This is an optimization exercise on Yosys and OpenROAD, whose aim is small area, a short achievable clock period and few clock cycles, not a production implementation.
Where RTL was checked, it was by simulation tests only, not by an equivalence proof against the original.
Not every run is shown, and edits may drop behaviour that the tests do not exercise.
The RTL of run 2 was laid out without a check of its function.

--- flow/design.v: outline only ---
// module fa: 10 lines
// module top: 6445 lines
module top (
    input clk,
    input rst_n,
    input mode,
    input [7:0] din,
    input ram_en,
    output reg [7:0] dout,
    output reg out_data_flag
);
  // ...
==> flow/run.sh <==
#!/bin/bash
# synth_recipe.tcl (not shown) runs the flow's synth.tcl, then flattens the netlist and writes it again
# the make line also repeats each setting of config.mk as NAME=value (left out here)
make -C /OpenROAD-flow-scripts/flow DESIGN_CONFIG=/design/flow/config.mk WORK_HOME=/design/flow/orfs CLKGATE_MAP_FILE= SYNTH_SCRIPT=/design/flow/synth_recipe.tcl finish
==> flow/config.mk <==
export PLATFORM = sky130hd
export DESIGN_NAME = top
export DESIGN_NICKNAME = top
export VERILOG_FILES = /design/flow/design.v
export SDC_FILE = /design/flow/constraint.sdc
export NUM_CORES = 4
export LEC_CHECK = 0
export CAP_MARGIN = 20
export CORE_MARGIN = 2
export CORE_UTILIZATION = 40
export SLEW_MARGIN = 20
export SYNTH_HIERARCHICAL = 1
==> flow/constraint.sdc <==
create_clock -name core_clock -period 10.0 [get_ports {clk}]
set_input_delay 2.0000 -clock core_clock [delete_from_list [all_inputs] [get_ports {clk}]]
set_output_delay 2.0000 -clock core_clock [all_outputs]
set_load 0.01 [all_outputs]
Figure 1. Path with the least slack (run 1).
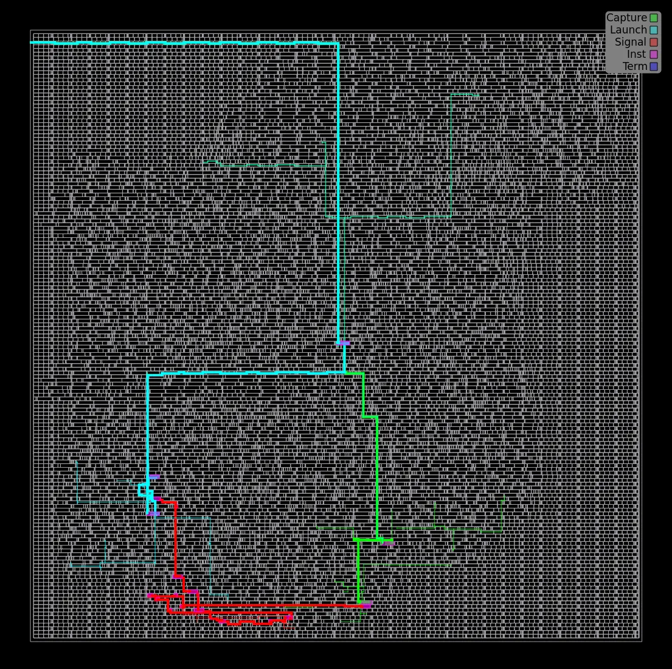
Min Clock Period, post-route: 5.128 ns
post-layout util: 0.4372
final worst slack: 4.872 ns
total negative slack: 0 ns
post-route insts no fill: 8798

Figure 2. I/O pins on the die edge (run 1).
Bar = 100 um. Pins as bars across the die edge, other pins in grey.
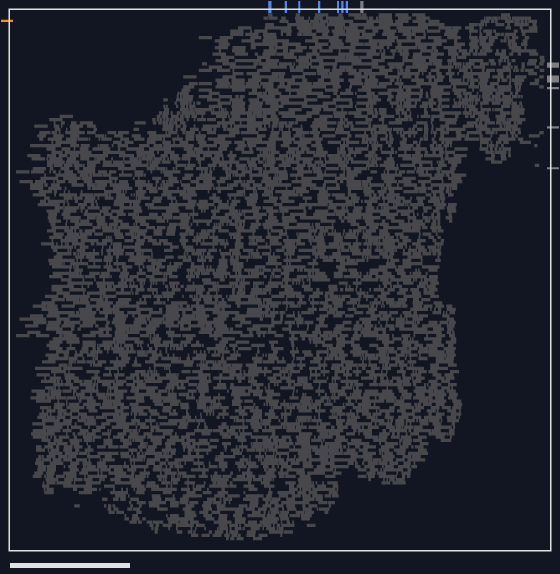
- orange: `clk` (pins 1; direction input; edge left)
- blue: `din` (pins 8; direction input; edge top)

Figure 3. PDN straps and rails (run 1).
Pins as bars on the die edge.
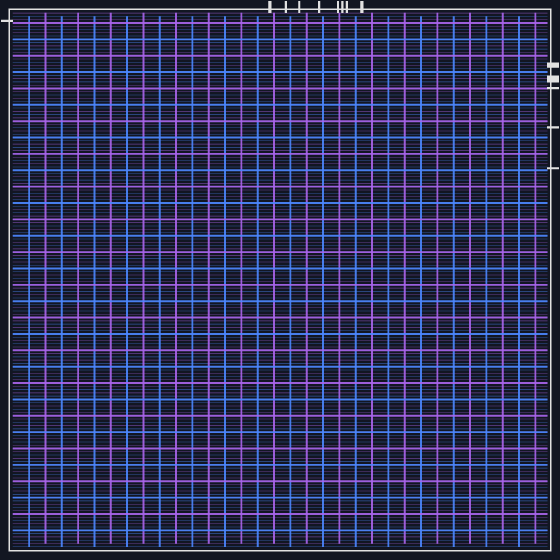
- purple: VDD
- blue: VSS
- met1 rails: 164
- met4 straps: 32
- rows: 163
- met5 straps: 32
- signal pins: 21
DIE HEIGHT: 448.7 um
Die X-Extent: 448.7 um

==> notes.md, run 1 <==
post-synth top area share: 0.4242
Synth Area in Simple Gates: 0.1052
most frequent cells in the layout: nand2_1 (1757), fa_1 (1676), edfxtp_1 (656)
Max stage delay on crit path: 0.64 ns
TritonRoute pass-1 iters: 8
total congestion overflow: 0
startpoint types: flop
Largest delay share family, worst path: adder cells
Post-synth ARST share: 0.02024
clock-cell share of area: 0.04882
worst-path maximum fanout: 7
# IOs: 21
Layout area overhead: 8.888%
share of cells above drive strength 1: 0.05588
Slew Limit Fails: 0
worst slack, placed: 4.895 ns
compound-cell area share of the yosys netlist: 0.02395
Final period util: 0.5128
Worst path depth: 15
clk_skew: 0.09460 ns
post-route ant nets: 0
met1 usage: 0.3250
FF+latch area: 0.02844 mm2
Hold WC Path Type: flop to flop
area of the multi-input gates: 0.04779 mm2
H-tree depth: 3
placed cells: 8573
Critical-path top delay cell: o211ai_1
CTS Buf Count: 117
Seq cells post-synth: 1087
XOR/XNOR Fraction of Synth Area: 0.004982
Iter 0 DRT Violations: 4736
Syn Area/Cell: 12.76 um2
area leader, netlist: fa_1
crit path kind: flop to flop
vias in the first global route: 53.10k
CTS Hold Bufs: 0
syn_nets: 8130
most utilized layer in the global route result: met2
post-synthesis adder-cell area fraction: 0.4629
mux cell area share after synthesis: 0.006944
Met2 Wirelength: 105900 um
starting density of the core: 0.4015
reg-to-reg slack, setup: 4.87 ns
Netlist cell types: 69
status: timing/DRC/antenna clean
number of max-cap violations: 0
sequential share of the synthesized area: 0.3595
Buf/Inv on CP: 3
Reg clk slew, reported paths: 0.07 ns
die area: 0.2013 mm2
non-clk buf share: 0.01040
via count: 47.92k
number of placement rows: 163
most common cell after layout, fill and taps aside: nand2_1
Testbench counts for the RTL of run 1, summed over its fixed seeds: cycles 12,376.
[run 1: cell usage after synthesis (12+ instances only)]
library cell / instances
buf_1: 85
inv_1: 396
edfxtp_1: 656
ha_1: 245
nand4_1: 16
xnor2_1: 33
nor2b_1: 57
nor2_1: 56
a21oi_1: 54
dfrtp_1: 22
clkbuf_1: 288
nor3_1: 14
a21o_1: 24
and2_1: 90
mux2_2: 29
xor2_1: 12
o21a_1: 61
mux2i_1: 20
o21ai_0: 51
fa_1: 1676
nand2_1: 1757
dfxtp_1: 409
[run 1: metrics by stage]
| step | hold WS, ns | util |
|---|---|---|
| final | 0.3250 | 0.4372 |
| after global routing | 0.3335 | 0.4372 |
| after CTS | 0.3318 | 0.4371 |
| after detailed placement | 0.3121 | 0.4158 |
| after global placement | 0.3118 | 0.4158 |
| after floorplan | 0.3096 | - |
==> run 2: a larger rewrite; changed files in full <==
==> flow/design.v <==
`timescale 1ns/1ps
module compress_utility #(
    parameter SUM_WIDTH = 20
)(
    input signed [SUM_WIDTH-1:0] sum_accum,
    output reg signed [7:0] ans
);
    wire gt,lt;
    assign gt = ($signed(sum_accum[SUM_WIDTH-1:8]) > 127);
    assign lt = ($signed(sum_accum[SUM_WIDTH-1:8]) < -128);
    always @(*) begin
        case ({gt, lt})
            {1'd1, 1'd0}: ans =  8'd127;
            {1'd0, 1'd1}: ans =  -8'd128;
            default: ans = $signed(sum_accum[15:8]);
        endcase
    end
endmodule
`timescale 1ns/1ps
module inner_dot_T2_utility #(
    parameter SUM_WIDTH = 20
)(
    input clk,
    input rst_n,
    input in_vld,
    input signed [7:0] data0,
    input signed [7:0] data1,
    input signed [7:0] data2,
    input signed [7:0] data3,
    input signed [7:0] data4,
    input signed [7:0] data5,
    input signed [7:0] data6,
    input signed [7:0] data7,
    input signed [7:0] data8,
    input signed [7:0] weight0,
    input signed [7:0] weight1,
    input signed [7:0] weight2,
    input signed [7:0] weight3,
    input signed [7:0] weight4,
    input signed [7:0] weight5,
    input signed [7:0] weight6,
    input signed [7:0] weight7,
    input signed [7:0] weight8,
    output signed [SUM_WIDTH-1:0] ans
);
    wire signed [15:0] product0,product1,product2,product3,product4,product5,product6,product7,product8;
    assign product0 = data0 * weight0;
    assign product1 = data1 * weight1;
    assign product2 = data2 * weight2;
    assign product3 = data3 * weight3;
    assign product4 = data4 * weight4;
    assign product5 = data5 * weight5;
    assign product6 = data6 * weight6;
    assign product7 = data7 * weight7;
    assign product8 = data8 * weight8;
    reg signed [15:0] product8_reg;
    always @(posedge clk, negedge rst_n) begin
        if(~rst_n) begin
            product8_reg <= 0;
        end
        else if(in_vld)begin
            product8_reg <= product8;
        end
    end
    wire signed [SUM_WIDTH-1:0] sum0,sum1,sum2,sum3;
    assign sum0 = product0 + product1;
    assign sum1 = product2 + product3;
    assign sum2 = product4 + product5;
    assign sum3 = product6 + product7;
    reg signed [SUM_WIDTH-1:0] sum0_reg;
    reg signed [SUM_WIDTH-1:0] sum1_reg;
    reg signed [SUM_WIDTH-1:0] sum2_reg;
    reg signed [SUM_WIDTH-1:0] sum3_reg;
    always @(posedge clk, negedge rst_n) begin
        if(~rst_n) begin
            sum0_reg <= 0;
            sum1_reg <= 0;
            sum2_reg <= 0;
            sum3_reg <= 0;
        end
        else if(in_vld) begin
            sum0_reg <= sum0;
            sum1_reg <= sum1;
            sum2_reg <= sum2;
            sum3_reg <= sum3;
        end
    end
    wire signed [SUM_WIDTH-1:0] sum00,sum11;
    assign sum00 = sum0_reg + sum1_reg;
    assign sum11 = sum2_reg + sum3_reg;
    wire signed [SUM_WIDTH-1:0] sum000;
    assign sum000 = sum00 + sum11;
    assign ans = sum000 + product8_reg;
endmodule
`timescale 1ns/1ps
module inner_dot_T9_utility #(
    parameter SUM_WIDTH = 20
)(
    input clk,
    input rst_n,
    input en,
    input accum_clr,
    input signed [7:0] data,
    input signed [7:0] weight,
    output signed [SUM_WIDTH-1:0] ans
);
    wire signed [15:0] product;
    assign product = data * weight;
    reg signed [SUM_WIDTH-1:0] sum_accum;
    always @(posedge clk, negedge rst_n) begin
        if(~rst_n)
            sum_accum <= 0;
        else if(en) begin
            if(accum_clr)   
                sum_accum <= product;
            else
                sum_accum <= sum_accum + product;
        end
    end
    assign ans = sum_accum;
endmodule
`timescale 1ns/1ps
module conv_storage (
    input clk,
    input rst_n,
    input in_vld,
    input [$clog2(68)-1:0] cnt,
    input [7:0] ans_D1,
    input [7:0] ans_D2,
    input [7:0] ans_D3,
    output reg [7:0] conv_D1_reg,
    output reg [7:0] conv_D2_reg,
    output reg [7:0] conv_D3_reg
);
    always @(posedge clk, negedge rst_n) begin
        if(~rst_n) begin
            conv_D1_reg <= 0;
            conv_D2_reg <= 0;
            conv_D3_reg <= 0;
        end
        else if(((cnt>=20 && cnt<=25) ||
                (cnt>=28 && cnt<=33) ||
                (cnt>=36 && cnt<=41) ||
                (cnt>=44 && cnt<=49) ||
                (cnt>=52 && cnt<=57) ||
                (cnt>=60 && cnt<=65)) && in_vld) begin
            conv_D1_reg <= ans_D1;
            conv_D2_reg <= ans_D2;
            conv_D3_reg <= ans_D3;
        end
    end
endmodule
`timescale 1ns/1ps
module pool_2x2(
    input clk,
    input rst_n,
    input in_vld,
    input [$clog2(68)-1:0] cnt,
    input signed [7:0] conv,
    output [3*8-1:0] pool_lin_reg
);
    reg signed [7:0] data0;
    reg signed [7:0] data1;
    reg signed [7:0] data2;
    always @(posedge clk, negedge rst_n) begin
        if(~rst_n) begin
            data0 <= 0;
            data1 <= 0;
            data2 <= 0;
        end
        else if(in_vld)begin
            case (cnt)
                21,37,53: data0 <= conv;
                22,29,30, 38,45,46, 54,61,62: data0 <= (conv > data0) ? conv : data0;
                23,39,55: data1 <= conv;
                24,31,32, 40,47,48, 56,63,64: data1 <= (conv > data1) ? conv : data1;
                25,41,57: data2 <= conv;
                26,33,34, 42,49,50, 58,65,66: data2 <= (conv > data2) ? conv : data2;
            endcase
        end
    end
    assign pool_lin_reg[0*8 +: 8] = $unsigned(data0);
    assign pool_lin_reg[1*8 +: 8] = $unsigned(data1);
    assign pool_lin_reg[2*8 +: 8] = $unsigned(data2);
endmodule
`timescale 1ns/1ps
module pool_module (
    input clk,
    input rst_n,
    input in_vld,
    input [$clog2(68)-1:0] cnt,
    input [7:0] conv_D1,
    input [7:0] conv_D2,
    input [7:0] conv_D3,
    output [3*8-1:0] pool_lin_D1,
    output [3*8-1:0] pool_lin_D2,
    output [3*8-1:0] pool_lin_D3
);
    pool_2x2 u_pool_2x2_D1(
        .clk(clk),
        .rst_n(rst_n),
        .in_vld(in_vld),
        .cnt(cnt),
        .conv(conv_D1),
        .pool_lin_reg(pool_lin_D1)
    );
    pool_2x2 u_pool_2x2_D2(
        .clk(clk),
        .rst_n(rst_n),
        .in_vld(in_vld),
        .cnt(cnt),
        .conv(conv_D2),
        .pool_lin_reg(pool_lin_D2)
    );
    pool_2x2 u_pool_2x2_D3(
        .clk(clk),
        .rst_n(rst_n),
        .in_vld(in_vld),
        .cnt(cnt),
        .conv(conv_D3),
        .pool_lin_reg(pool_lin_D3)
    );
endmodule
`timescale 1ns/1ps
module connect_inner_dot (
    input clk,
    input rst_n,
    input in_vld,
    input [$clog2(68)-1:0] cnt,
    input [7:0] data_c0,
    input [7:0] data_c1,
    input [7:0] data_c2,
    input [7:0] weight0,
    input [7:0] weight1,
    input [7:0] weight2,
    input [7:0] weight3,
    input [7:0] weight4,
    input [7:0] weight5,
    input [7:0] weight6,
    input [7:0] weight7,
    input [7:0] weight8,
    output [20:0] dot
);
    wire accum_clr;
    assign accum_clr = (cnt == 31);
    wire en;
    assign en = (cnt==31 || cnt==33 || cnt==35 || cnt==47 || cnt==49 || cnt==51 || cnt==63  || cnt==65 || cnt==67) && in_vld;
    reg [7:0] data_in;
    always @(*) begin
        case (cnt)
            31,47,63: data_in = data_c0;
            33,49,65: data_in = data_c1;
            35,51,67: data_in = data_c2;
            default: data_in = 0;
        endcase
    end
    reg [7:0] weight_in;
    always @(*) begin
        case (cnt)
            31: weight_in = weight0;
            33: weight_in = weight1;
            35: weight_in = weight2;
            47: weight_in = weight3;
            49: weight_in = weight4;
            51: weight_in = weight5;
            63: weight_in = weight6;
            65: weight_in = weight7;
            67: weight_in = weight8;
            default: weight_in = 0;
        endcase
    end
    inner_dot_T9_utility #(
        .SUM_WIDTH(21)
    ) u_connect_inner_dot_T9 (
        .clk(clk),
        .rst_n(rst_n),
        .en(en),
        .accum_clr(accum_clr),
        .data(data_in),
        .weight(weight_in),
        .ans(dot)
    );
endmodule
`timescale 1ns/1ps
module connect_sum_all (
    input clk,
    input rst_n,
    input [$clog2(68)-1:0] cnt,
    input signed [20:0] dot_D1,
    input signed [20:0] dot_D2,
    input signed [20:0] dot_D3,
    output reg [7:0] ans_reg
);
    wire signed [20:0] sum_all;
    assign sum_all = dot_D1 + dot_D2 + dot_D3;
    wire [7:0] compress;
    compress_utility #(
        .SUM_WIDTH(21)
    ) u_conv_3x3_compress_D3(
        .sum_accum(sum_all),
        .ans(compress)
    );
    always @(posedge clk, negedge rst_n) begin
        if(~rst_n)
            ans_reg <= 0;
        else if(cnt == 68)
            ans_reg <= compress;
    end
endmodule
`timescale 1ns/1ps
module control (
    input clk,
    input rst_n,
    input in_vld,
    output reg [$clog2(68)-1:0] cnt,
    output reg out_data_flag
);
    reg [2:0] cnt_side;
    always @(posedge clk, negedge rst_n) begin
        if(~rst_n)
            cnt <= 0;
        else if(cnt == 68) begin
            if(in_vld)
                cnt <= cnt_side + 1;
            else
                cnt <= {4'b0000, cnt_side};
        end
        else if(cnt >= 64)
            cnt <= cnt + 1;
        else if(in_vld)
            cnt <= cnt + 1;
    end
    always @(posedge clk, negedge rst_n) begin
        if(~rst_n)
            cnt_side <= 0;
        else if(cnt >= 64) begin
            if(in_vld)
                cnt_side <= cnt_side + 1;
            else
                cnt_side <= cnt_side;
        end
        else
            cnt_side <= 0;
    end
    always @(posedge clk, negedge rst_n) begin
        if(~rst_n)
            out_data_flag <= 0;
        else if(cnt == 68)
            out_data_flag <= 1;
        else
            out_data_flag <= 0;
    end
endmodule
`timescale 1ns/1ps
module data_ram (
    input clk,
    input rst_n,
    input wen,
    input [7:0] din,
    output reg [19*8-1:0] dout
);
    integer j,k;
    reg [7:0] mem [19-1:0];
    always @(posedge clk, negedge rst_n) begin
        if(~rst_n) begin
            for(k = 0; k <= 18; k = k + 1)
                mem[k] <= 0;
        end
        else if(wen) begin
            for(j = 0; j <= 17; j = j + 1)
                mem[j] <= mem[j + 1];    
            mem[18] <= din;
        end
    end
    integer i;
    always @(*) begin
        for(i = 0; i <= (19-1); i = i + 1) begin
            dout[(i*8) +: 8] = mem[i];
        end
    end
endmodule
`timescale 1ns/1ps
module weight_ram (
    input clk,
    input rst_n,
    input wen,
    input [7:0] din,
    output reg [3*3*3*2*8-1:0] dout
);
    integer j,k;
    reg [7:0] mem [3*3*3*2-1:0];
    always @(posedge clk, negedge rst_n) begin
        if(~rst_n) begin
            for(k = 0; k <= 3*3*3*2-1; k = k + 1)
                mem[k] <= 0;
        end
        else if(wen) begin
            for(j = 0; j <= 3*3*3*2-2; j = j + 1)
                mem[j] <= mem[j + 1];    
            mem[3*3*3*2-1] <= din;
        end
    end
    integer i;
    always @(*) begin
        for(i = 0; i <= (3*3*3*2-1); i = i + 1) begin
            dout[(i*8) +: 8] = mem[i];
        end
    end
endmodule
`timescale 1ns/1ps
module ram_mux (
    input mode,
    input ram_en,
    output weight_ram_en,
    output data_ram_en
);
    assign data_ram_en = ram_en & ~mode;
    assign weight_ram_en = ram_en & mode;
endmodule
`timescale 1ns/1ps
module top (
    input clk,
    input rst_n,
    input mode,
    input [7:0] din,
    input ram_en,
    output [7:0] dout,
    output out_data_flag
);
    wire weight_ram_en;
    wire data_ram_en;
    ram_mux u_ram_mux (
        .mode(mode),
        .ram_en(ram_en),
        .weight_ram_en(weight_ram_en),
        .data_ram_en(data_ram_en)
    );
    wire [19*8-1:0] data_mem;
    data_ram u_data_ram(
        .clk(clk),
        .rst_n(rst_n),
        .wen(data_ram_en),
        .din(din),
        .dout(data_mem)
    );
    wire [3*3*3*2*8-1:0] weight_mem;
    weight_ram u_weight_ram(
        .clk(clk),
        .rst_n(rst_n),
        .wen(weight_ram_en),
        .din(din),
        .dout(weight_mem)
    );
    wire [$clog2(68)-1:0] cnt;
    control u_control(
        .clk(clk),
        .rst_n(rst_n),
        .in_vld(data_ram_en),
        .cnt(cnt),
        .out_data_flag(out_data_flag)
    );
    wire in_vld;
    assign in_vld = (data_ram_en || cnt >= 64);
    wire [19:0] conv_dot_D1;
    wire [19:0] conv_dot_D2;
    wire [19:0] conv_dot_D3;
    inner_dot_T2_utility #(
        .SUM_WIDTH(20)
    ) u_conv_inner_dot_D1 (
        .clk(clk),
        .rst_n(rst_n),
        .in_vld(in_vld),
        .data0(data_mem[ 0*8 +: 8]),
        .data1(data_mem[ 1*8 +: 8]),
        .data2(data_mem[ 2*8 +: 8]),
        .data3(data_mem[ 8*8 +: 8]),
        .data4(data_mem[ 9*8 +: 8]),
        .data5(data_mem[10*8 +: 8]),
        .data6(data_mem[16*8 +: 8]),
        .data7(data_mem[17*8 +: 8]),
        .data8(data_mem[18*8 +: 8]),
        .weight0(weight_mem[(0*9+0)*8 +: 8]),
        .weight1(weight_mem[(0*9+1)*8 +: 8]),
        .weight2(weight_mem[(0*9+2)*8 +: 8]),
        .weight3(weight_mem[(0*9+3)*8 +: 8]),
        .weight4(weight_mem[(0*9+4)*8 +: 8]),
        .weight5(weight_mem[(0*9+5)*8 +: 8]),
        .weight6(weight_mem[(0*9+6)*8 +: 8]),
        .weight7(weight_mem[(0*9+7)*8 +: 8]),
        .weight8(weight_mem[(0*9+8)*8 +: 8]),
        .ans(conv_dot_D1)
    );
    inner_dot_T2_utility #(
        .SUM_WIDTH(20)
    ) u_conv_inner_dot_D2 (
        .clk(clk),
        .rst_n(rst_n),
        .in_vld(in_vld),
        .data0(data_mem[ 0*8 +: 8]),
        .data1(data_mem[ 1*8 +: 8]),
        .data2(data_mem[ 2*8 +: 8]),
        .data3(data_mem[ 8*8 +: 8]),
        .data4(data_mem[ 9*8 +: 8]),
        .data5(data_mem[10*8 +: 8]),
        .data6(data_mem[16*8 +: 8]),
        .data7(data_mem[17*8 +: 8]),
        .data8(data_mem[18*8 +: 8]),
        .weight0(weight_mem[(1*9+0)*8 +: 8]),
        .weight1(weight_mem[(1*9+1)*8 +: 8]),
        .weight2(weight_mem[(1*9+2)*8 +: 8]),
        .weight3(weight_mem[(1*9+3)*8 +: 8]),
        .weight4(weight_mem[(1*9+4)*8 +: 8]),
        .weight5(weight_mem[(1*9+5)*8 +: 8]),
        .weight6(weight_mem[(1*9+6)*8 +: 8]),
        .weight7(weight_mem[(1*9+7)*8 +: 8]),
        .weight8(weight_mem[(1*9+8)*8 +: 8]),
        .ans(conv_dot_D2)
    );
    inner_dot_T2_utility #(
        .SUM_WIDTH(20)
    ) u_conv_inner_dot_D3 (
        .clk(clk),
        .rst_n(rst_n),
        .in_vld(in_vld),
        .data0(data_mem[ 0*8 +: 8]),
        .data1(data_mem[ 1*8 +: 8]),
        .data2(data_mem[ 2*8 +: 8]),
        .data3(data_mem[ 8*8 +: 8]),
        .data4(data_mem[ 9*8 +: 8]),
        .data5(data_mem[10*8 +: 8]),
        .data6(data_mem[16*8 +: 8]),
        .data7(data_mem[17*8 +: 8]),
        .data8(data_mem[18*8 +: 8]),
        .weight0(weight_mem[(2*9+0)*8 +: 8]),
        .weight1(weight_mem[(2*9+1)*8 +: 8]),
        .weight2(weight_mem[(2*9+2)*8 +: 8]),
        .weight3(weight_mem[(2*9+3)*8 +: 8]),
        .weight4(weight_mem[(2*9+4)*8 +: 8]),
        .weight5(weight_mem[(2*9+5)*8 +: 8]),
        .weight6(weight_mem[(2*9+6)*8 +: 8]),
        .weight7(weight_mem[(2*9+7)*8 +: 8]),
        .weight8(weight_mem[(2*9+8)*8 +: 8]),
        .ans(conv_dot_D3)
    );
    wire [7:0] conv_compress_D1;
    wire [7:0] conv_compress_D2;
    wire [7:0] conv_compress_D3;
    compress_utility #(
        .SUM_WIDTH(20)
    ) u_conv_3x3_compress_D1(
        .sum_accum(conv_dot_D1),
        .ans(conv_compress_D1)
    );
    compress_utility #(
        .SUM_WIDTH(20)
    ) u_conv_3x3_compress_D2(
        .sum_accum(conv_dot_D2),
        .ans(conv_compress_D2)
    );
    compress_utility #(
        .SUM_WIDTH(20)
    ) u_conv_3x3_compress_D3(
        .sum_accum(conv_dot_D3),
        .ans(conv_compress_D3)
    );
    wire [7:0] conv_D1;
    wire [7:0] conv_D2;
    wire [7:0] conv_D3;
    conv_storage u_conv_storage(
        .clk(clk),
        .rst_n(rst_n),
        .in_vld(in_vld),
        .cnt(cnt),
        .ans_D1(conv_compress_D1),
        .ans_D2(conv_compress_D2),
        .ans_D3(conv_compress_D3),
        .conv_D1_reg(conv_D1),
        .conv_D2_reg(conv_D2),
        .conv_D3_reg(conv_D3)
    );
    wire [3*8-1:0] pool_lin_D1;
    wire [3*8-1:0] pool_lin_D2;
    wire [3*8-1:0] pool_lin_D3;
    pool_module u_pool_module(
        .clk(clk),
        .rst_n(rst_n),
        .in_vld(in_vld),
        .cnt(cnt),
        .conv_D1(conv_D1),
        .conv_D2(conv_D2),
        .conv_D3(conv_D3),
        .pool_lin_D1(pool_lin_D1),
        .pool_lin_D2(pool_lin_D2),
        .pool_lin_D3(pool_lin_D3)
    );
    wire [20:0] connect_dot_D1;
    wire [20:0] connect_dot_D2;
    wire [20:0] connect_dot_D3;
    connect_inner_dot u_connect_inner_dot_D1(
        .clk(clk),
        .rst_n(rst_n),
        .in_vld(in_vld),
        .cnt(cnt),
        .data_c0(pool_lin_D1[0*8 +: 8]),
        .data_c1(pool_lin_D1[1*8 +: 8]),
        .data_c2(pool_lin_D1[2*8 +: 8]),
        .weight0(weight_mem[(27+0*9+0)*8 +: 8]),
        .weight1(weight_mem[(27+0*9+1)*8 +: 8]),
        .weight2(weight_mem[(27+0*9+2)*8 +: 8]),
        .weight3(weight_mem[(27+0*9+3)*8 +: 8]),
        .weight4(weight_mem[(27+0*9+4)*8 +: 8]),
        .weight5(weight_mem[(27+0*9+5)*8 +: 8]),
        .weight6(weight_mem[(27+0*9+6)*8 +: 8]),
        .weight7(weight_mem[(27+0*9+7)*8 +: 8]),
        .weight8(weight_mem[(27+0*9+8)*8 +: 8]),
        .dot(connect_dot_D1)
    );
    connect_inner_dot u_connect_inner_dot_D2(
        .clk(clk),
        .rst_n(rst_n),
        .in_vld(in_vld),
        .cnt(cnt),
        .data_c0(pool_lin_D2[0*8 +: 8]),
        .data_c1(pool_lin_D2[1*8 +: 8]),
        .data_c2(pool_lin_D2[2*8 +: 8]),
        .weight0(weight_mem[(27+1*9+0)*8 +: 8]),
        .weight1(weight_mem[(27+1*9+1)*8 +: 8]),
        .weight2(weight_mem[(27+1*9+2)*8 +: 8]),
        .weight3(weight_mem[(27+1*9+3)*8 +: 8]),
        .weight4(weight_mem[(27+1*9+4)*8 +: 8]),
        .weight5(weight_mem[(27+1*9+5)*8 +: 8]),
        .weight6(weight_mem[(27+1*9+6)*8 +: 8]),
        .weight7(weight_mem[(27+1*9+7)*8 +: 8]),
        .weight8(weight_mem[(27+1*9+8)*8 +: 8]),
        .dot(connect_dot_D2)
    );
    connect_inner_dot u_connect_inner_dot_D3(
        .clk(clk),
        .rst_n(rst_n),
        .in_vld(in_vld),
        .cnt(cnt),
        .data_c0(pool_lin_D3[0*8 +: 8]),
        .data_c1(pool_lin_D3[1*8 +: 8]),
        .data_c2(pool_lin_D3[2*8 +: 8]),
        .weight0(weight_mem[(27+2*9+0)*8 +: 8]),
        .weight1(weight_mem[(27+2*9+1)*8 +: 8]),
        .weight2(weight_mem[(27+2*9+2)*8 +: 8]),
        .weight3(weight_mem[(27+2*9+3)*8 +: 8]),
        .weight4(weight_mem[(27+2*9+4)*8 +: 8]),
        .weight5(weight_mem[(27+2*9+5)*8 +: 8]),
        .weight6(weight_mem[(27+2*9+6)*8 +: 8]),
        .weight7(weight_mem[(27+2*9+7)*8 +: 8]),
        .weight8(weight_mem[(27+2*9+8)*8 +: 8]),
        .dot(connect_dot_D3)
    );
    connect_sum_all u_connect_sum_all(
        .clk(clk),
        .rst_n(rst_n),
        .cnt(cnt),
        .dot_D1(connect_dot_D1),
        .dot_D2(connect_dot_D2),
        .dot_D3(connect_dot_D3),
        .ans_reg(dout)
    );
endmodule
==> flow/config.mk <==
export PLATFORM = sky130hd
export DESIGN_NAME = top
export DESIGN_NICKNAME = top
export VERILOG_FILES = /design/flow/design.v
export SDC_FILE = /design/flow/constraint.sdc
export NUM_CORES = 4
export LEC_CHECK = 0
export CAP_MARGIN = 20
export CORE_MARGIN = 2
export CORE_UTILIZATION = 40
export SLEW_MARGIN = 20
==> run 2 against run 1 <==
  * Still clean
  * Sequential cell count is 73 lower
  * Global-route usage fell by 2.1 points
  * Area after synthesis grew 63%
  * Synthesized cell count increased by 110%
==> notes.md, run 2 <==
most frequent cell after synthesis: inv_1
Layout area overhead: 7.586%
Netlist cell types: 92 (+33%)
total negative slack: 0 ns (unchanged)
hold_ws: 0.4599 ns (+0.1349 ns)
startpoint types: flop
clock-cell share of area: 0.03363 (-0.01519)
vias in the first global route: 92.40k (+74%)
die area: 0.3261 mm2 (+62%)
Hold WC Path Type: flop to flop
number of max-cap violations: 0 (unchanged)
Final period util: 0.8856 (+0.3728)
worst-path maximum fanout: 18 (+11)
FF+latch area: 0.02538 mm2 (-11%)
area leader, netlist: fa_1
CTS Hold Bufs: 0 (unchanged)
H-tree depth: 4 (+1)
syn_nets: 16.21k (+99%)
non-clk buf share: 0.009893 (-0.0005074)
CTS Buf Count: 141 (+21%)
Seq cells post-synth: 1014 (-6.7%)
crit path kind: flop to flop
status: timing/DRC/antenna clean
clk_skew: 0.07677 ns (-0.01783 ns)
total congestion overflow: 0 (unchanged)
## run 2: cell count changes after synthesis, sizes merged, moves of 116 or more
cell	before	now
inv	396	2397
dfrtp	22	1014
and2	90	981
ha	245	1035
edfxtp	656	0
fa	1676	2227
nor2	56	572
mux2	29	481
dfxtp	409	0
a21oi	54	436
xnor2	33	364
nand2	1757	1508
o21ai	51	274
xor2	12	128
## run 2: per-stage QoR
step	std cells	setup slack, ns	area (um2)
4_1_cts	17197	1.140	138300
5_1_grt	17197	0.4653	138300
2_1_floorplan	12937	2.025	128600
3_3_place_gp	16955	1.224	133700
3_5_place_dp	16955	1.215	133700
6_report	17203	1.144	138400
## run 2: cells by family (layout without fill, tap and decap cells)
family	count (synthesis)	in the layout	synth area share
muxes	516	516	0.04484
and+or+nand+nor	3547	3547	0.1313
AOI/OAI and AO/OA	1250	1250	0.06178
other	0	6	0
DFF	1014	1014	0.1973
buffers and inverters	2856	2811	0.08390
adders and majority gates	3262	3262	0.4474
xor gates and xnor gates	492	492	0.03351
Figure 4. Path with the least slack (run 2).
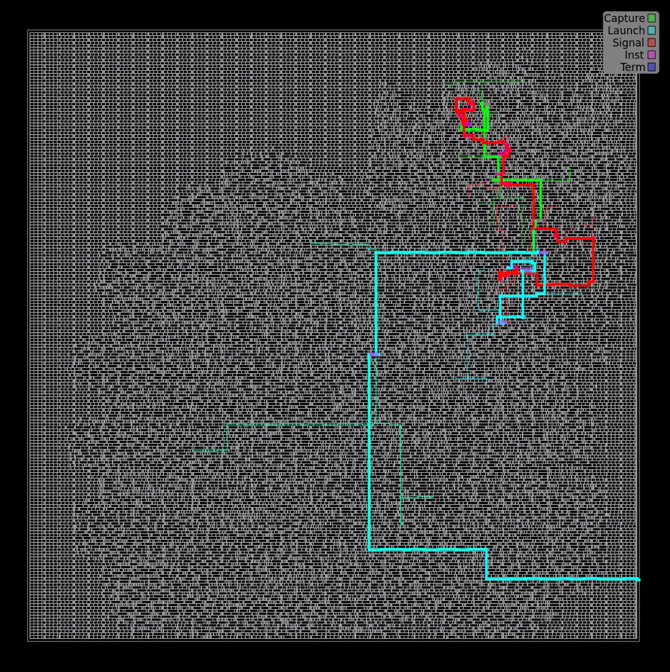
final worst slack: 1.144 ns
post-route insts no fill: 17.20k
post-layout util: 0.4319

Figure 5. Signal wires on met1 (run 2).
Cells faint in the background.
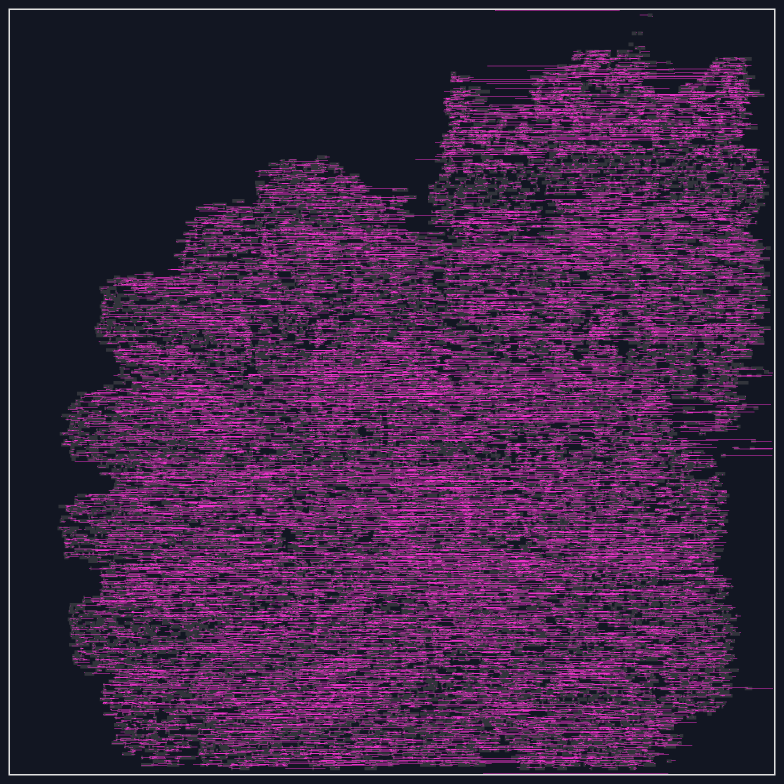
- main direction: horizontal
- share of all routed wire: 46%
- nets with wire on the layer: 14853
- wire length on this layer: 155 mm
- longest straight run: 139 um

Figure 6. I/O pins on the die edge (run 2).
Bar = 200 um. Pins as bars across the die edge, other pins in grey.
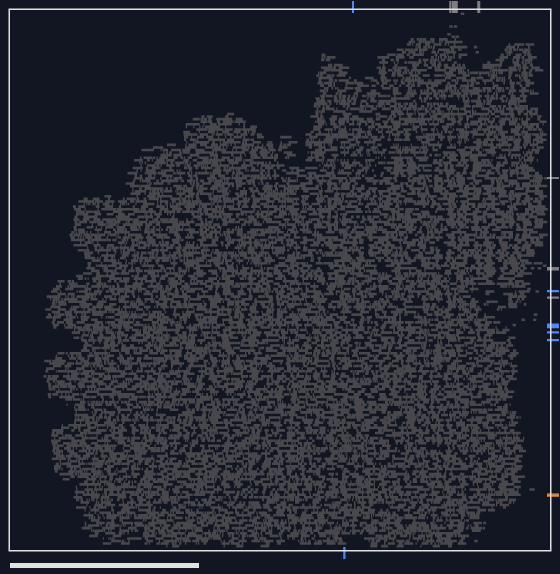
- blue: `din` (pins 8; direction input; edge 6 right, 1 bottom, 1 top)
- orange: `clk` (pins 1; direction input; edge right)
DIE HEIGHT: 571.0 um
Port Buffers: 20
Die X-Extent: 571.0 um

Figure 7. PDN straps and rails (run 2).
Pins as bars on the die edge.
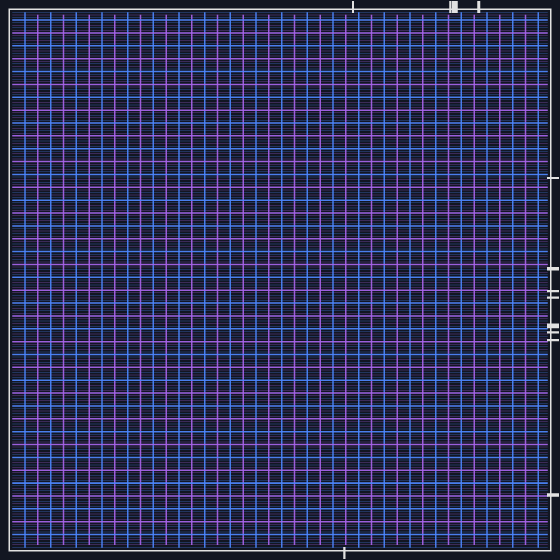
- blue: VSS
- purple: VDD
- met5 straps: 41
- rows: 208
- signal pins: 21
- met4 straps: 41

==> run 3: too many edits to list; what changed since run 2 <==
flow/design.v: 665 -> 5658 lines; modules unchanged: 0
  fa: new, 10 lines
  sel3: new, 11 lines
  top: edited, 245 -> 5635 lines
  removed: compress_utility, inner_dot_T2_utility, inner_dot_T9_utility, conv_storage, pool_2x2, pool_module, connect_inner_dot, connect_sum_all, control, data_ram, weight_ram, ram_mux
==> module fa as of run 3 <==
module fa (
    input a,
    input b,
    input c,
    output s,
    output co
);
    assign s = a ^ b ^ c;
    assign co = (a & b) | (a & c) | (b & c);
endmodule
==> module sel3 as of run 3 <==
module sel3 (
    input e1,
    input e2,
    input e3,
    input x1,
    input x2,
    input x3,
    output y
);
    assign y = ~((e1 & x1) | (e2 & x2) | (e3 & x3));
endmodule
--- a/flow/config.mk
+++ b/flow/config.mk
@@ -6,6 +6,8 @@
 export NUM_CORES = 4
 export LEC_CHECK = 0
+export ABC_CLOCK_PERIOD_IN_PS = 3000
 export CAP_MARGIN = 20
 export CORE_MARGIN = 2
 export CORE_UTILIZATION = 40
 export SLEW_MARGIN = 20
+export SYNTH_HIERARCHICAL = 1
==> run 3 against run 2 <==
  * Non-clock buffer count is 12 higher
  * Largest cell class unchanged
  * Final area shrank 40%
  * Register-to-register slack better by 3.3 ns
  * Final cell count shrank 53%
  * Highest routed layer unchanged
  * Fmax up 59%
  * Synthesized cell count down 59%
  * Global-route usage up 5.8 points
  * Still clean on timing, DRC and antenna
  * Core utilization is 2.2 points higher
==> notes.md, run 3 <==
CTS Hold Bufs: 0 (unchanged)
area leader, netlist: fa_1
post-route ant nets: 0
Hold WC Path Type: flop to flop
startpoint types: flop
Synth Area in Simple Gates: 0.04472 (-0.08657)
Critical-path top delay cell: xor2_1
total congestion overflow: 0 (unchanged)
Seq cells post-synth: 1219 (+20%)
H-tree depth: 4 (unchanged)
number of max-cap violations: 0 (unchanged)
Buf/Inv on CP: 2
Netlist cell types: 72 (-22%)
worst-path maximum fanout: 10 (-8)
Synth Flop Type: edfxtp_1
largest family of logic cells by synthesized area: adder cells
die area: 0.1887 mm2 (-42%)
compound-cell area share of the yosys netlist: 0.1503 (+0.08851)
clk_skew: 0.04848 ns (-0.02830 ns)
Setup crit end kind: flop
syn_nets: 6679 (-59%)
vias in the first global route: 55.22k (-40%)
Port Buffers: 20 (unchanged)
Final period util: 0.5560 (-0.3296)
total negative slack: 0 ns (unchanged)
crit path kind: flop to flop
most frequent cells in the layout: fa_1 (1022), a222oi_1 (864), edfxtp_1 (656)
status: timing/DRC/antenna clean
most frequent cell after synthesis: fa_1
Residual DRC: 0
worst endpoint data arrival time: 6.22 ns
Final #Nets: 6906
placed cell area: 0.07843 mm2 (-41%)
XOR/XNOR Fraction of Synth Area: 0.01524 (-0.01826)
Testbench counts for the RTL of run 3, summed over its fixed seeds: cycles 12,376.
[run 3: per-layer routing]
metal | vias up | global-route usage | share of wire
li1 | 21129 | - | -
met1 | 26856 | 0.3600 | 0.37
met2 | 4512 | 0.3863 | 0.41
met3 | 996 | 0.09464 | 0.14
met4 | 4 | 0.1749 | 0.076
met5 | - | 0.002049 | 0.00022
[run 3: layout make-up]
class | count | area (um2)
clock buffer | 178 | 3844
fill | 16272 | 100300
antenna | 5 | 12.51
tap | 2464 | 3083
clock inverter | 84 | 1081
timing repair buffer | 172 | 1351
inverter | 550 | 2064
multi-input combinational | 3461 | 40840
sequential | 1219 | 31090
[run 3: through the flow]
step           cells  setup slack [ns]  hold slack, ns
2_1_floorplan   5318             3.134          0.3096
5_1_grt         8129             4.335          0.3330
6_report        8133             4.440          0.3247
4_1_cts         8128             4.684          0.3252
3_3_place_gp    7865             4.755          0.3117
3_5_place_dp    7866             4.701          0.3121
Figure 8. I/O pins on the die edge (run 3).
Bar = 100 um. Pins as bars across the die edge, other pins in grey.
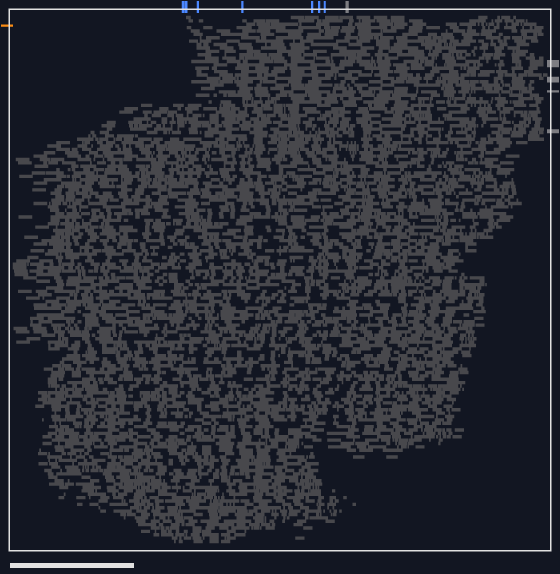
- blue: `din` (pins 8; direction input; edge top)
- orange: `clk` (pins 1; direction input; edge left)
- all pins by edge: 10 top, 10 right, 1 left

Figure 9. Path with the least slack (run 3).
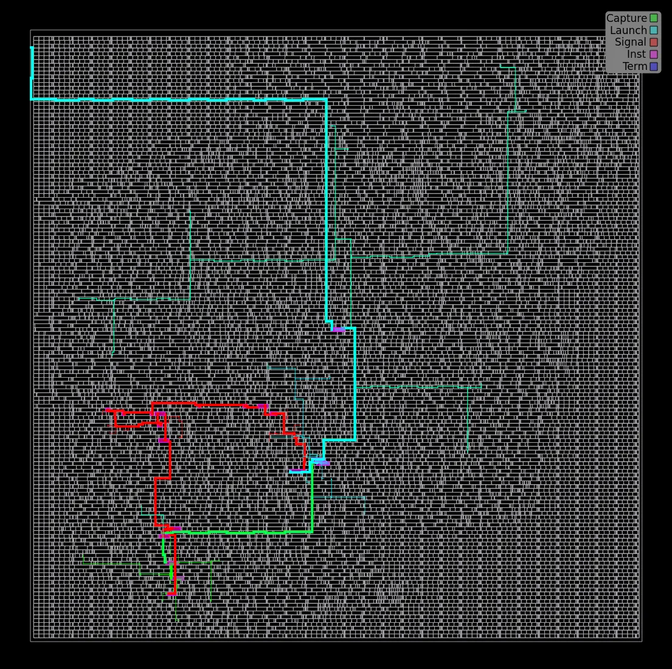
post-layout util: 0.4539
post-route insts no fill: 8133

Figure 10. PDN straps and rails (run 3).
Pins as bars on the die edge.
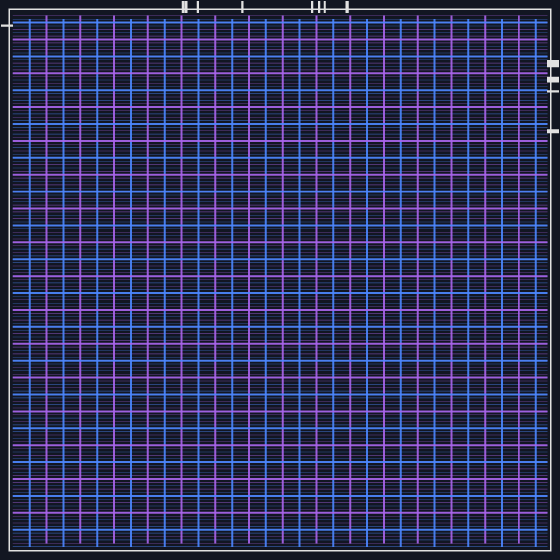
- purple: VDD
- blue: VSS
- signal pins: 21
- met1 rails: 158
- met5 straps: 31
- met4 straps: 31
Die X-Extent: 434.4 um
DIE HEIGHT: 434.4 um
Core ar.: 0.1837 mm2

Figure 11. Signal wires on met1 (run 3).
Cells faint in the background.
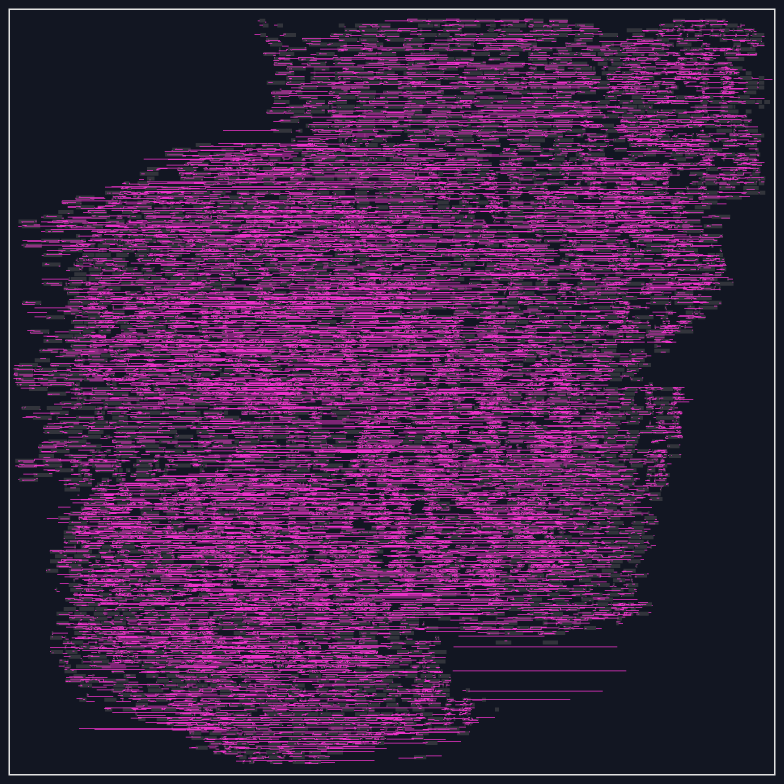
- share of all routed wire: 37%
- nets with wire on the layer: 6410
- wire length on this layer: 95.3 mm
- main direction: horizontal
- longest straight run: 116 um

--- run 4: outline of the changes from run 3 ---
flow/design.v: 5658 -> 5858 lines; modules unchanged: 2
  top: edited, 5635 -> 5835 lines
==> flow/flow/run.sh (new file) <==
#!/bin/bash
# The standard layout, except that the port buffers are plain buffers
# (buffer_ports would otherwise pick a delay buffer, which slows the paths to
# the outputs). Every port still gets its buffer.
set -euo pipefail
export BUFFER_PORTS_ARGS="-buffer_cell sky130_fd_sc_hd__buf_4"
bash standard.sh > standard.log 2>&1
==> flow/standard.sh (new file) <==
#!/bin/bash
# synth_recipe.tcl (not shown) runs the flow's synth.tcl, then flattens the netlist and writes it again
# the make line also repeats each setting of config.mk as NAME=value (left out here)
make -C /OpenROAD-flow-scripts/flow DESIGN_CONFIG=/design/flow/config.mk WORK_HOME=/design/flow/orfs CLKGATE_MAP_FILE= SYNTH_SCRIPT=/design/flow/synth_recipe.tcl "${@:-finish}"
--- a/flow/config.mk
+++ b/flow/config.mk
@@ -8,6 +8,9 @@
 export ABC_CLOCK_PERIOD_IN_PS = 3000
 export CAP_MARGIN = 20
+export CELL_PAD_IN_SITES_DETAIL_PLACEMENT = 1
+export CELL_PAD_IN_SITES_GLOBAL_PLACEMENT = 1
 export CORE_MARGIN = 2
 export CORE_UTILIZATION = 40
+export CTS_BUF_LIST = sky130_fd_sc_hd__clkbuf_4 sky130_fd_sc_hd__clkbuf_8
 export SLEW_MARGIN = 20
 export SYNTH_HIERARCHICAL = 1
removed: flow/run.sh
==> run 4 against run 3 <==
  * Still clean
  * Worst hold slack got worse by 0.023 ns
  * Area after synthesis rose by 1.9%
  * Global-route usage up 2.4 points
  * Clock skew up 0.030 ns
  * Sequential cell count up 98
  * First-iteration DRC count fell by 9.4%
  * Critical path type unchanged
  * Highest routed layer unchanged
==> notes.md, run 4 <==
clock root buffer: clkbuf_8
Final #Nets: 6953 (+0.68%)
crit path kind: flop to flop
CTS Buffer Depth: 3
largest family of logic cells by synthesized area: adder cells
number of antenna violations at the first check in global routing: 16
placed cell area: 0.07978 mm2 (+1.7%)
most frequent cell after synthesis: fa_1
# IOs: 21
clk_skew: 0.07821 ns (+0.02973 ns)
worst endpoint data arrival time: 4.89 ns (-1.33 ns)
area leader, netlist: edfxtp_1
worst-path maximum fanout: 29 (+19)
Residual DRC: 0 (unchanged)
Post-synth ARST share: 0.01746
Seq cells post-synth: 1317 (+8.0%)
most frequent cells in the layout: fa_1 (1020), a222oi_1 (864), edfxtp_1 (692)
Synth Flop Type: edfxtp_1
Slew headroom: 0.1675
CTS Hold Bufs: 0 (unchanged)
Final period util: 0.4020 (-0.1540)
vias in the first global route: 58.12k (+5.3%)
total congestion overflow: 0 (unchanged)
Hold WC Path Type: flop to flop
hold_ws: 0.3015 ns (-0.02314 ns)
worst slack, placed: 6.125 ns (+1.423 ns)
DRT Wirelength: 286000 um
first-pass GRT wire length: 413400 um
unrepaired setup endpoints after global routing: no
Synth Area in Simple Gates: 0.05643 (+0.01171)
XOR/XNOR Fraction of Synth Area: 0.008201 (-0.007044)
Setup crit end kind: flop
post-route ant nets: 0 (unchanged)
Port Buffers: 20 (unchanged)
die area: 0.1923 mm2 (+1.9%)
compound-cell area share of the yosys netlist: 0.1430 (-0.007246)
number of max-cap violations: 0 (unchanged)
syn_nets: 6611 (-1.0%)
Netlist cell types: 76 (+5.6%)
placed cells: 7922 (+0.71%)
buffers inserted by post-CTS timing repair: 0
status: timing/DRC/antenna clean
most common cell after layout, fill and taps aside: fa_1
total negative slack: 0 ns (unchanged)
R2R depth: 6
H-tree depth: 4 (unchanged)
startpoint types: flop
Fill cells: 18.78k (+15%)
CTS Buf Count: 229
Testbench counts for the RTL of run 4, summed over its fixed seeds: cycles 12,384.
-- run 4: cell types whose count changed after synthesis, moves of 36 or more --
| cell | previous run | this run |
|---|---|---|
| a21oi_1 | 133 | 63 |
| dfxtp_1 | 541 | 602 |
| and2_1 | 52 | 125 |
| nor2_1 | 109 | 69 |
| nor2b_1 | 118 | 251 |
| edfxtp_1 | 656 | 692 |
| ha_1 | 327 | 259 |
| xnor2_1 | 83 | 42 |
-- run 4: worst max-delay path: stages, from the launching register on --
cell and delay (ns):
edfxtp_1 0.70, buf_4 0.38, a222oi_1 0.72, fa_1 0.58
fa_1 0.52, fa_1 0.46, fa_1 0.48
-- run 4: layout make-up --
cell class,count,area (um2),share of cell area
clock inverters,85,914.6,0.01074
clock buffers,347,4344,0.05102
multi-input cells,3393,39840,0.4680
repair buffers,188,1491,0.01752
well taps,2495,3122,0.03667
diodes,4,10.01,0.0001176
inverters,533,2001,0.02350
flip-flops and latches,1317,33410,0.3925
-- run 4: routing by layer --
layer,global-route usage,up-vias,wire length [um]
li1,-,21308,-
met1,0.3923,28042,111100
met2,0.4481,3887,124400
met3,0.08693,978,33840
met4,0.1509,4,16680
met5,0,-,21
Figure 12. I/O pins on the die edge (run 4).
Bar = 100 um. Pins as bars across the die edge, other pins in grey.
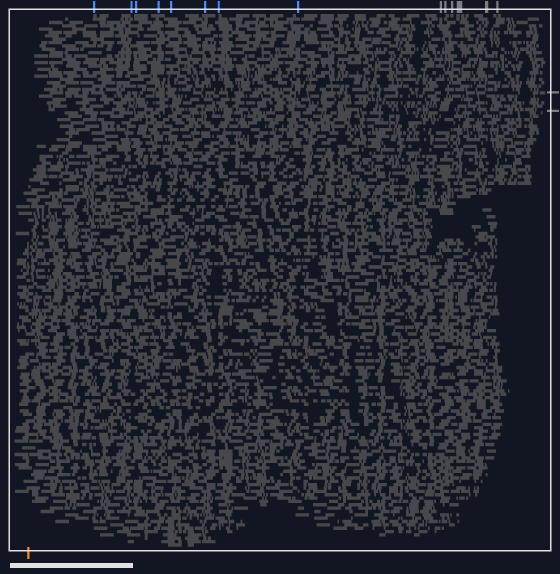
- orange: `clk` (pins 1; direction input; edge bottom)
- blue: `din` (pins 8; direction input; edge top)

Figure 13. Path with the least slack (run 4).
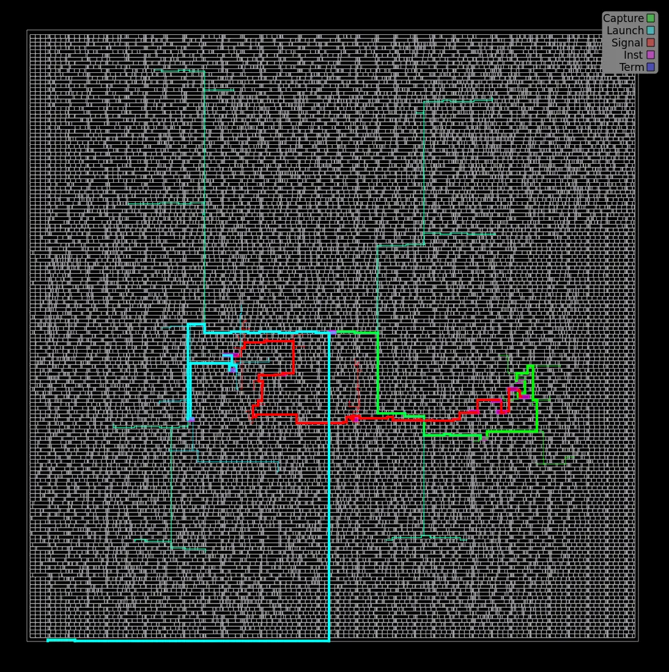
final worst slack: 5.980 ns
Min Clock Period, post-route: 4.020 ns
post-layout util: 0.4538
post-route insts no fill: 8362

Figure 14. PDN straps and rails (run 4).
Pins as bars on the die edge.
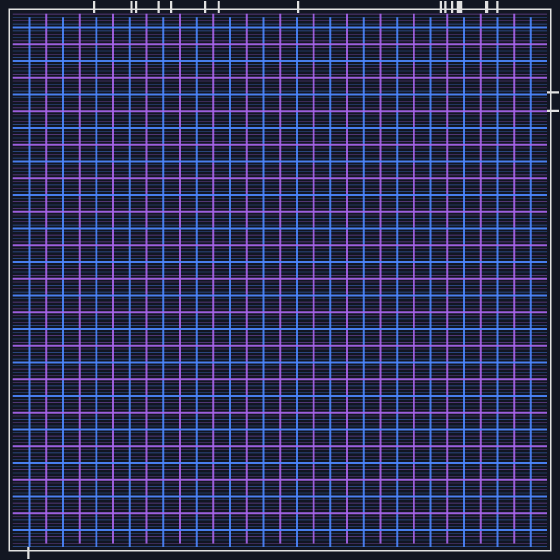
- purple: VDD
- blue: VSS
- signal pins: 21
- met4 straps: 31
- met5 straps: 31
- rows: 159
Core ar.: 0.1876 mm2
Die X-Extent: 438.5 um
DIE HEIGHT: 438.5 um

Figure 15. Signal wires on met1 (run 4).
Cells faint in the background.
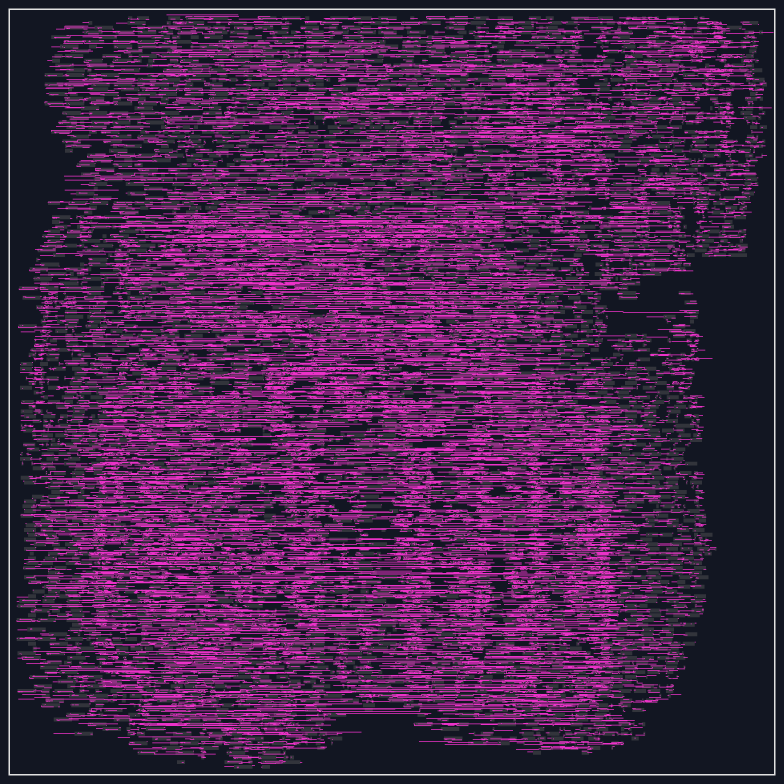
- longest straight run: 223 um
- nets with wire on the layer: 6548

==> run 5: changes to the inputs <==
==> flow/flow/run.sh (replaced) <==
#!/bin/bash
# The standard layout with two changes to how it is made (the clock period
# and the constraints are the standard flow's own):
#  - the port buffers are plain buffers (buffer_ports would otherwise pick a
#    delay buffer, which slows the paths to the outputs); every port still gets
#    its buffer;
#  - timing repair aims for 6.7 ns of setup slack, so the resizer sizes the
#    cells on the longest paths as if the clock were 3.3 ns.
set -euo pipefail
export BUFFER_PORTS_ARGS="-buffer_cell sky130_fd_sc_hd__buf_4"
export SETUP_SLACK_MARGIN=6.7
bash standard.sh > standard.log 2>&1
==> run 5 against run 4 <==
  * Still clean
  * Fmax rose by 6.3%
  * Area after synthesis is the same
  * Critical path type unchanged
==> notes.md, run 5 <==
status: timing/DRC/antenna clean
CTS Buf Count: 230 (+0.44%)
placed cell area: 0.07980 mm2 (about the same)
DIE HEIGHT: 438.5 um (unchanged)
die area: 0.1923 mm2 (unchanged)
max layer used: met5
worst slack, placed: 6.280 ns (+0.1554 ns)
placed cells: 7926 (+0.050%)
Setup crit end kind: flop
Max stage delay on crit path: 0.78 ns (+0.06 ns)
Core ar.: 0.1876 mm2 (unchanged)
hold_ws: 0.3237 ns (+0.02214 ns)
# IOs: 21 (unchanged)
vias in the first global route: 58.86k (+1.3%)
wl on met1: 112400 um (+1.2%)
Largest delay share family, worst path: adder cells
Met2 Wirelength: 130600 um (+5.0%)
number of antenna violations at the first check in global routing: 27 (+11)
syn_nets: 6611 (unchanged)
Final period util: 0.3780 (-0.02395)
Residual DRC: 0 (unchanged)
Port Buffers: 20 (unchanged)
number of max-cap violations: 0 (unchanged)
met2 Track Usage GR: 0.4613 (+0.01323)
Final #Nets: 7100 (+2.1%)
M3 GR Usage: 0.1032 (+0.01631)
Slew headroom: 0.1569 (-0.01063)
clk_skew: 0.07681 ns (-0.001401 ns)
most frequent cell after synthesis: fa_1
Hold WC Path Type: flop to flop
CP Cell Sequence: nor2b_1 > buf_4 > a222oi_1 > fa_1 > fa_2 > fa_2 > fa_2
most frequent cells in the layout: fa_1 (965), a222oi_1 (864), edfxtp_1 (692)
total negative slack: 0 ns (unchanged)
Netlist cell types: 76 (unchanged)
most utilized layer in the global route result: met2
Critical-path top delay cell: a222oi_1
crit path kind: flop to flop
Buf/Inv on CP: 1 (unchanged)
worst endpoint data arrival time: 4.76 ns (-0.13 ns)
H-tree depth: 4 (unchanged)
area leader, netlist: edfxtp_1
first-pass GRT wire length: 424300 um (+2.6%)
CTS Buffer Depth: 3 (unchanged)
R2R depth: 7 (+1)
Die X-Extent: 438.5 um (unchanged)
most common cell after layout, fill and taps aside: fa_1
[run 5: area by class of cell]
type	instances	area [um2]
antenna	11	27.53
clock buffer	358	4420
clock inverter	74	705.7
fill	18719	100300
inverter	533	2001
multi-input combinational	3393	40490
sequential	1317	33430
tap	2495	3122
timing repair buffer	334	3088
[run 5: what timing repair did]
action / 4_1_cts / 5_1_grt
endpoints found under the hold margin: 0 / 0
hold buffers: 0 / 0
pin swaps: 65 / 92
gates cloned: 4 / 6
endpoints found under the setup margin: 98 / 244
setup buffers: 85 / 51
resized for setup: 230 / 114
[run 5: cell families after synthesis]
family / synth area share
adder cells (fa/ha/maj): 0.3133
AO/OA/AOI/OAI: 0.1430
XOR/XNOR: 0.008201
AND/OR/NAND/NOR: 0.05643
flip-flops: 0.4423
multiplexers: 0.006229
buffers and inverters: 0.03047
Figure 16. PDN straps and rails (run 5).
Pins as bars on the die edge.
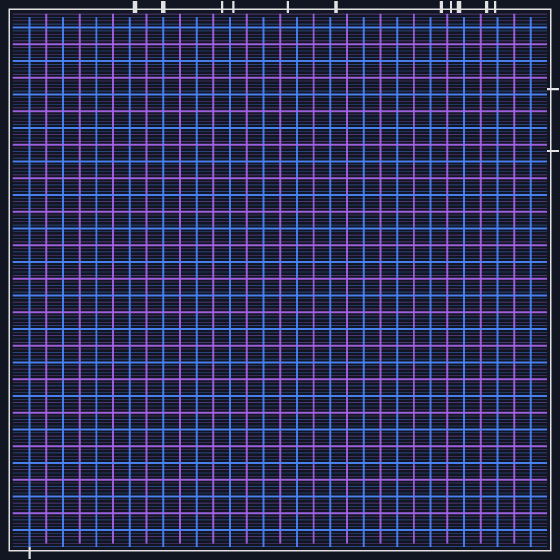
- blue: VSS
- purple: VDD
- met5 straps: 31
- rows: 159
- met4 straps: 31

Figure 17. Signal wires on met1 (run 5).
Cells faint in the background.
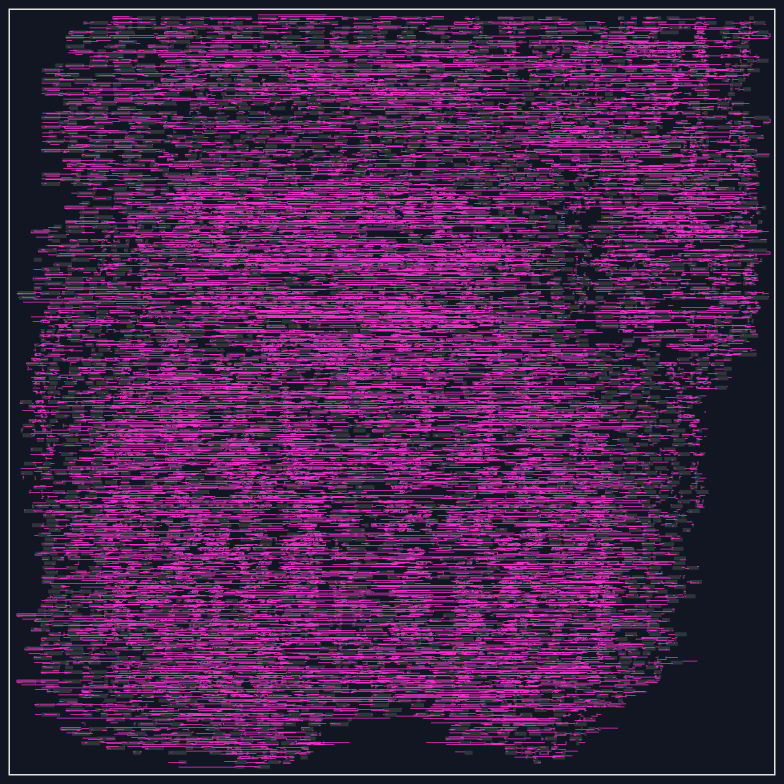
- main direction: horizontal
- longest straight run: 96.1 um
via count: 55.41k
DRT Wirelength: 299300 um
met1 usage: 0.3939

Figure 18. I/O pins on the die edge (run 5).
Bar = 100 um. Pins as bars across the die edge, other pins in grey.
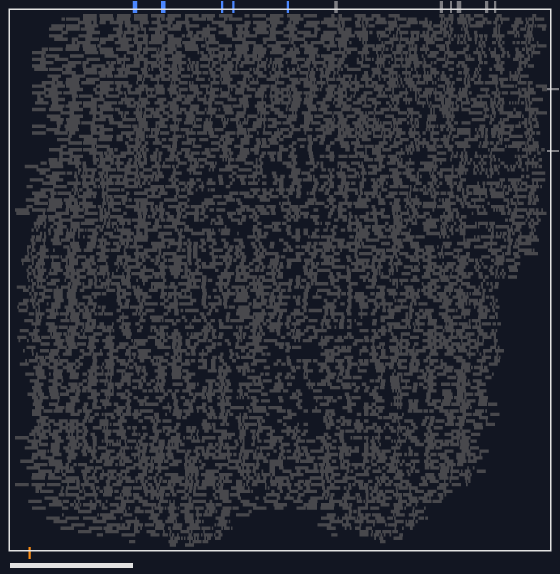
- orange: `clk` (pins 1; direction input; edge bottom)
- blue: `din` (pins 8; direction input; edge top)
- all pins by edge: 18 top, 2 right, 1 bottom

Figure 19. Path with the least slack (run 5).
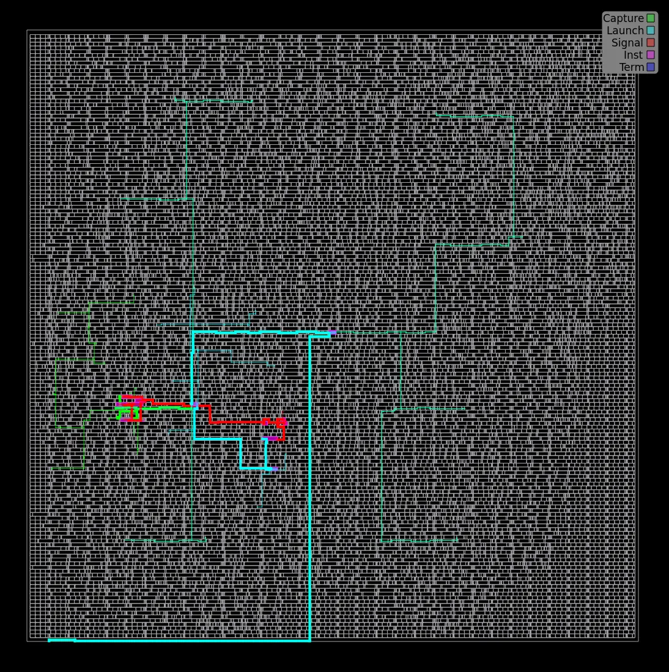
final worst slack: 6.220 ns
Min Clock Period, post-route: 3.780 ns
post-layout util: 0.4653
post-route insts no fill: 8515

==> run 6: too many edits to list; what changed since run 5 <==
flow/design.v: 5858 -> 6136 lines; modules unchanged: 2
  top: edited, 5835 -> 6113 lines
--- a/flow/config.mk
+++ b/flow/config.mk
@@ -12,5 +12,4 @@
 export CORE_MARGIN = 2
 export CORE_UTILIZATION = 40
-export CTS_BUF_LIST = sky130_fd_sc_hd__clkbuf_4 sky130_fd_sc_hd__clkbuf_8
 export SLEW_MARGIN = 20
 export SYNTH_HIERARCHICAL = 1
==> run 6 against run 5 <==
  * Area after synthesis increased by 4.8%
  * Final area increased by 3.1%
  * Fmax increased by 12%
  * Via count decreased by 0.14%
  * Clock skew decreased by 0.010 ns
  * Die area increased by 4.8%
  * Non-clock buffer count decreased by 121
  * Count of clock-buffer cells in the layout decreased by 116
  * Critical endpoint is now k0_ra780
==> notes.md, run 6 <==
H-tree depth: 4 (unchanged)
most frequent cells in the layout: fa_1 (1010), a222oi_1 (865), dfxtp_1 (786)
post-layout util: 0.4566 (-0.008677)
Netlist cell types: 75 (-1.3%)
number of max-cap violations: 0 (unchanged)
worst endpoint data arrival time: 4.10 ns (-0.66 ns)
die area: 0.2015 mm2 (+4.8%)
Max stage delay on crit path: 0.79 ns (about the same)
worst slack, placed: 6.469 ns (+0.1892 ns)
Slew headroom: 0.1455 (-0.01137)
most utilized layer in the global route result: met2
Port Buffers: 20 (unchanged)
# IOs: 21 (unchanged)
CTS Buffer Depth: 3 (unchanged)
crit path kind: flop to flop
detailed-placement wirelength estimate: 212100 um
syn_nets: 6800 (+2.9%)
Final #Nets: 7110 (+0.14%)
Met2 Wirelength: 124300 um (-4.8%)
vias in the first global route: 59.13k (+0.45%)
CTS Hold Bufs: 0 (unchanged)
most common cell after layout, fill and taps aside: fa_1
M3 GR Usage: 0.1081 (+0.004883)
Post-synth EDFFs: 692
status: timing/DRC/antenna clean
total negative slack: 0 ns (unchanged)
Largest delay share family, worst path: adder cells
hold_ws: 0.3150 ns (-0.008697 ns)
met2 Track Usage GR: 0.4226 (-0.03876)
number of antenna violations at the first check in global routing: 19 (-30%)
first-pass GRT wire length: 428500 um (+0.98%)
Buf/Inv on CP: 0 (-1)
number of gates resized after CTS: 15 (-93%)
number of placement rows: 163
Fill cells: 19.73k (+5.4%)
most frequent cell after synthesis: fa_1
CTS tree: yes
R2R depth: 5 (-2)
Residual DRC: 0 (unchanged)
Detail Route met3 WL: 38760 um
Setup crit end kind: flop
final setup violation count: 0
max layer used: met5
CP Cell Sequence: nor2b_1 > a222oi_1 > fa_1 > fa_1 > fa_1
area leader, netlist: edfxtp_1
clk_skew: 0.06672 ns (-0.01009 ns)
Critical-path top delay cell: nor2b_1
Testbench counts for the RTL of run 6, summed over its fixed seeds: cycles 12,384.
==> run 6: cell count changes after synthesis, sizes merged, moves of 8 or more <==
cell,delta
o21a,+16
a21oi,+9
fa,-9
nand2b,-15
dfxtp,+192
nand2,+17
ha,+9
a22oi,-8
==> run 6: area by class of cell <==
type	count	area (um2)	share of cell area
flip-flops and latches	1509	37270	0.4143
inverters	531	1993	0.02216
clock buffers	242	4987	0.05544
repair buffers	213	1714	0.01906
clock inverters	79	1005	0.01117
diodes	6	15.01	0.0001669
multi-input cells	3393	39670	0.4410
well taps	2640	3303	0.03672
==> run 6: stage by stage <==
step | cell area, um2 | cells
4_1_cts | 89730 | 8585
3_3_place_gp | 83620 | 8257
3_5_place_dp | 83670 | 8261
2_1_floorplan | 79190 | 5509
5_1_grt | 89940 | 8608
6_report | 89960 | 8613
==> run 6: kinds of logic (layout without fill, tap and decap cells) <==
kind of cell / Yosys count / count (layout) / synth area share
fa+ha+maj: 1279 / 1279 / 0.2980
buf+inv: 607 / 1065 / 0.02878
xor+xnor: 73 / 73 / 0.008170
flops: 1509 / 1509 / 0.4705
simple gates: 817 / 817 / 0.05277
compound gates: 1176 / 1176 / 0.1351
mux: 48 / 48 / 0.006700
other cells: 0 / 6 / 0
Figure 20. PDN straps and rails (run 6).
Pins as bars on the die edge.
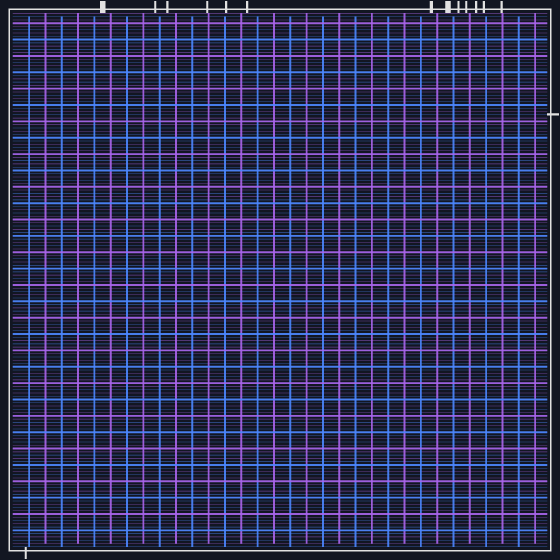
- purple: VDD
- blue: VSS
- met4 straps: 32
- signal pins: 21
- met5 straps: 32
- rows: 163
- met1 rails: 164
Core ar.: 0.1970 mm2
Die X-Extent: 448.9 um
DIE HEIGHT: 448.9 um

Figure 21. Path with the least slack (run 6).
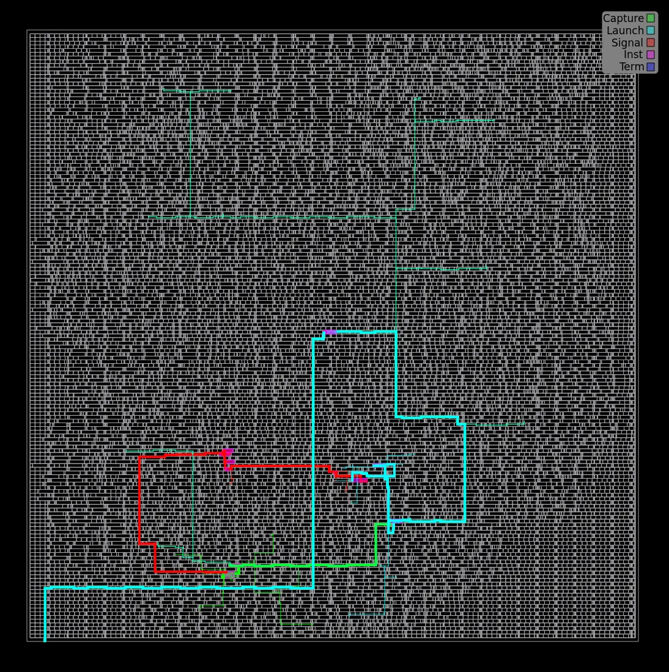
Min Clock Period, post-route: 3.389 ns
post-route insts no fill: 8613
final worst slack: 6.611 ns

Figure 22. Signal wires on met1 (run 6).
Cells faint in the background.
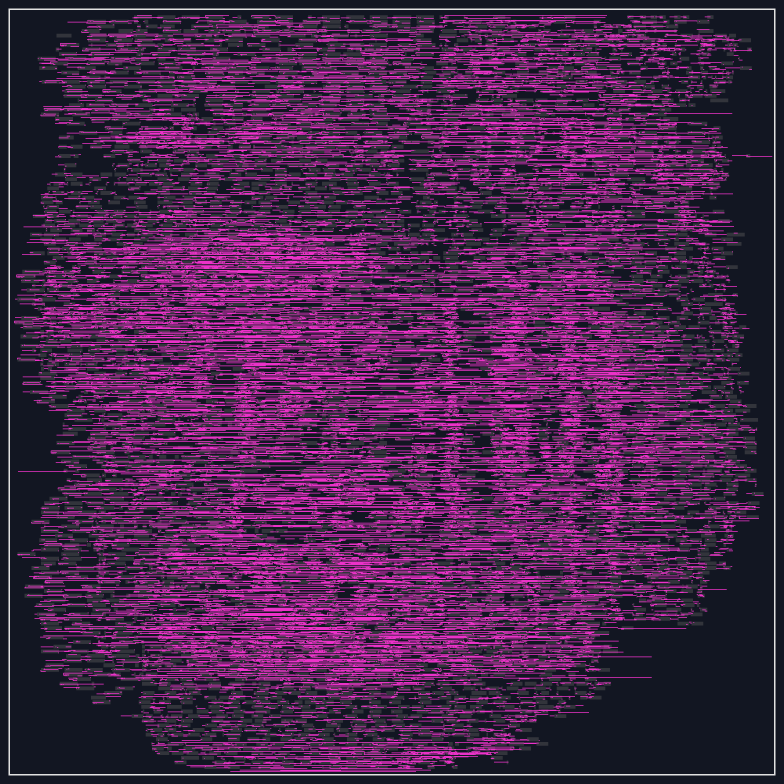
- share of all routed wire: 39%
- longest straight run: 163 um
DRT Wirelength: 299500 um
met1 usage: 0.3907
via count: 55.34k

Figure 23. I/O pins on the die edge (run 6).
Bar = 100 um. Pins as bars across the die edge, other pins in grey.
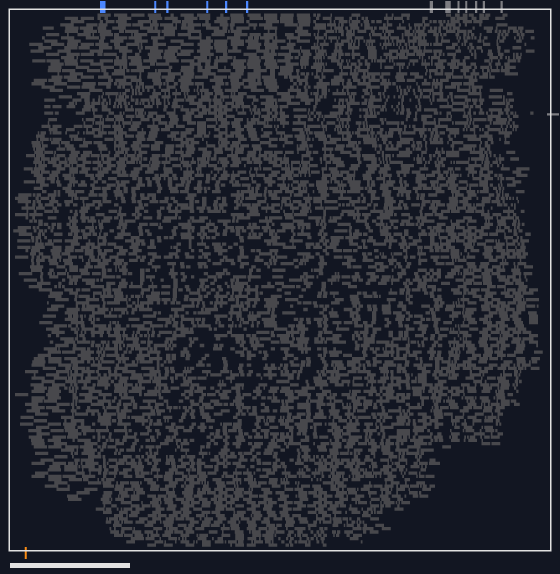
- blue: `din` (pins 8; direction input; edge top)
- orange: `clk` (pins 1; direction input; edge bottom)

==> run 7: changes to the inputs <==
--- a/flow/design.v
+++ b/flow/design.v
@@ -5859,13 +5859,13 @@
         mac_first <= (fc_r == 2'd0) & (fc_c == 2'd0) & (fc_d == 2'd0);
     end
     always @(posedge clk, negedge rst_n) begin
-        if (~rst_n) begin mac_last_v <= 1'b0; fin_v <= 1'b0; out_data_flag <= 1'b0; end
+        if (~rst_n) begin mac_last_v <= 1'b0; fin_v <= 1'b0; end
         else begin
             mac_last_v <= issue & (fc_r == 2'd2) & (fc_c == 2'd2) & (fc_d == 2'd2);
             fin_v <= mac_last_v;
-            out_data_flag <= fin_v;
         end
     end
+    always @(posedge clk) out_data_flag <= fin_v;
     reg [19:0] acc_s, acc_c;
     wire [19:0] acc_sg = mac_first ? 20'd0 : acc_s;
     wire [19:0] acc_cg = mac_first ? 20'd0 : acc_c;
==> run 7 against run 6 <==
  * Still clean on timing, DRC and antenna
  * Count of clock-buffer cells in the layout shrank 10
  * Worst hold slack gained 0.012 ns
  * Area after synthesis is essentially flat
  * Synthesized cell count is the same
  * Non-clock buffer count shrank 4
  * Die area is essentially flat
  * Register-to-register slack gained 0.10 ns
==> notes.md, run 7 <==
most frequent cell after synthesis: fa_1
clkbuf count: 232 (-4.1%)
crit path kind: flop to flop
number of max-cap violations: 0 (unchanged)
Port Buffers: 20 (unchanged)
Met2 Wirelength: 124300 um (about the same)
status: timing/DRC/antenna clean
number of antenna violations at the first check in global routing: 20 (+1)
largest family of logic cells by synthesized area: adder cells
CTS Buffer Depth: 3 (unchanged)
Synth Area in Simple Gates: 0.05277 (about the same)
die area: 0.2015 mm2 (about the same)
M3 GR Usage: 0.09876 (-0.009359)
# IOs: 21 (unchanged)
Inverters: 531 (unchanged)
CTS tree: yes
DRT Wirelength: 299300 um (about the same)
DIE HEIGHT: 448.9 um (about the same)
Die X-Extent: 448.9 um (about the same)
max layer used: met5
H-tree depth: 4 (unchanged)
non-clk buf share: 0.01935 (+0.0002992)
Detail Route met3 WL: 37590 um (-3.0%)
via count: 55.38k (+0.074%)
XOR/XNOR Fraction of Synth Area: 0.008171 (about the same)
Finished Cell Area: 0.08986 mm2 (-0.11%)
vias in the first global route: 58.85k (-0.47%)
most utilized layer in the global route result: met2
Fill cells: 19.74k (+0.035%)
detailed-placement wirelength estimate: 213500 um (+0.65%)
clk_skew: 0.04282 ns (-0.02390 ns)
hold_ws: 0.3265 ns (+0.01156 ns)
Core ar.: 0.1970 mm2 (unchanged)
met1 usage: 0.3891 (-0.001505)
Residual DRC: 0 (unchanged)
Post-synth EDFFs: 692 (unchanged)
first-pass GRT wire length: 425100 um (-0.79%)
final setup violation count: 0 (unchanged)
met2 Track Usage GR: 0.4177 (-0.004871)
Setup crit end kind: flop
number of placement rows: 163 (unchanged)
Testbench counts for the RTL of run 7, summed over its fixed seeds: cycles 12,384.
==> run 7: through the flow <==
step	util	worst slack, ns
finish	0.4561	6.715
CTS	0.4552	6.667
detailed placement	0.4252	6.700
global placement	0.4244	6.385
floorplan	-	6.250
global route	0.4560	6.660
==> run 7: critical path: stages, from the launching register on <==
cell,delay (ns)
edfxtp_1,1.07
buf_4,0.36
a222oi_1,0.15
fa_1,0.55
fa_1,0.45
fa_1,0.54
==> run 7: repair_timing <==
item                       4_1_cts  5_1_grt
setup buffers                    0       11
setup endpoints to repair        9       15
pin swaps                        0        3
gates resized for setup         17        5
hold buffers                     0        0
gates cloned                     0        0
Figure 24. I/O pins on the die edge (run 7).
Bar = 100 um. Pins as bars across the die edge, other pins in grey.
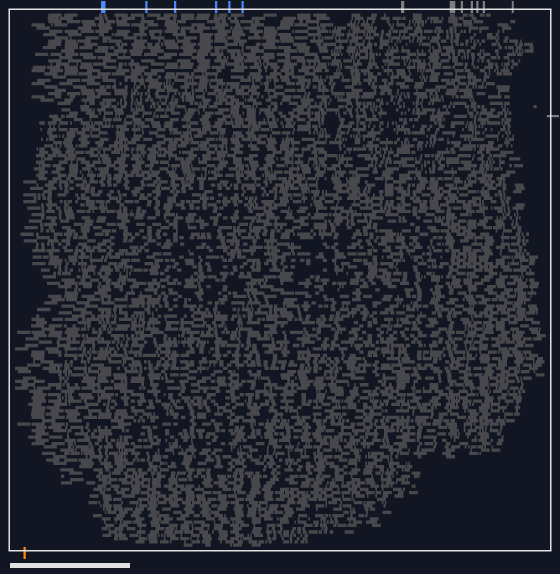
- orange: `clk` (pins 1; direction input; edge bottom)
- blue: `din` (pins 8; direction input; edge top)
- all pins by edge: 19 top, 1 bottom, 1 right

Figure 25. Path with the least slack (run 7).
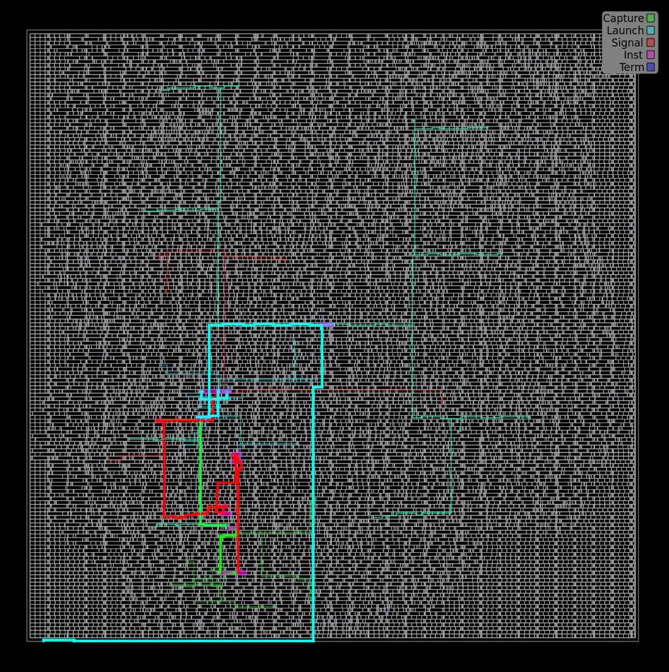
Min Clock Period, post-route: 3.285 ns
final worst slack: 6.715 ns
post-route insts no fill: 8616
post-layout util: 0.4561

Figure 26. PDN straps and rails (run 7).
Pins as bars on the die edge.
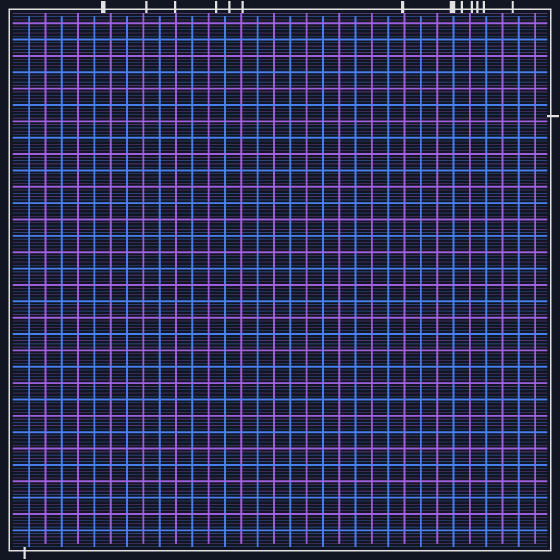
- purple: VDD
- blue: VSS
- signal pins: 21
- met5 straps: 32
- rows: 163
- met4 straps: 32
- met1 rails: 164

Figure 27. Signal wires on met1 (run 7).
Cells faint in the background.
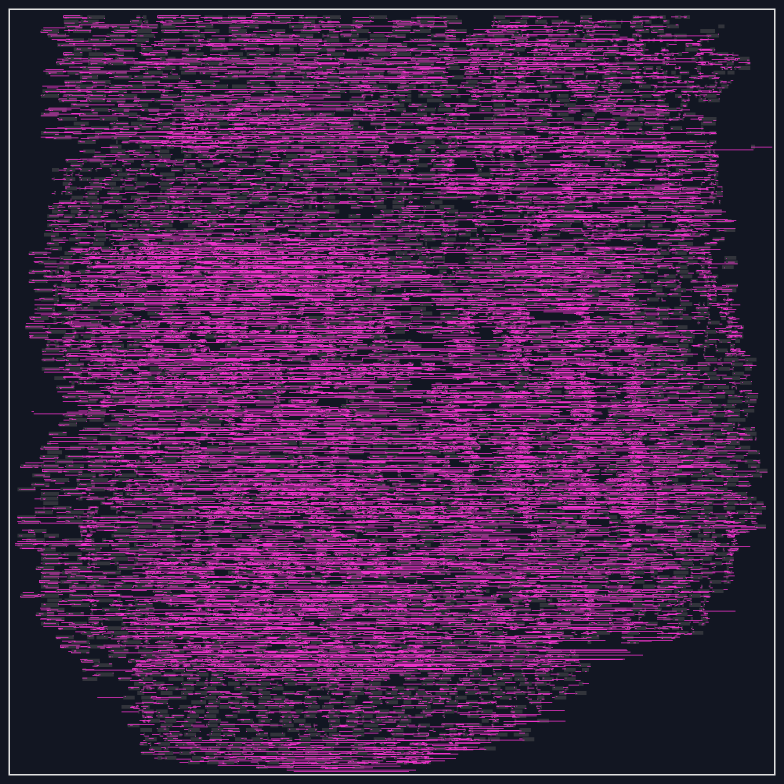
- wire length on this layer: 117 mm
- main direction: horizontal
- longest straight run: 135 um
- share of all routed wire: 39%

==> run 8: changes to the inputs <==
==> flow/flow/run.sh (replaced) <==
#!/bin/bash
# The standard layout with two changes to how it is made (the clock period
# and the constraints are the standard flow's own):
#  - the port buffers are plain buffers (buffer_ports would otherwise pick a
#    delay buffer, which slows the paths to the outputs); every port still gets
#    its buffer;
#  - timing repair aims for 7.0 ns of setup slack, so the resizer sizes the
#    cells on the longest paths as if the clock were 3.0 ns.
set -euo pipefail
export BUFFER_PORTS_ARGS="-buffer_cell sky130_fd_sc_hd__buf_4"
export SETUP_SLACK_MARGIN=7.0
bash standard.sh > standard.log 2>&1
==> run 8 against run 7 <==
  * Final cell count grew 0.57%
  * Still clean on timing, DRC and antenna
  * Critical endpoint is now k2_ra780
  * First-iteration DRC count grew 10%
  * Non-clock buffer count grew 57
  * Worst hold slack lost 0.00080 ns
  * Area after synthesis is the same
  * Largest cell class unchanged
  * Synthesized cell count is the same
  * Core utilization grew 0.71 points
  * Critical path depth grew 5
  * Highest routed layer unchanged
==> notes.md, run 8 <==
detailed-placement wirelength estimate: 219500 um (+2.8%)
Setup crit end kind: flop
number of gates resized after CTS: 179 (+162)
Inverters: 531 (unchanged)
most common cell after layout, fill and taps aside: fa_1
H-tree depth: 4 (unchanged)
Max stage delay on crit path: 0.85 ns (-0.22 ns)
yosys warns: 7
Core ar.: 0.1970 mm2 (unchanged)
hold_ws: 0.3257 ns (-0.0007990 ns)
Worst path depth: 10 (+5)
non-clk buf share: 0.02713 (+0.007777)
comb_multi_in: 3393
total congestion overflow: 0
Fill cells: 19.61k (-0.66%)
crit path kind: flop to flop
number of max-cap violations: 0 (unchanged)
Post-synth EDFFs: 692 (unchanged)
status: timing/DRC/antenna clean
final setup violation count: 0 (unchanged)
vias in the first global route: 59.35k (+0.85%)
CTS tree: yes
unrepaired setup endpoints after global routing: yes
Largest delay share family, worst path: adder cells
most frequent cell after synthesis: fa_1
buffers inserted by post-CTS timing repair: 73 (+73)
Port Buffers: 20 (unchanged)
sequential share of the synthesized area: 0.4704
clk_skew: 0.06103 ns (+0.01821 ns)
Diodes inserted: 10
starting density of the core: 0.4019
Buf/Inv on CP: 6 (+5)
FF+latch area: 0.03731 mm2
Slew Limit Fails: 0
post-route insts no fill: 8665 (+0.57%)
die area: 0.2015 mm2 (unchanged)
number of placement rows: 163 (unchanged)
number of antenna violations at the first check in global routing: 18 (-10%)
CP Cell Sequence: buf_6 > buf_6 > buf_8 > buf_16 > buf_8 > a222oi_1 > fa_2 > inv_2 > fa_1 > fa_2
startpoint types: flop
Critical-path top delay cell: a222oi_1
CTS Buffer Depth: 3 (unchanged)
Residual DRC: 0 (unchanged)
# IOs: 21 (unchanged)
first-pass GRT wire length: 437900 um (+3.0%)
post-layout util: 0.4632 (+0.007138)
CTS Hold Bufs: 0 (unchanged)
Finished Cell Area: 0.09126 mm2 (+1.6%)
worst slack, placed: 6.671 ns (-0.02897 ns)
post-synth top area share: 0.2625
[run 8: cell count changes in the layout (fill, tap and decap cells not counted), moves of 14 or more]
cell and change:
fa_1 -137, fa_2 +137, nor2b_1 -67, nor2b_2 +60, dfxtp_1 -30, dfxtp_2 +26
buf_6 +21, buf_4 +18, inv_1 -14, inv_2 +14
[run 8: cell families (layout without fill, tap and decap cells)]
logic type | Yosys count | count (layout) | share of synthesized area
DFF | 1509 | 1509 | 0.4704
adders and majority gates | 1279 | 1279 | 0.2980
AOI/OAI and AO/OA | 1176 | 1176 | 0.1351
and+or+nand+nor | 817 | 817 | 0.05277
buffers and inverters | 607 | 1113 | 0.02878
xor gates and xnor gates | 73 | 73 | 0.008171
muxes | 48 | 48 | 0.006701
other | 0 | 10 | 0
[run 8: routing by layer]
metal  up-vias  track usage  share of wire  routed length [um]
li1      21882            -              -                   -
met4        18       0.1791          0.068               21160
met3       979       0.1056           0.13               40380
met5         -     0.004498        0.00077                 238
met2      4279       0.4288           0.41              128500
met1     29096       0.4040           0.39              120500
Figure 28. PDN straps and rails (run 8).
Pins as bars on the die edge.
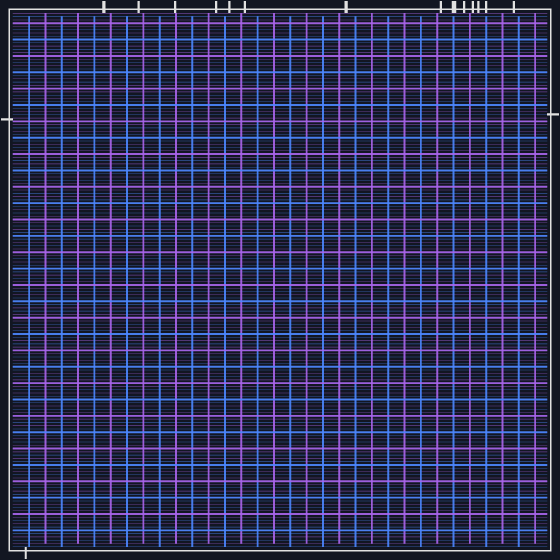
- blue: VSS
- purple: VDD
- met4 straps: 32
- met5 straps: 32
Die X-Extent: 448.9 um
DIE HEIGHT: 448.9 um

Figure 29. Signal wires on met1 (run 8).
Cells faint in the background.
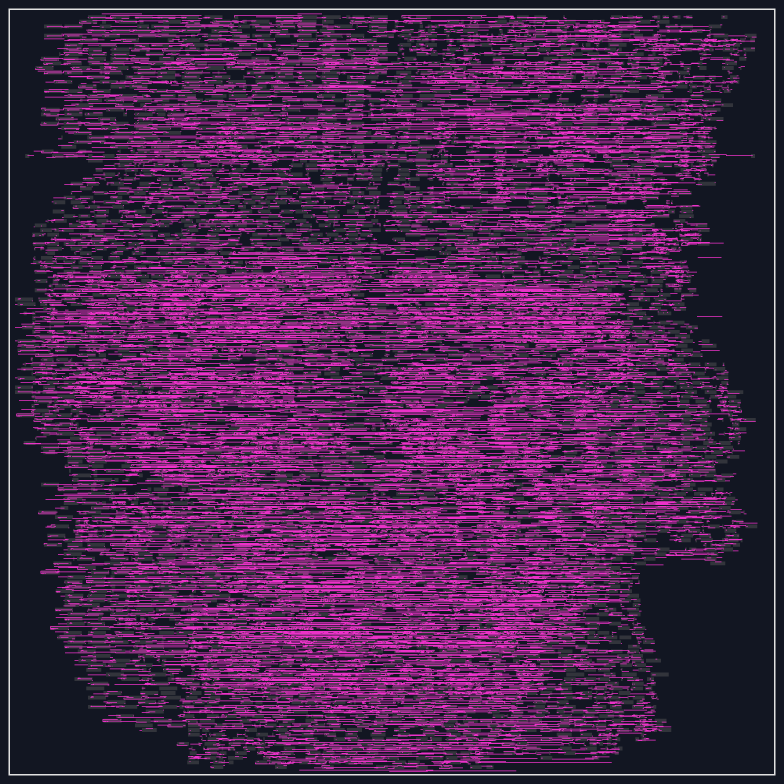
- wire length on this layer: 121 mm
- share of all routed wire: 39%
via count: 56.25k
DRT Wirelength: 310900 um
met1 usage: 0.4040

Figure 30. I/O pins on the die edge (run 8).
Bar = 100 um. Pins as bars across the die edge, other pins in grey.
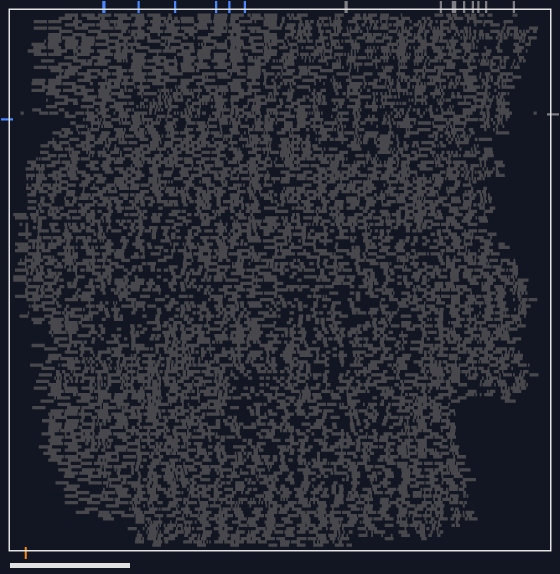
- orange: `clk` (pins 1; direction input; edge bottom)
- blue: `din` (pins 8; direction input; edge 7 top, 1 left)
- all pins by edge: 18 top, 1 bottom, 1 left, 1 right

Figure 31. Path with the least slack (run 8).
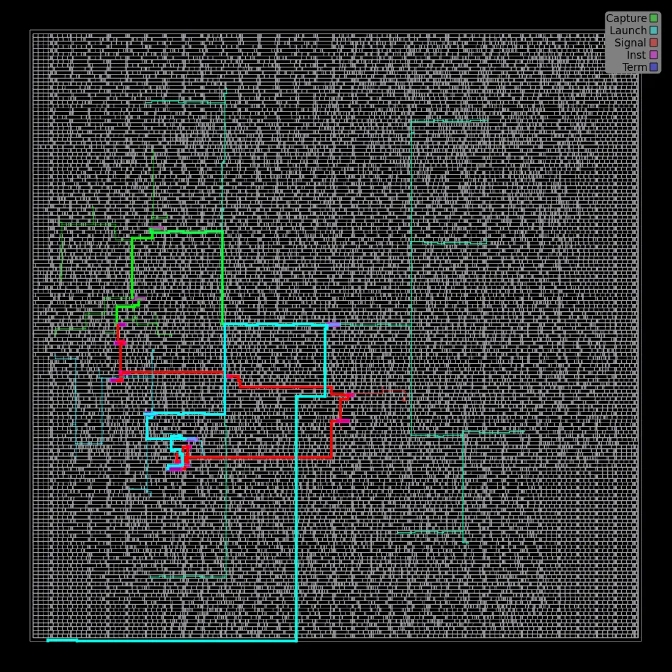
Min Clock Period, post-route: 3.446 ns
final worst slack: 6.554 ns

[what the ideal ports hide]
The results above use ideal ports. As a check the final layouts listed here were re-extracted and re-timed, cells and wires unchanged. Step 1: set_driving_cell puts a clkbuf_16 on clk and a buf_2 on each other input, an assumption about the parent block. Step 2, shift: input delay + t, output delay - t, t = (earliest + latest rising clock arrival at the registers) / 2. This alone moves slack from input paths to output paths. Slacks: ideal / step 1 / step 2; pairs: ideal / step 1.
| run | t, ns | setup WS [ns] | worst hold slack (ns) | worst setup path after step 2 | worst slew at a driven data input, ns |
|---|---|---|---|---|---|
| run 1 | 0.871 | 4.872 / 4.872 / 4.872 | 0.325 / 0.325 / 0.325 | register to register | 0.04 |
| run 2 | 0.897 | 1.144 / 1.144 / 1.144 | 0.460 / 0.460 / 0.460 | register to register | 0.08 |
| run 3 | 0.907 | 4.440 / 4.440 / 4.440 | 0.325 / 0.325 / 0.325 | register to register | 0.03 |
| run 4 | 1.100 | 5.980 / 5.980 / 5.980 | 0.302 / 0.302 / 0.302 | register to register | 0.06 |
| run 5 | 1.087 | 6.220 / 6.220 / 6.220 | 0.324 / 0.324 / 0.324 | register to register | 0.06 |
| run 6 | 0.941 | 6.611 / 6.529 / 6.611 | 0.315 / 0.315 / 0.315 | register to register | 0.10 |
| run 7 | 0.924 | 6.715 / 6.655 / 6.715 | 0.327 / 0.327 / 0.327 | register to register | 0.04 |
| run 8 | 0.932 | 6.554 / 6.554 / 6.554 | 0.326 / 0.326 / 0.326 | register to register | 0.07 |
After both steps setup and hold are still met in every run listed.
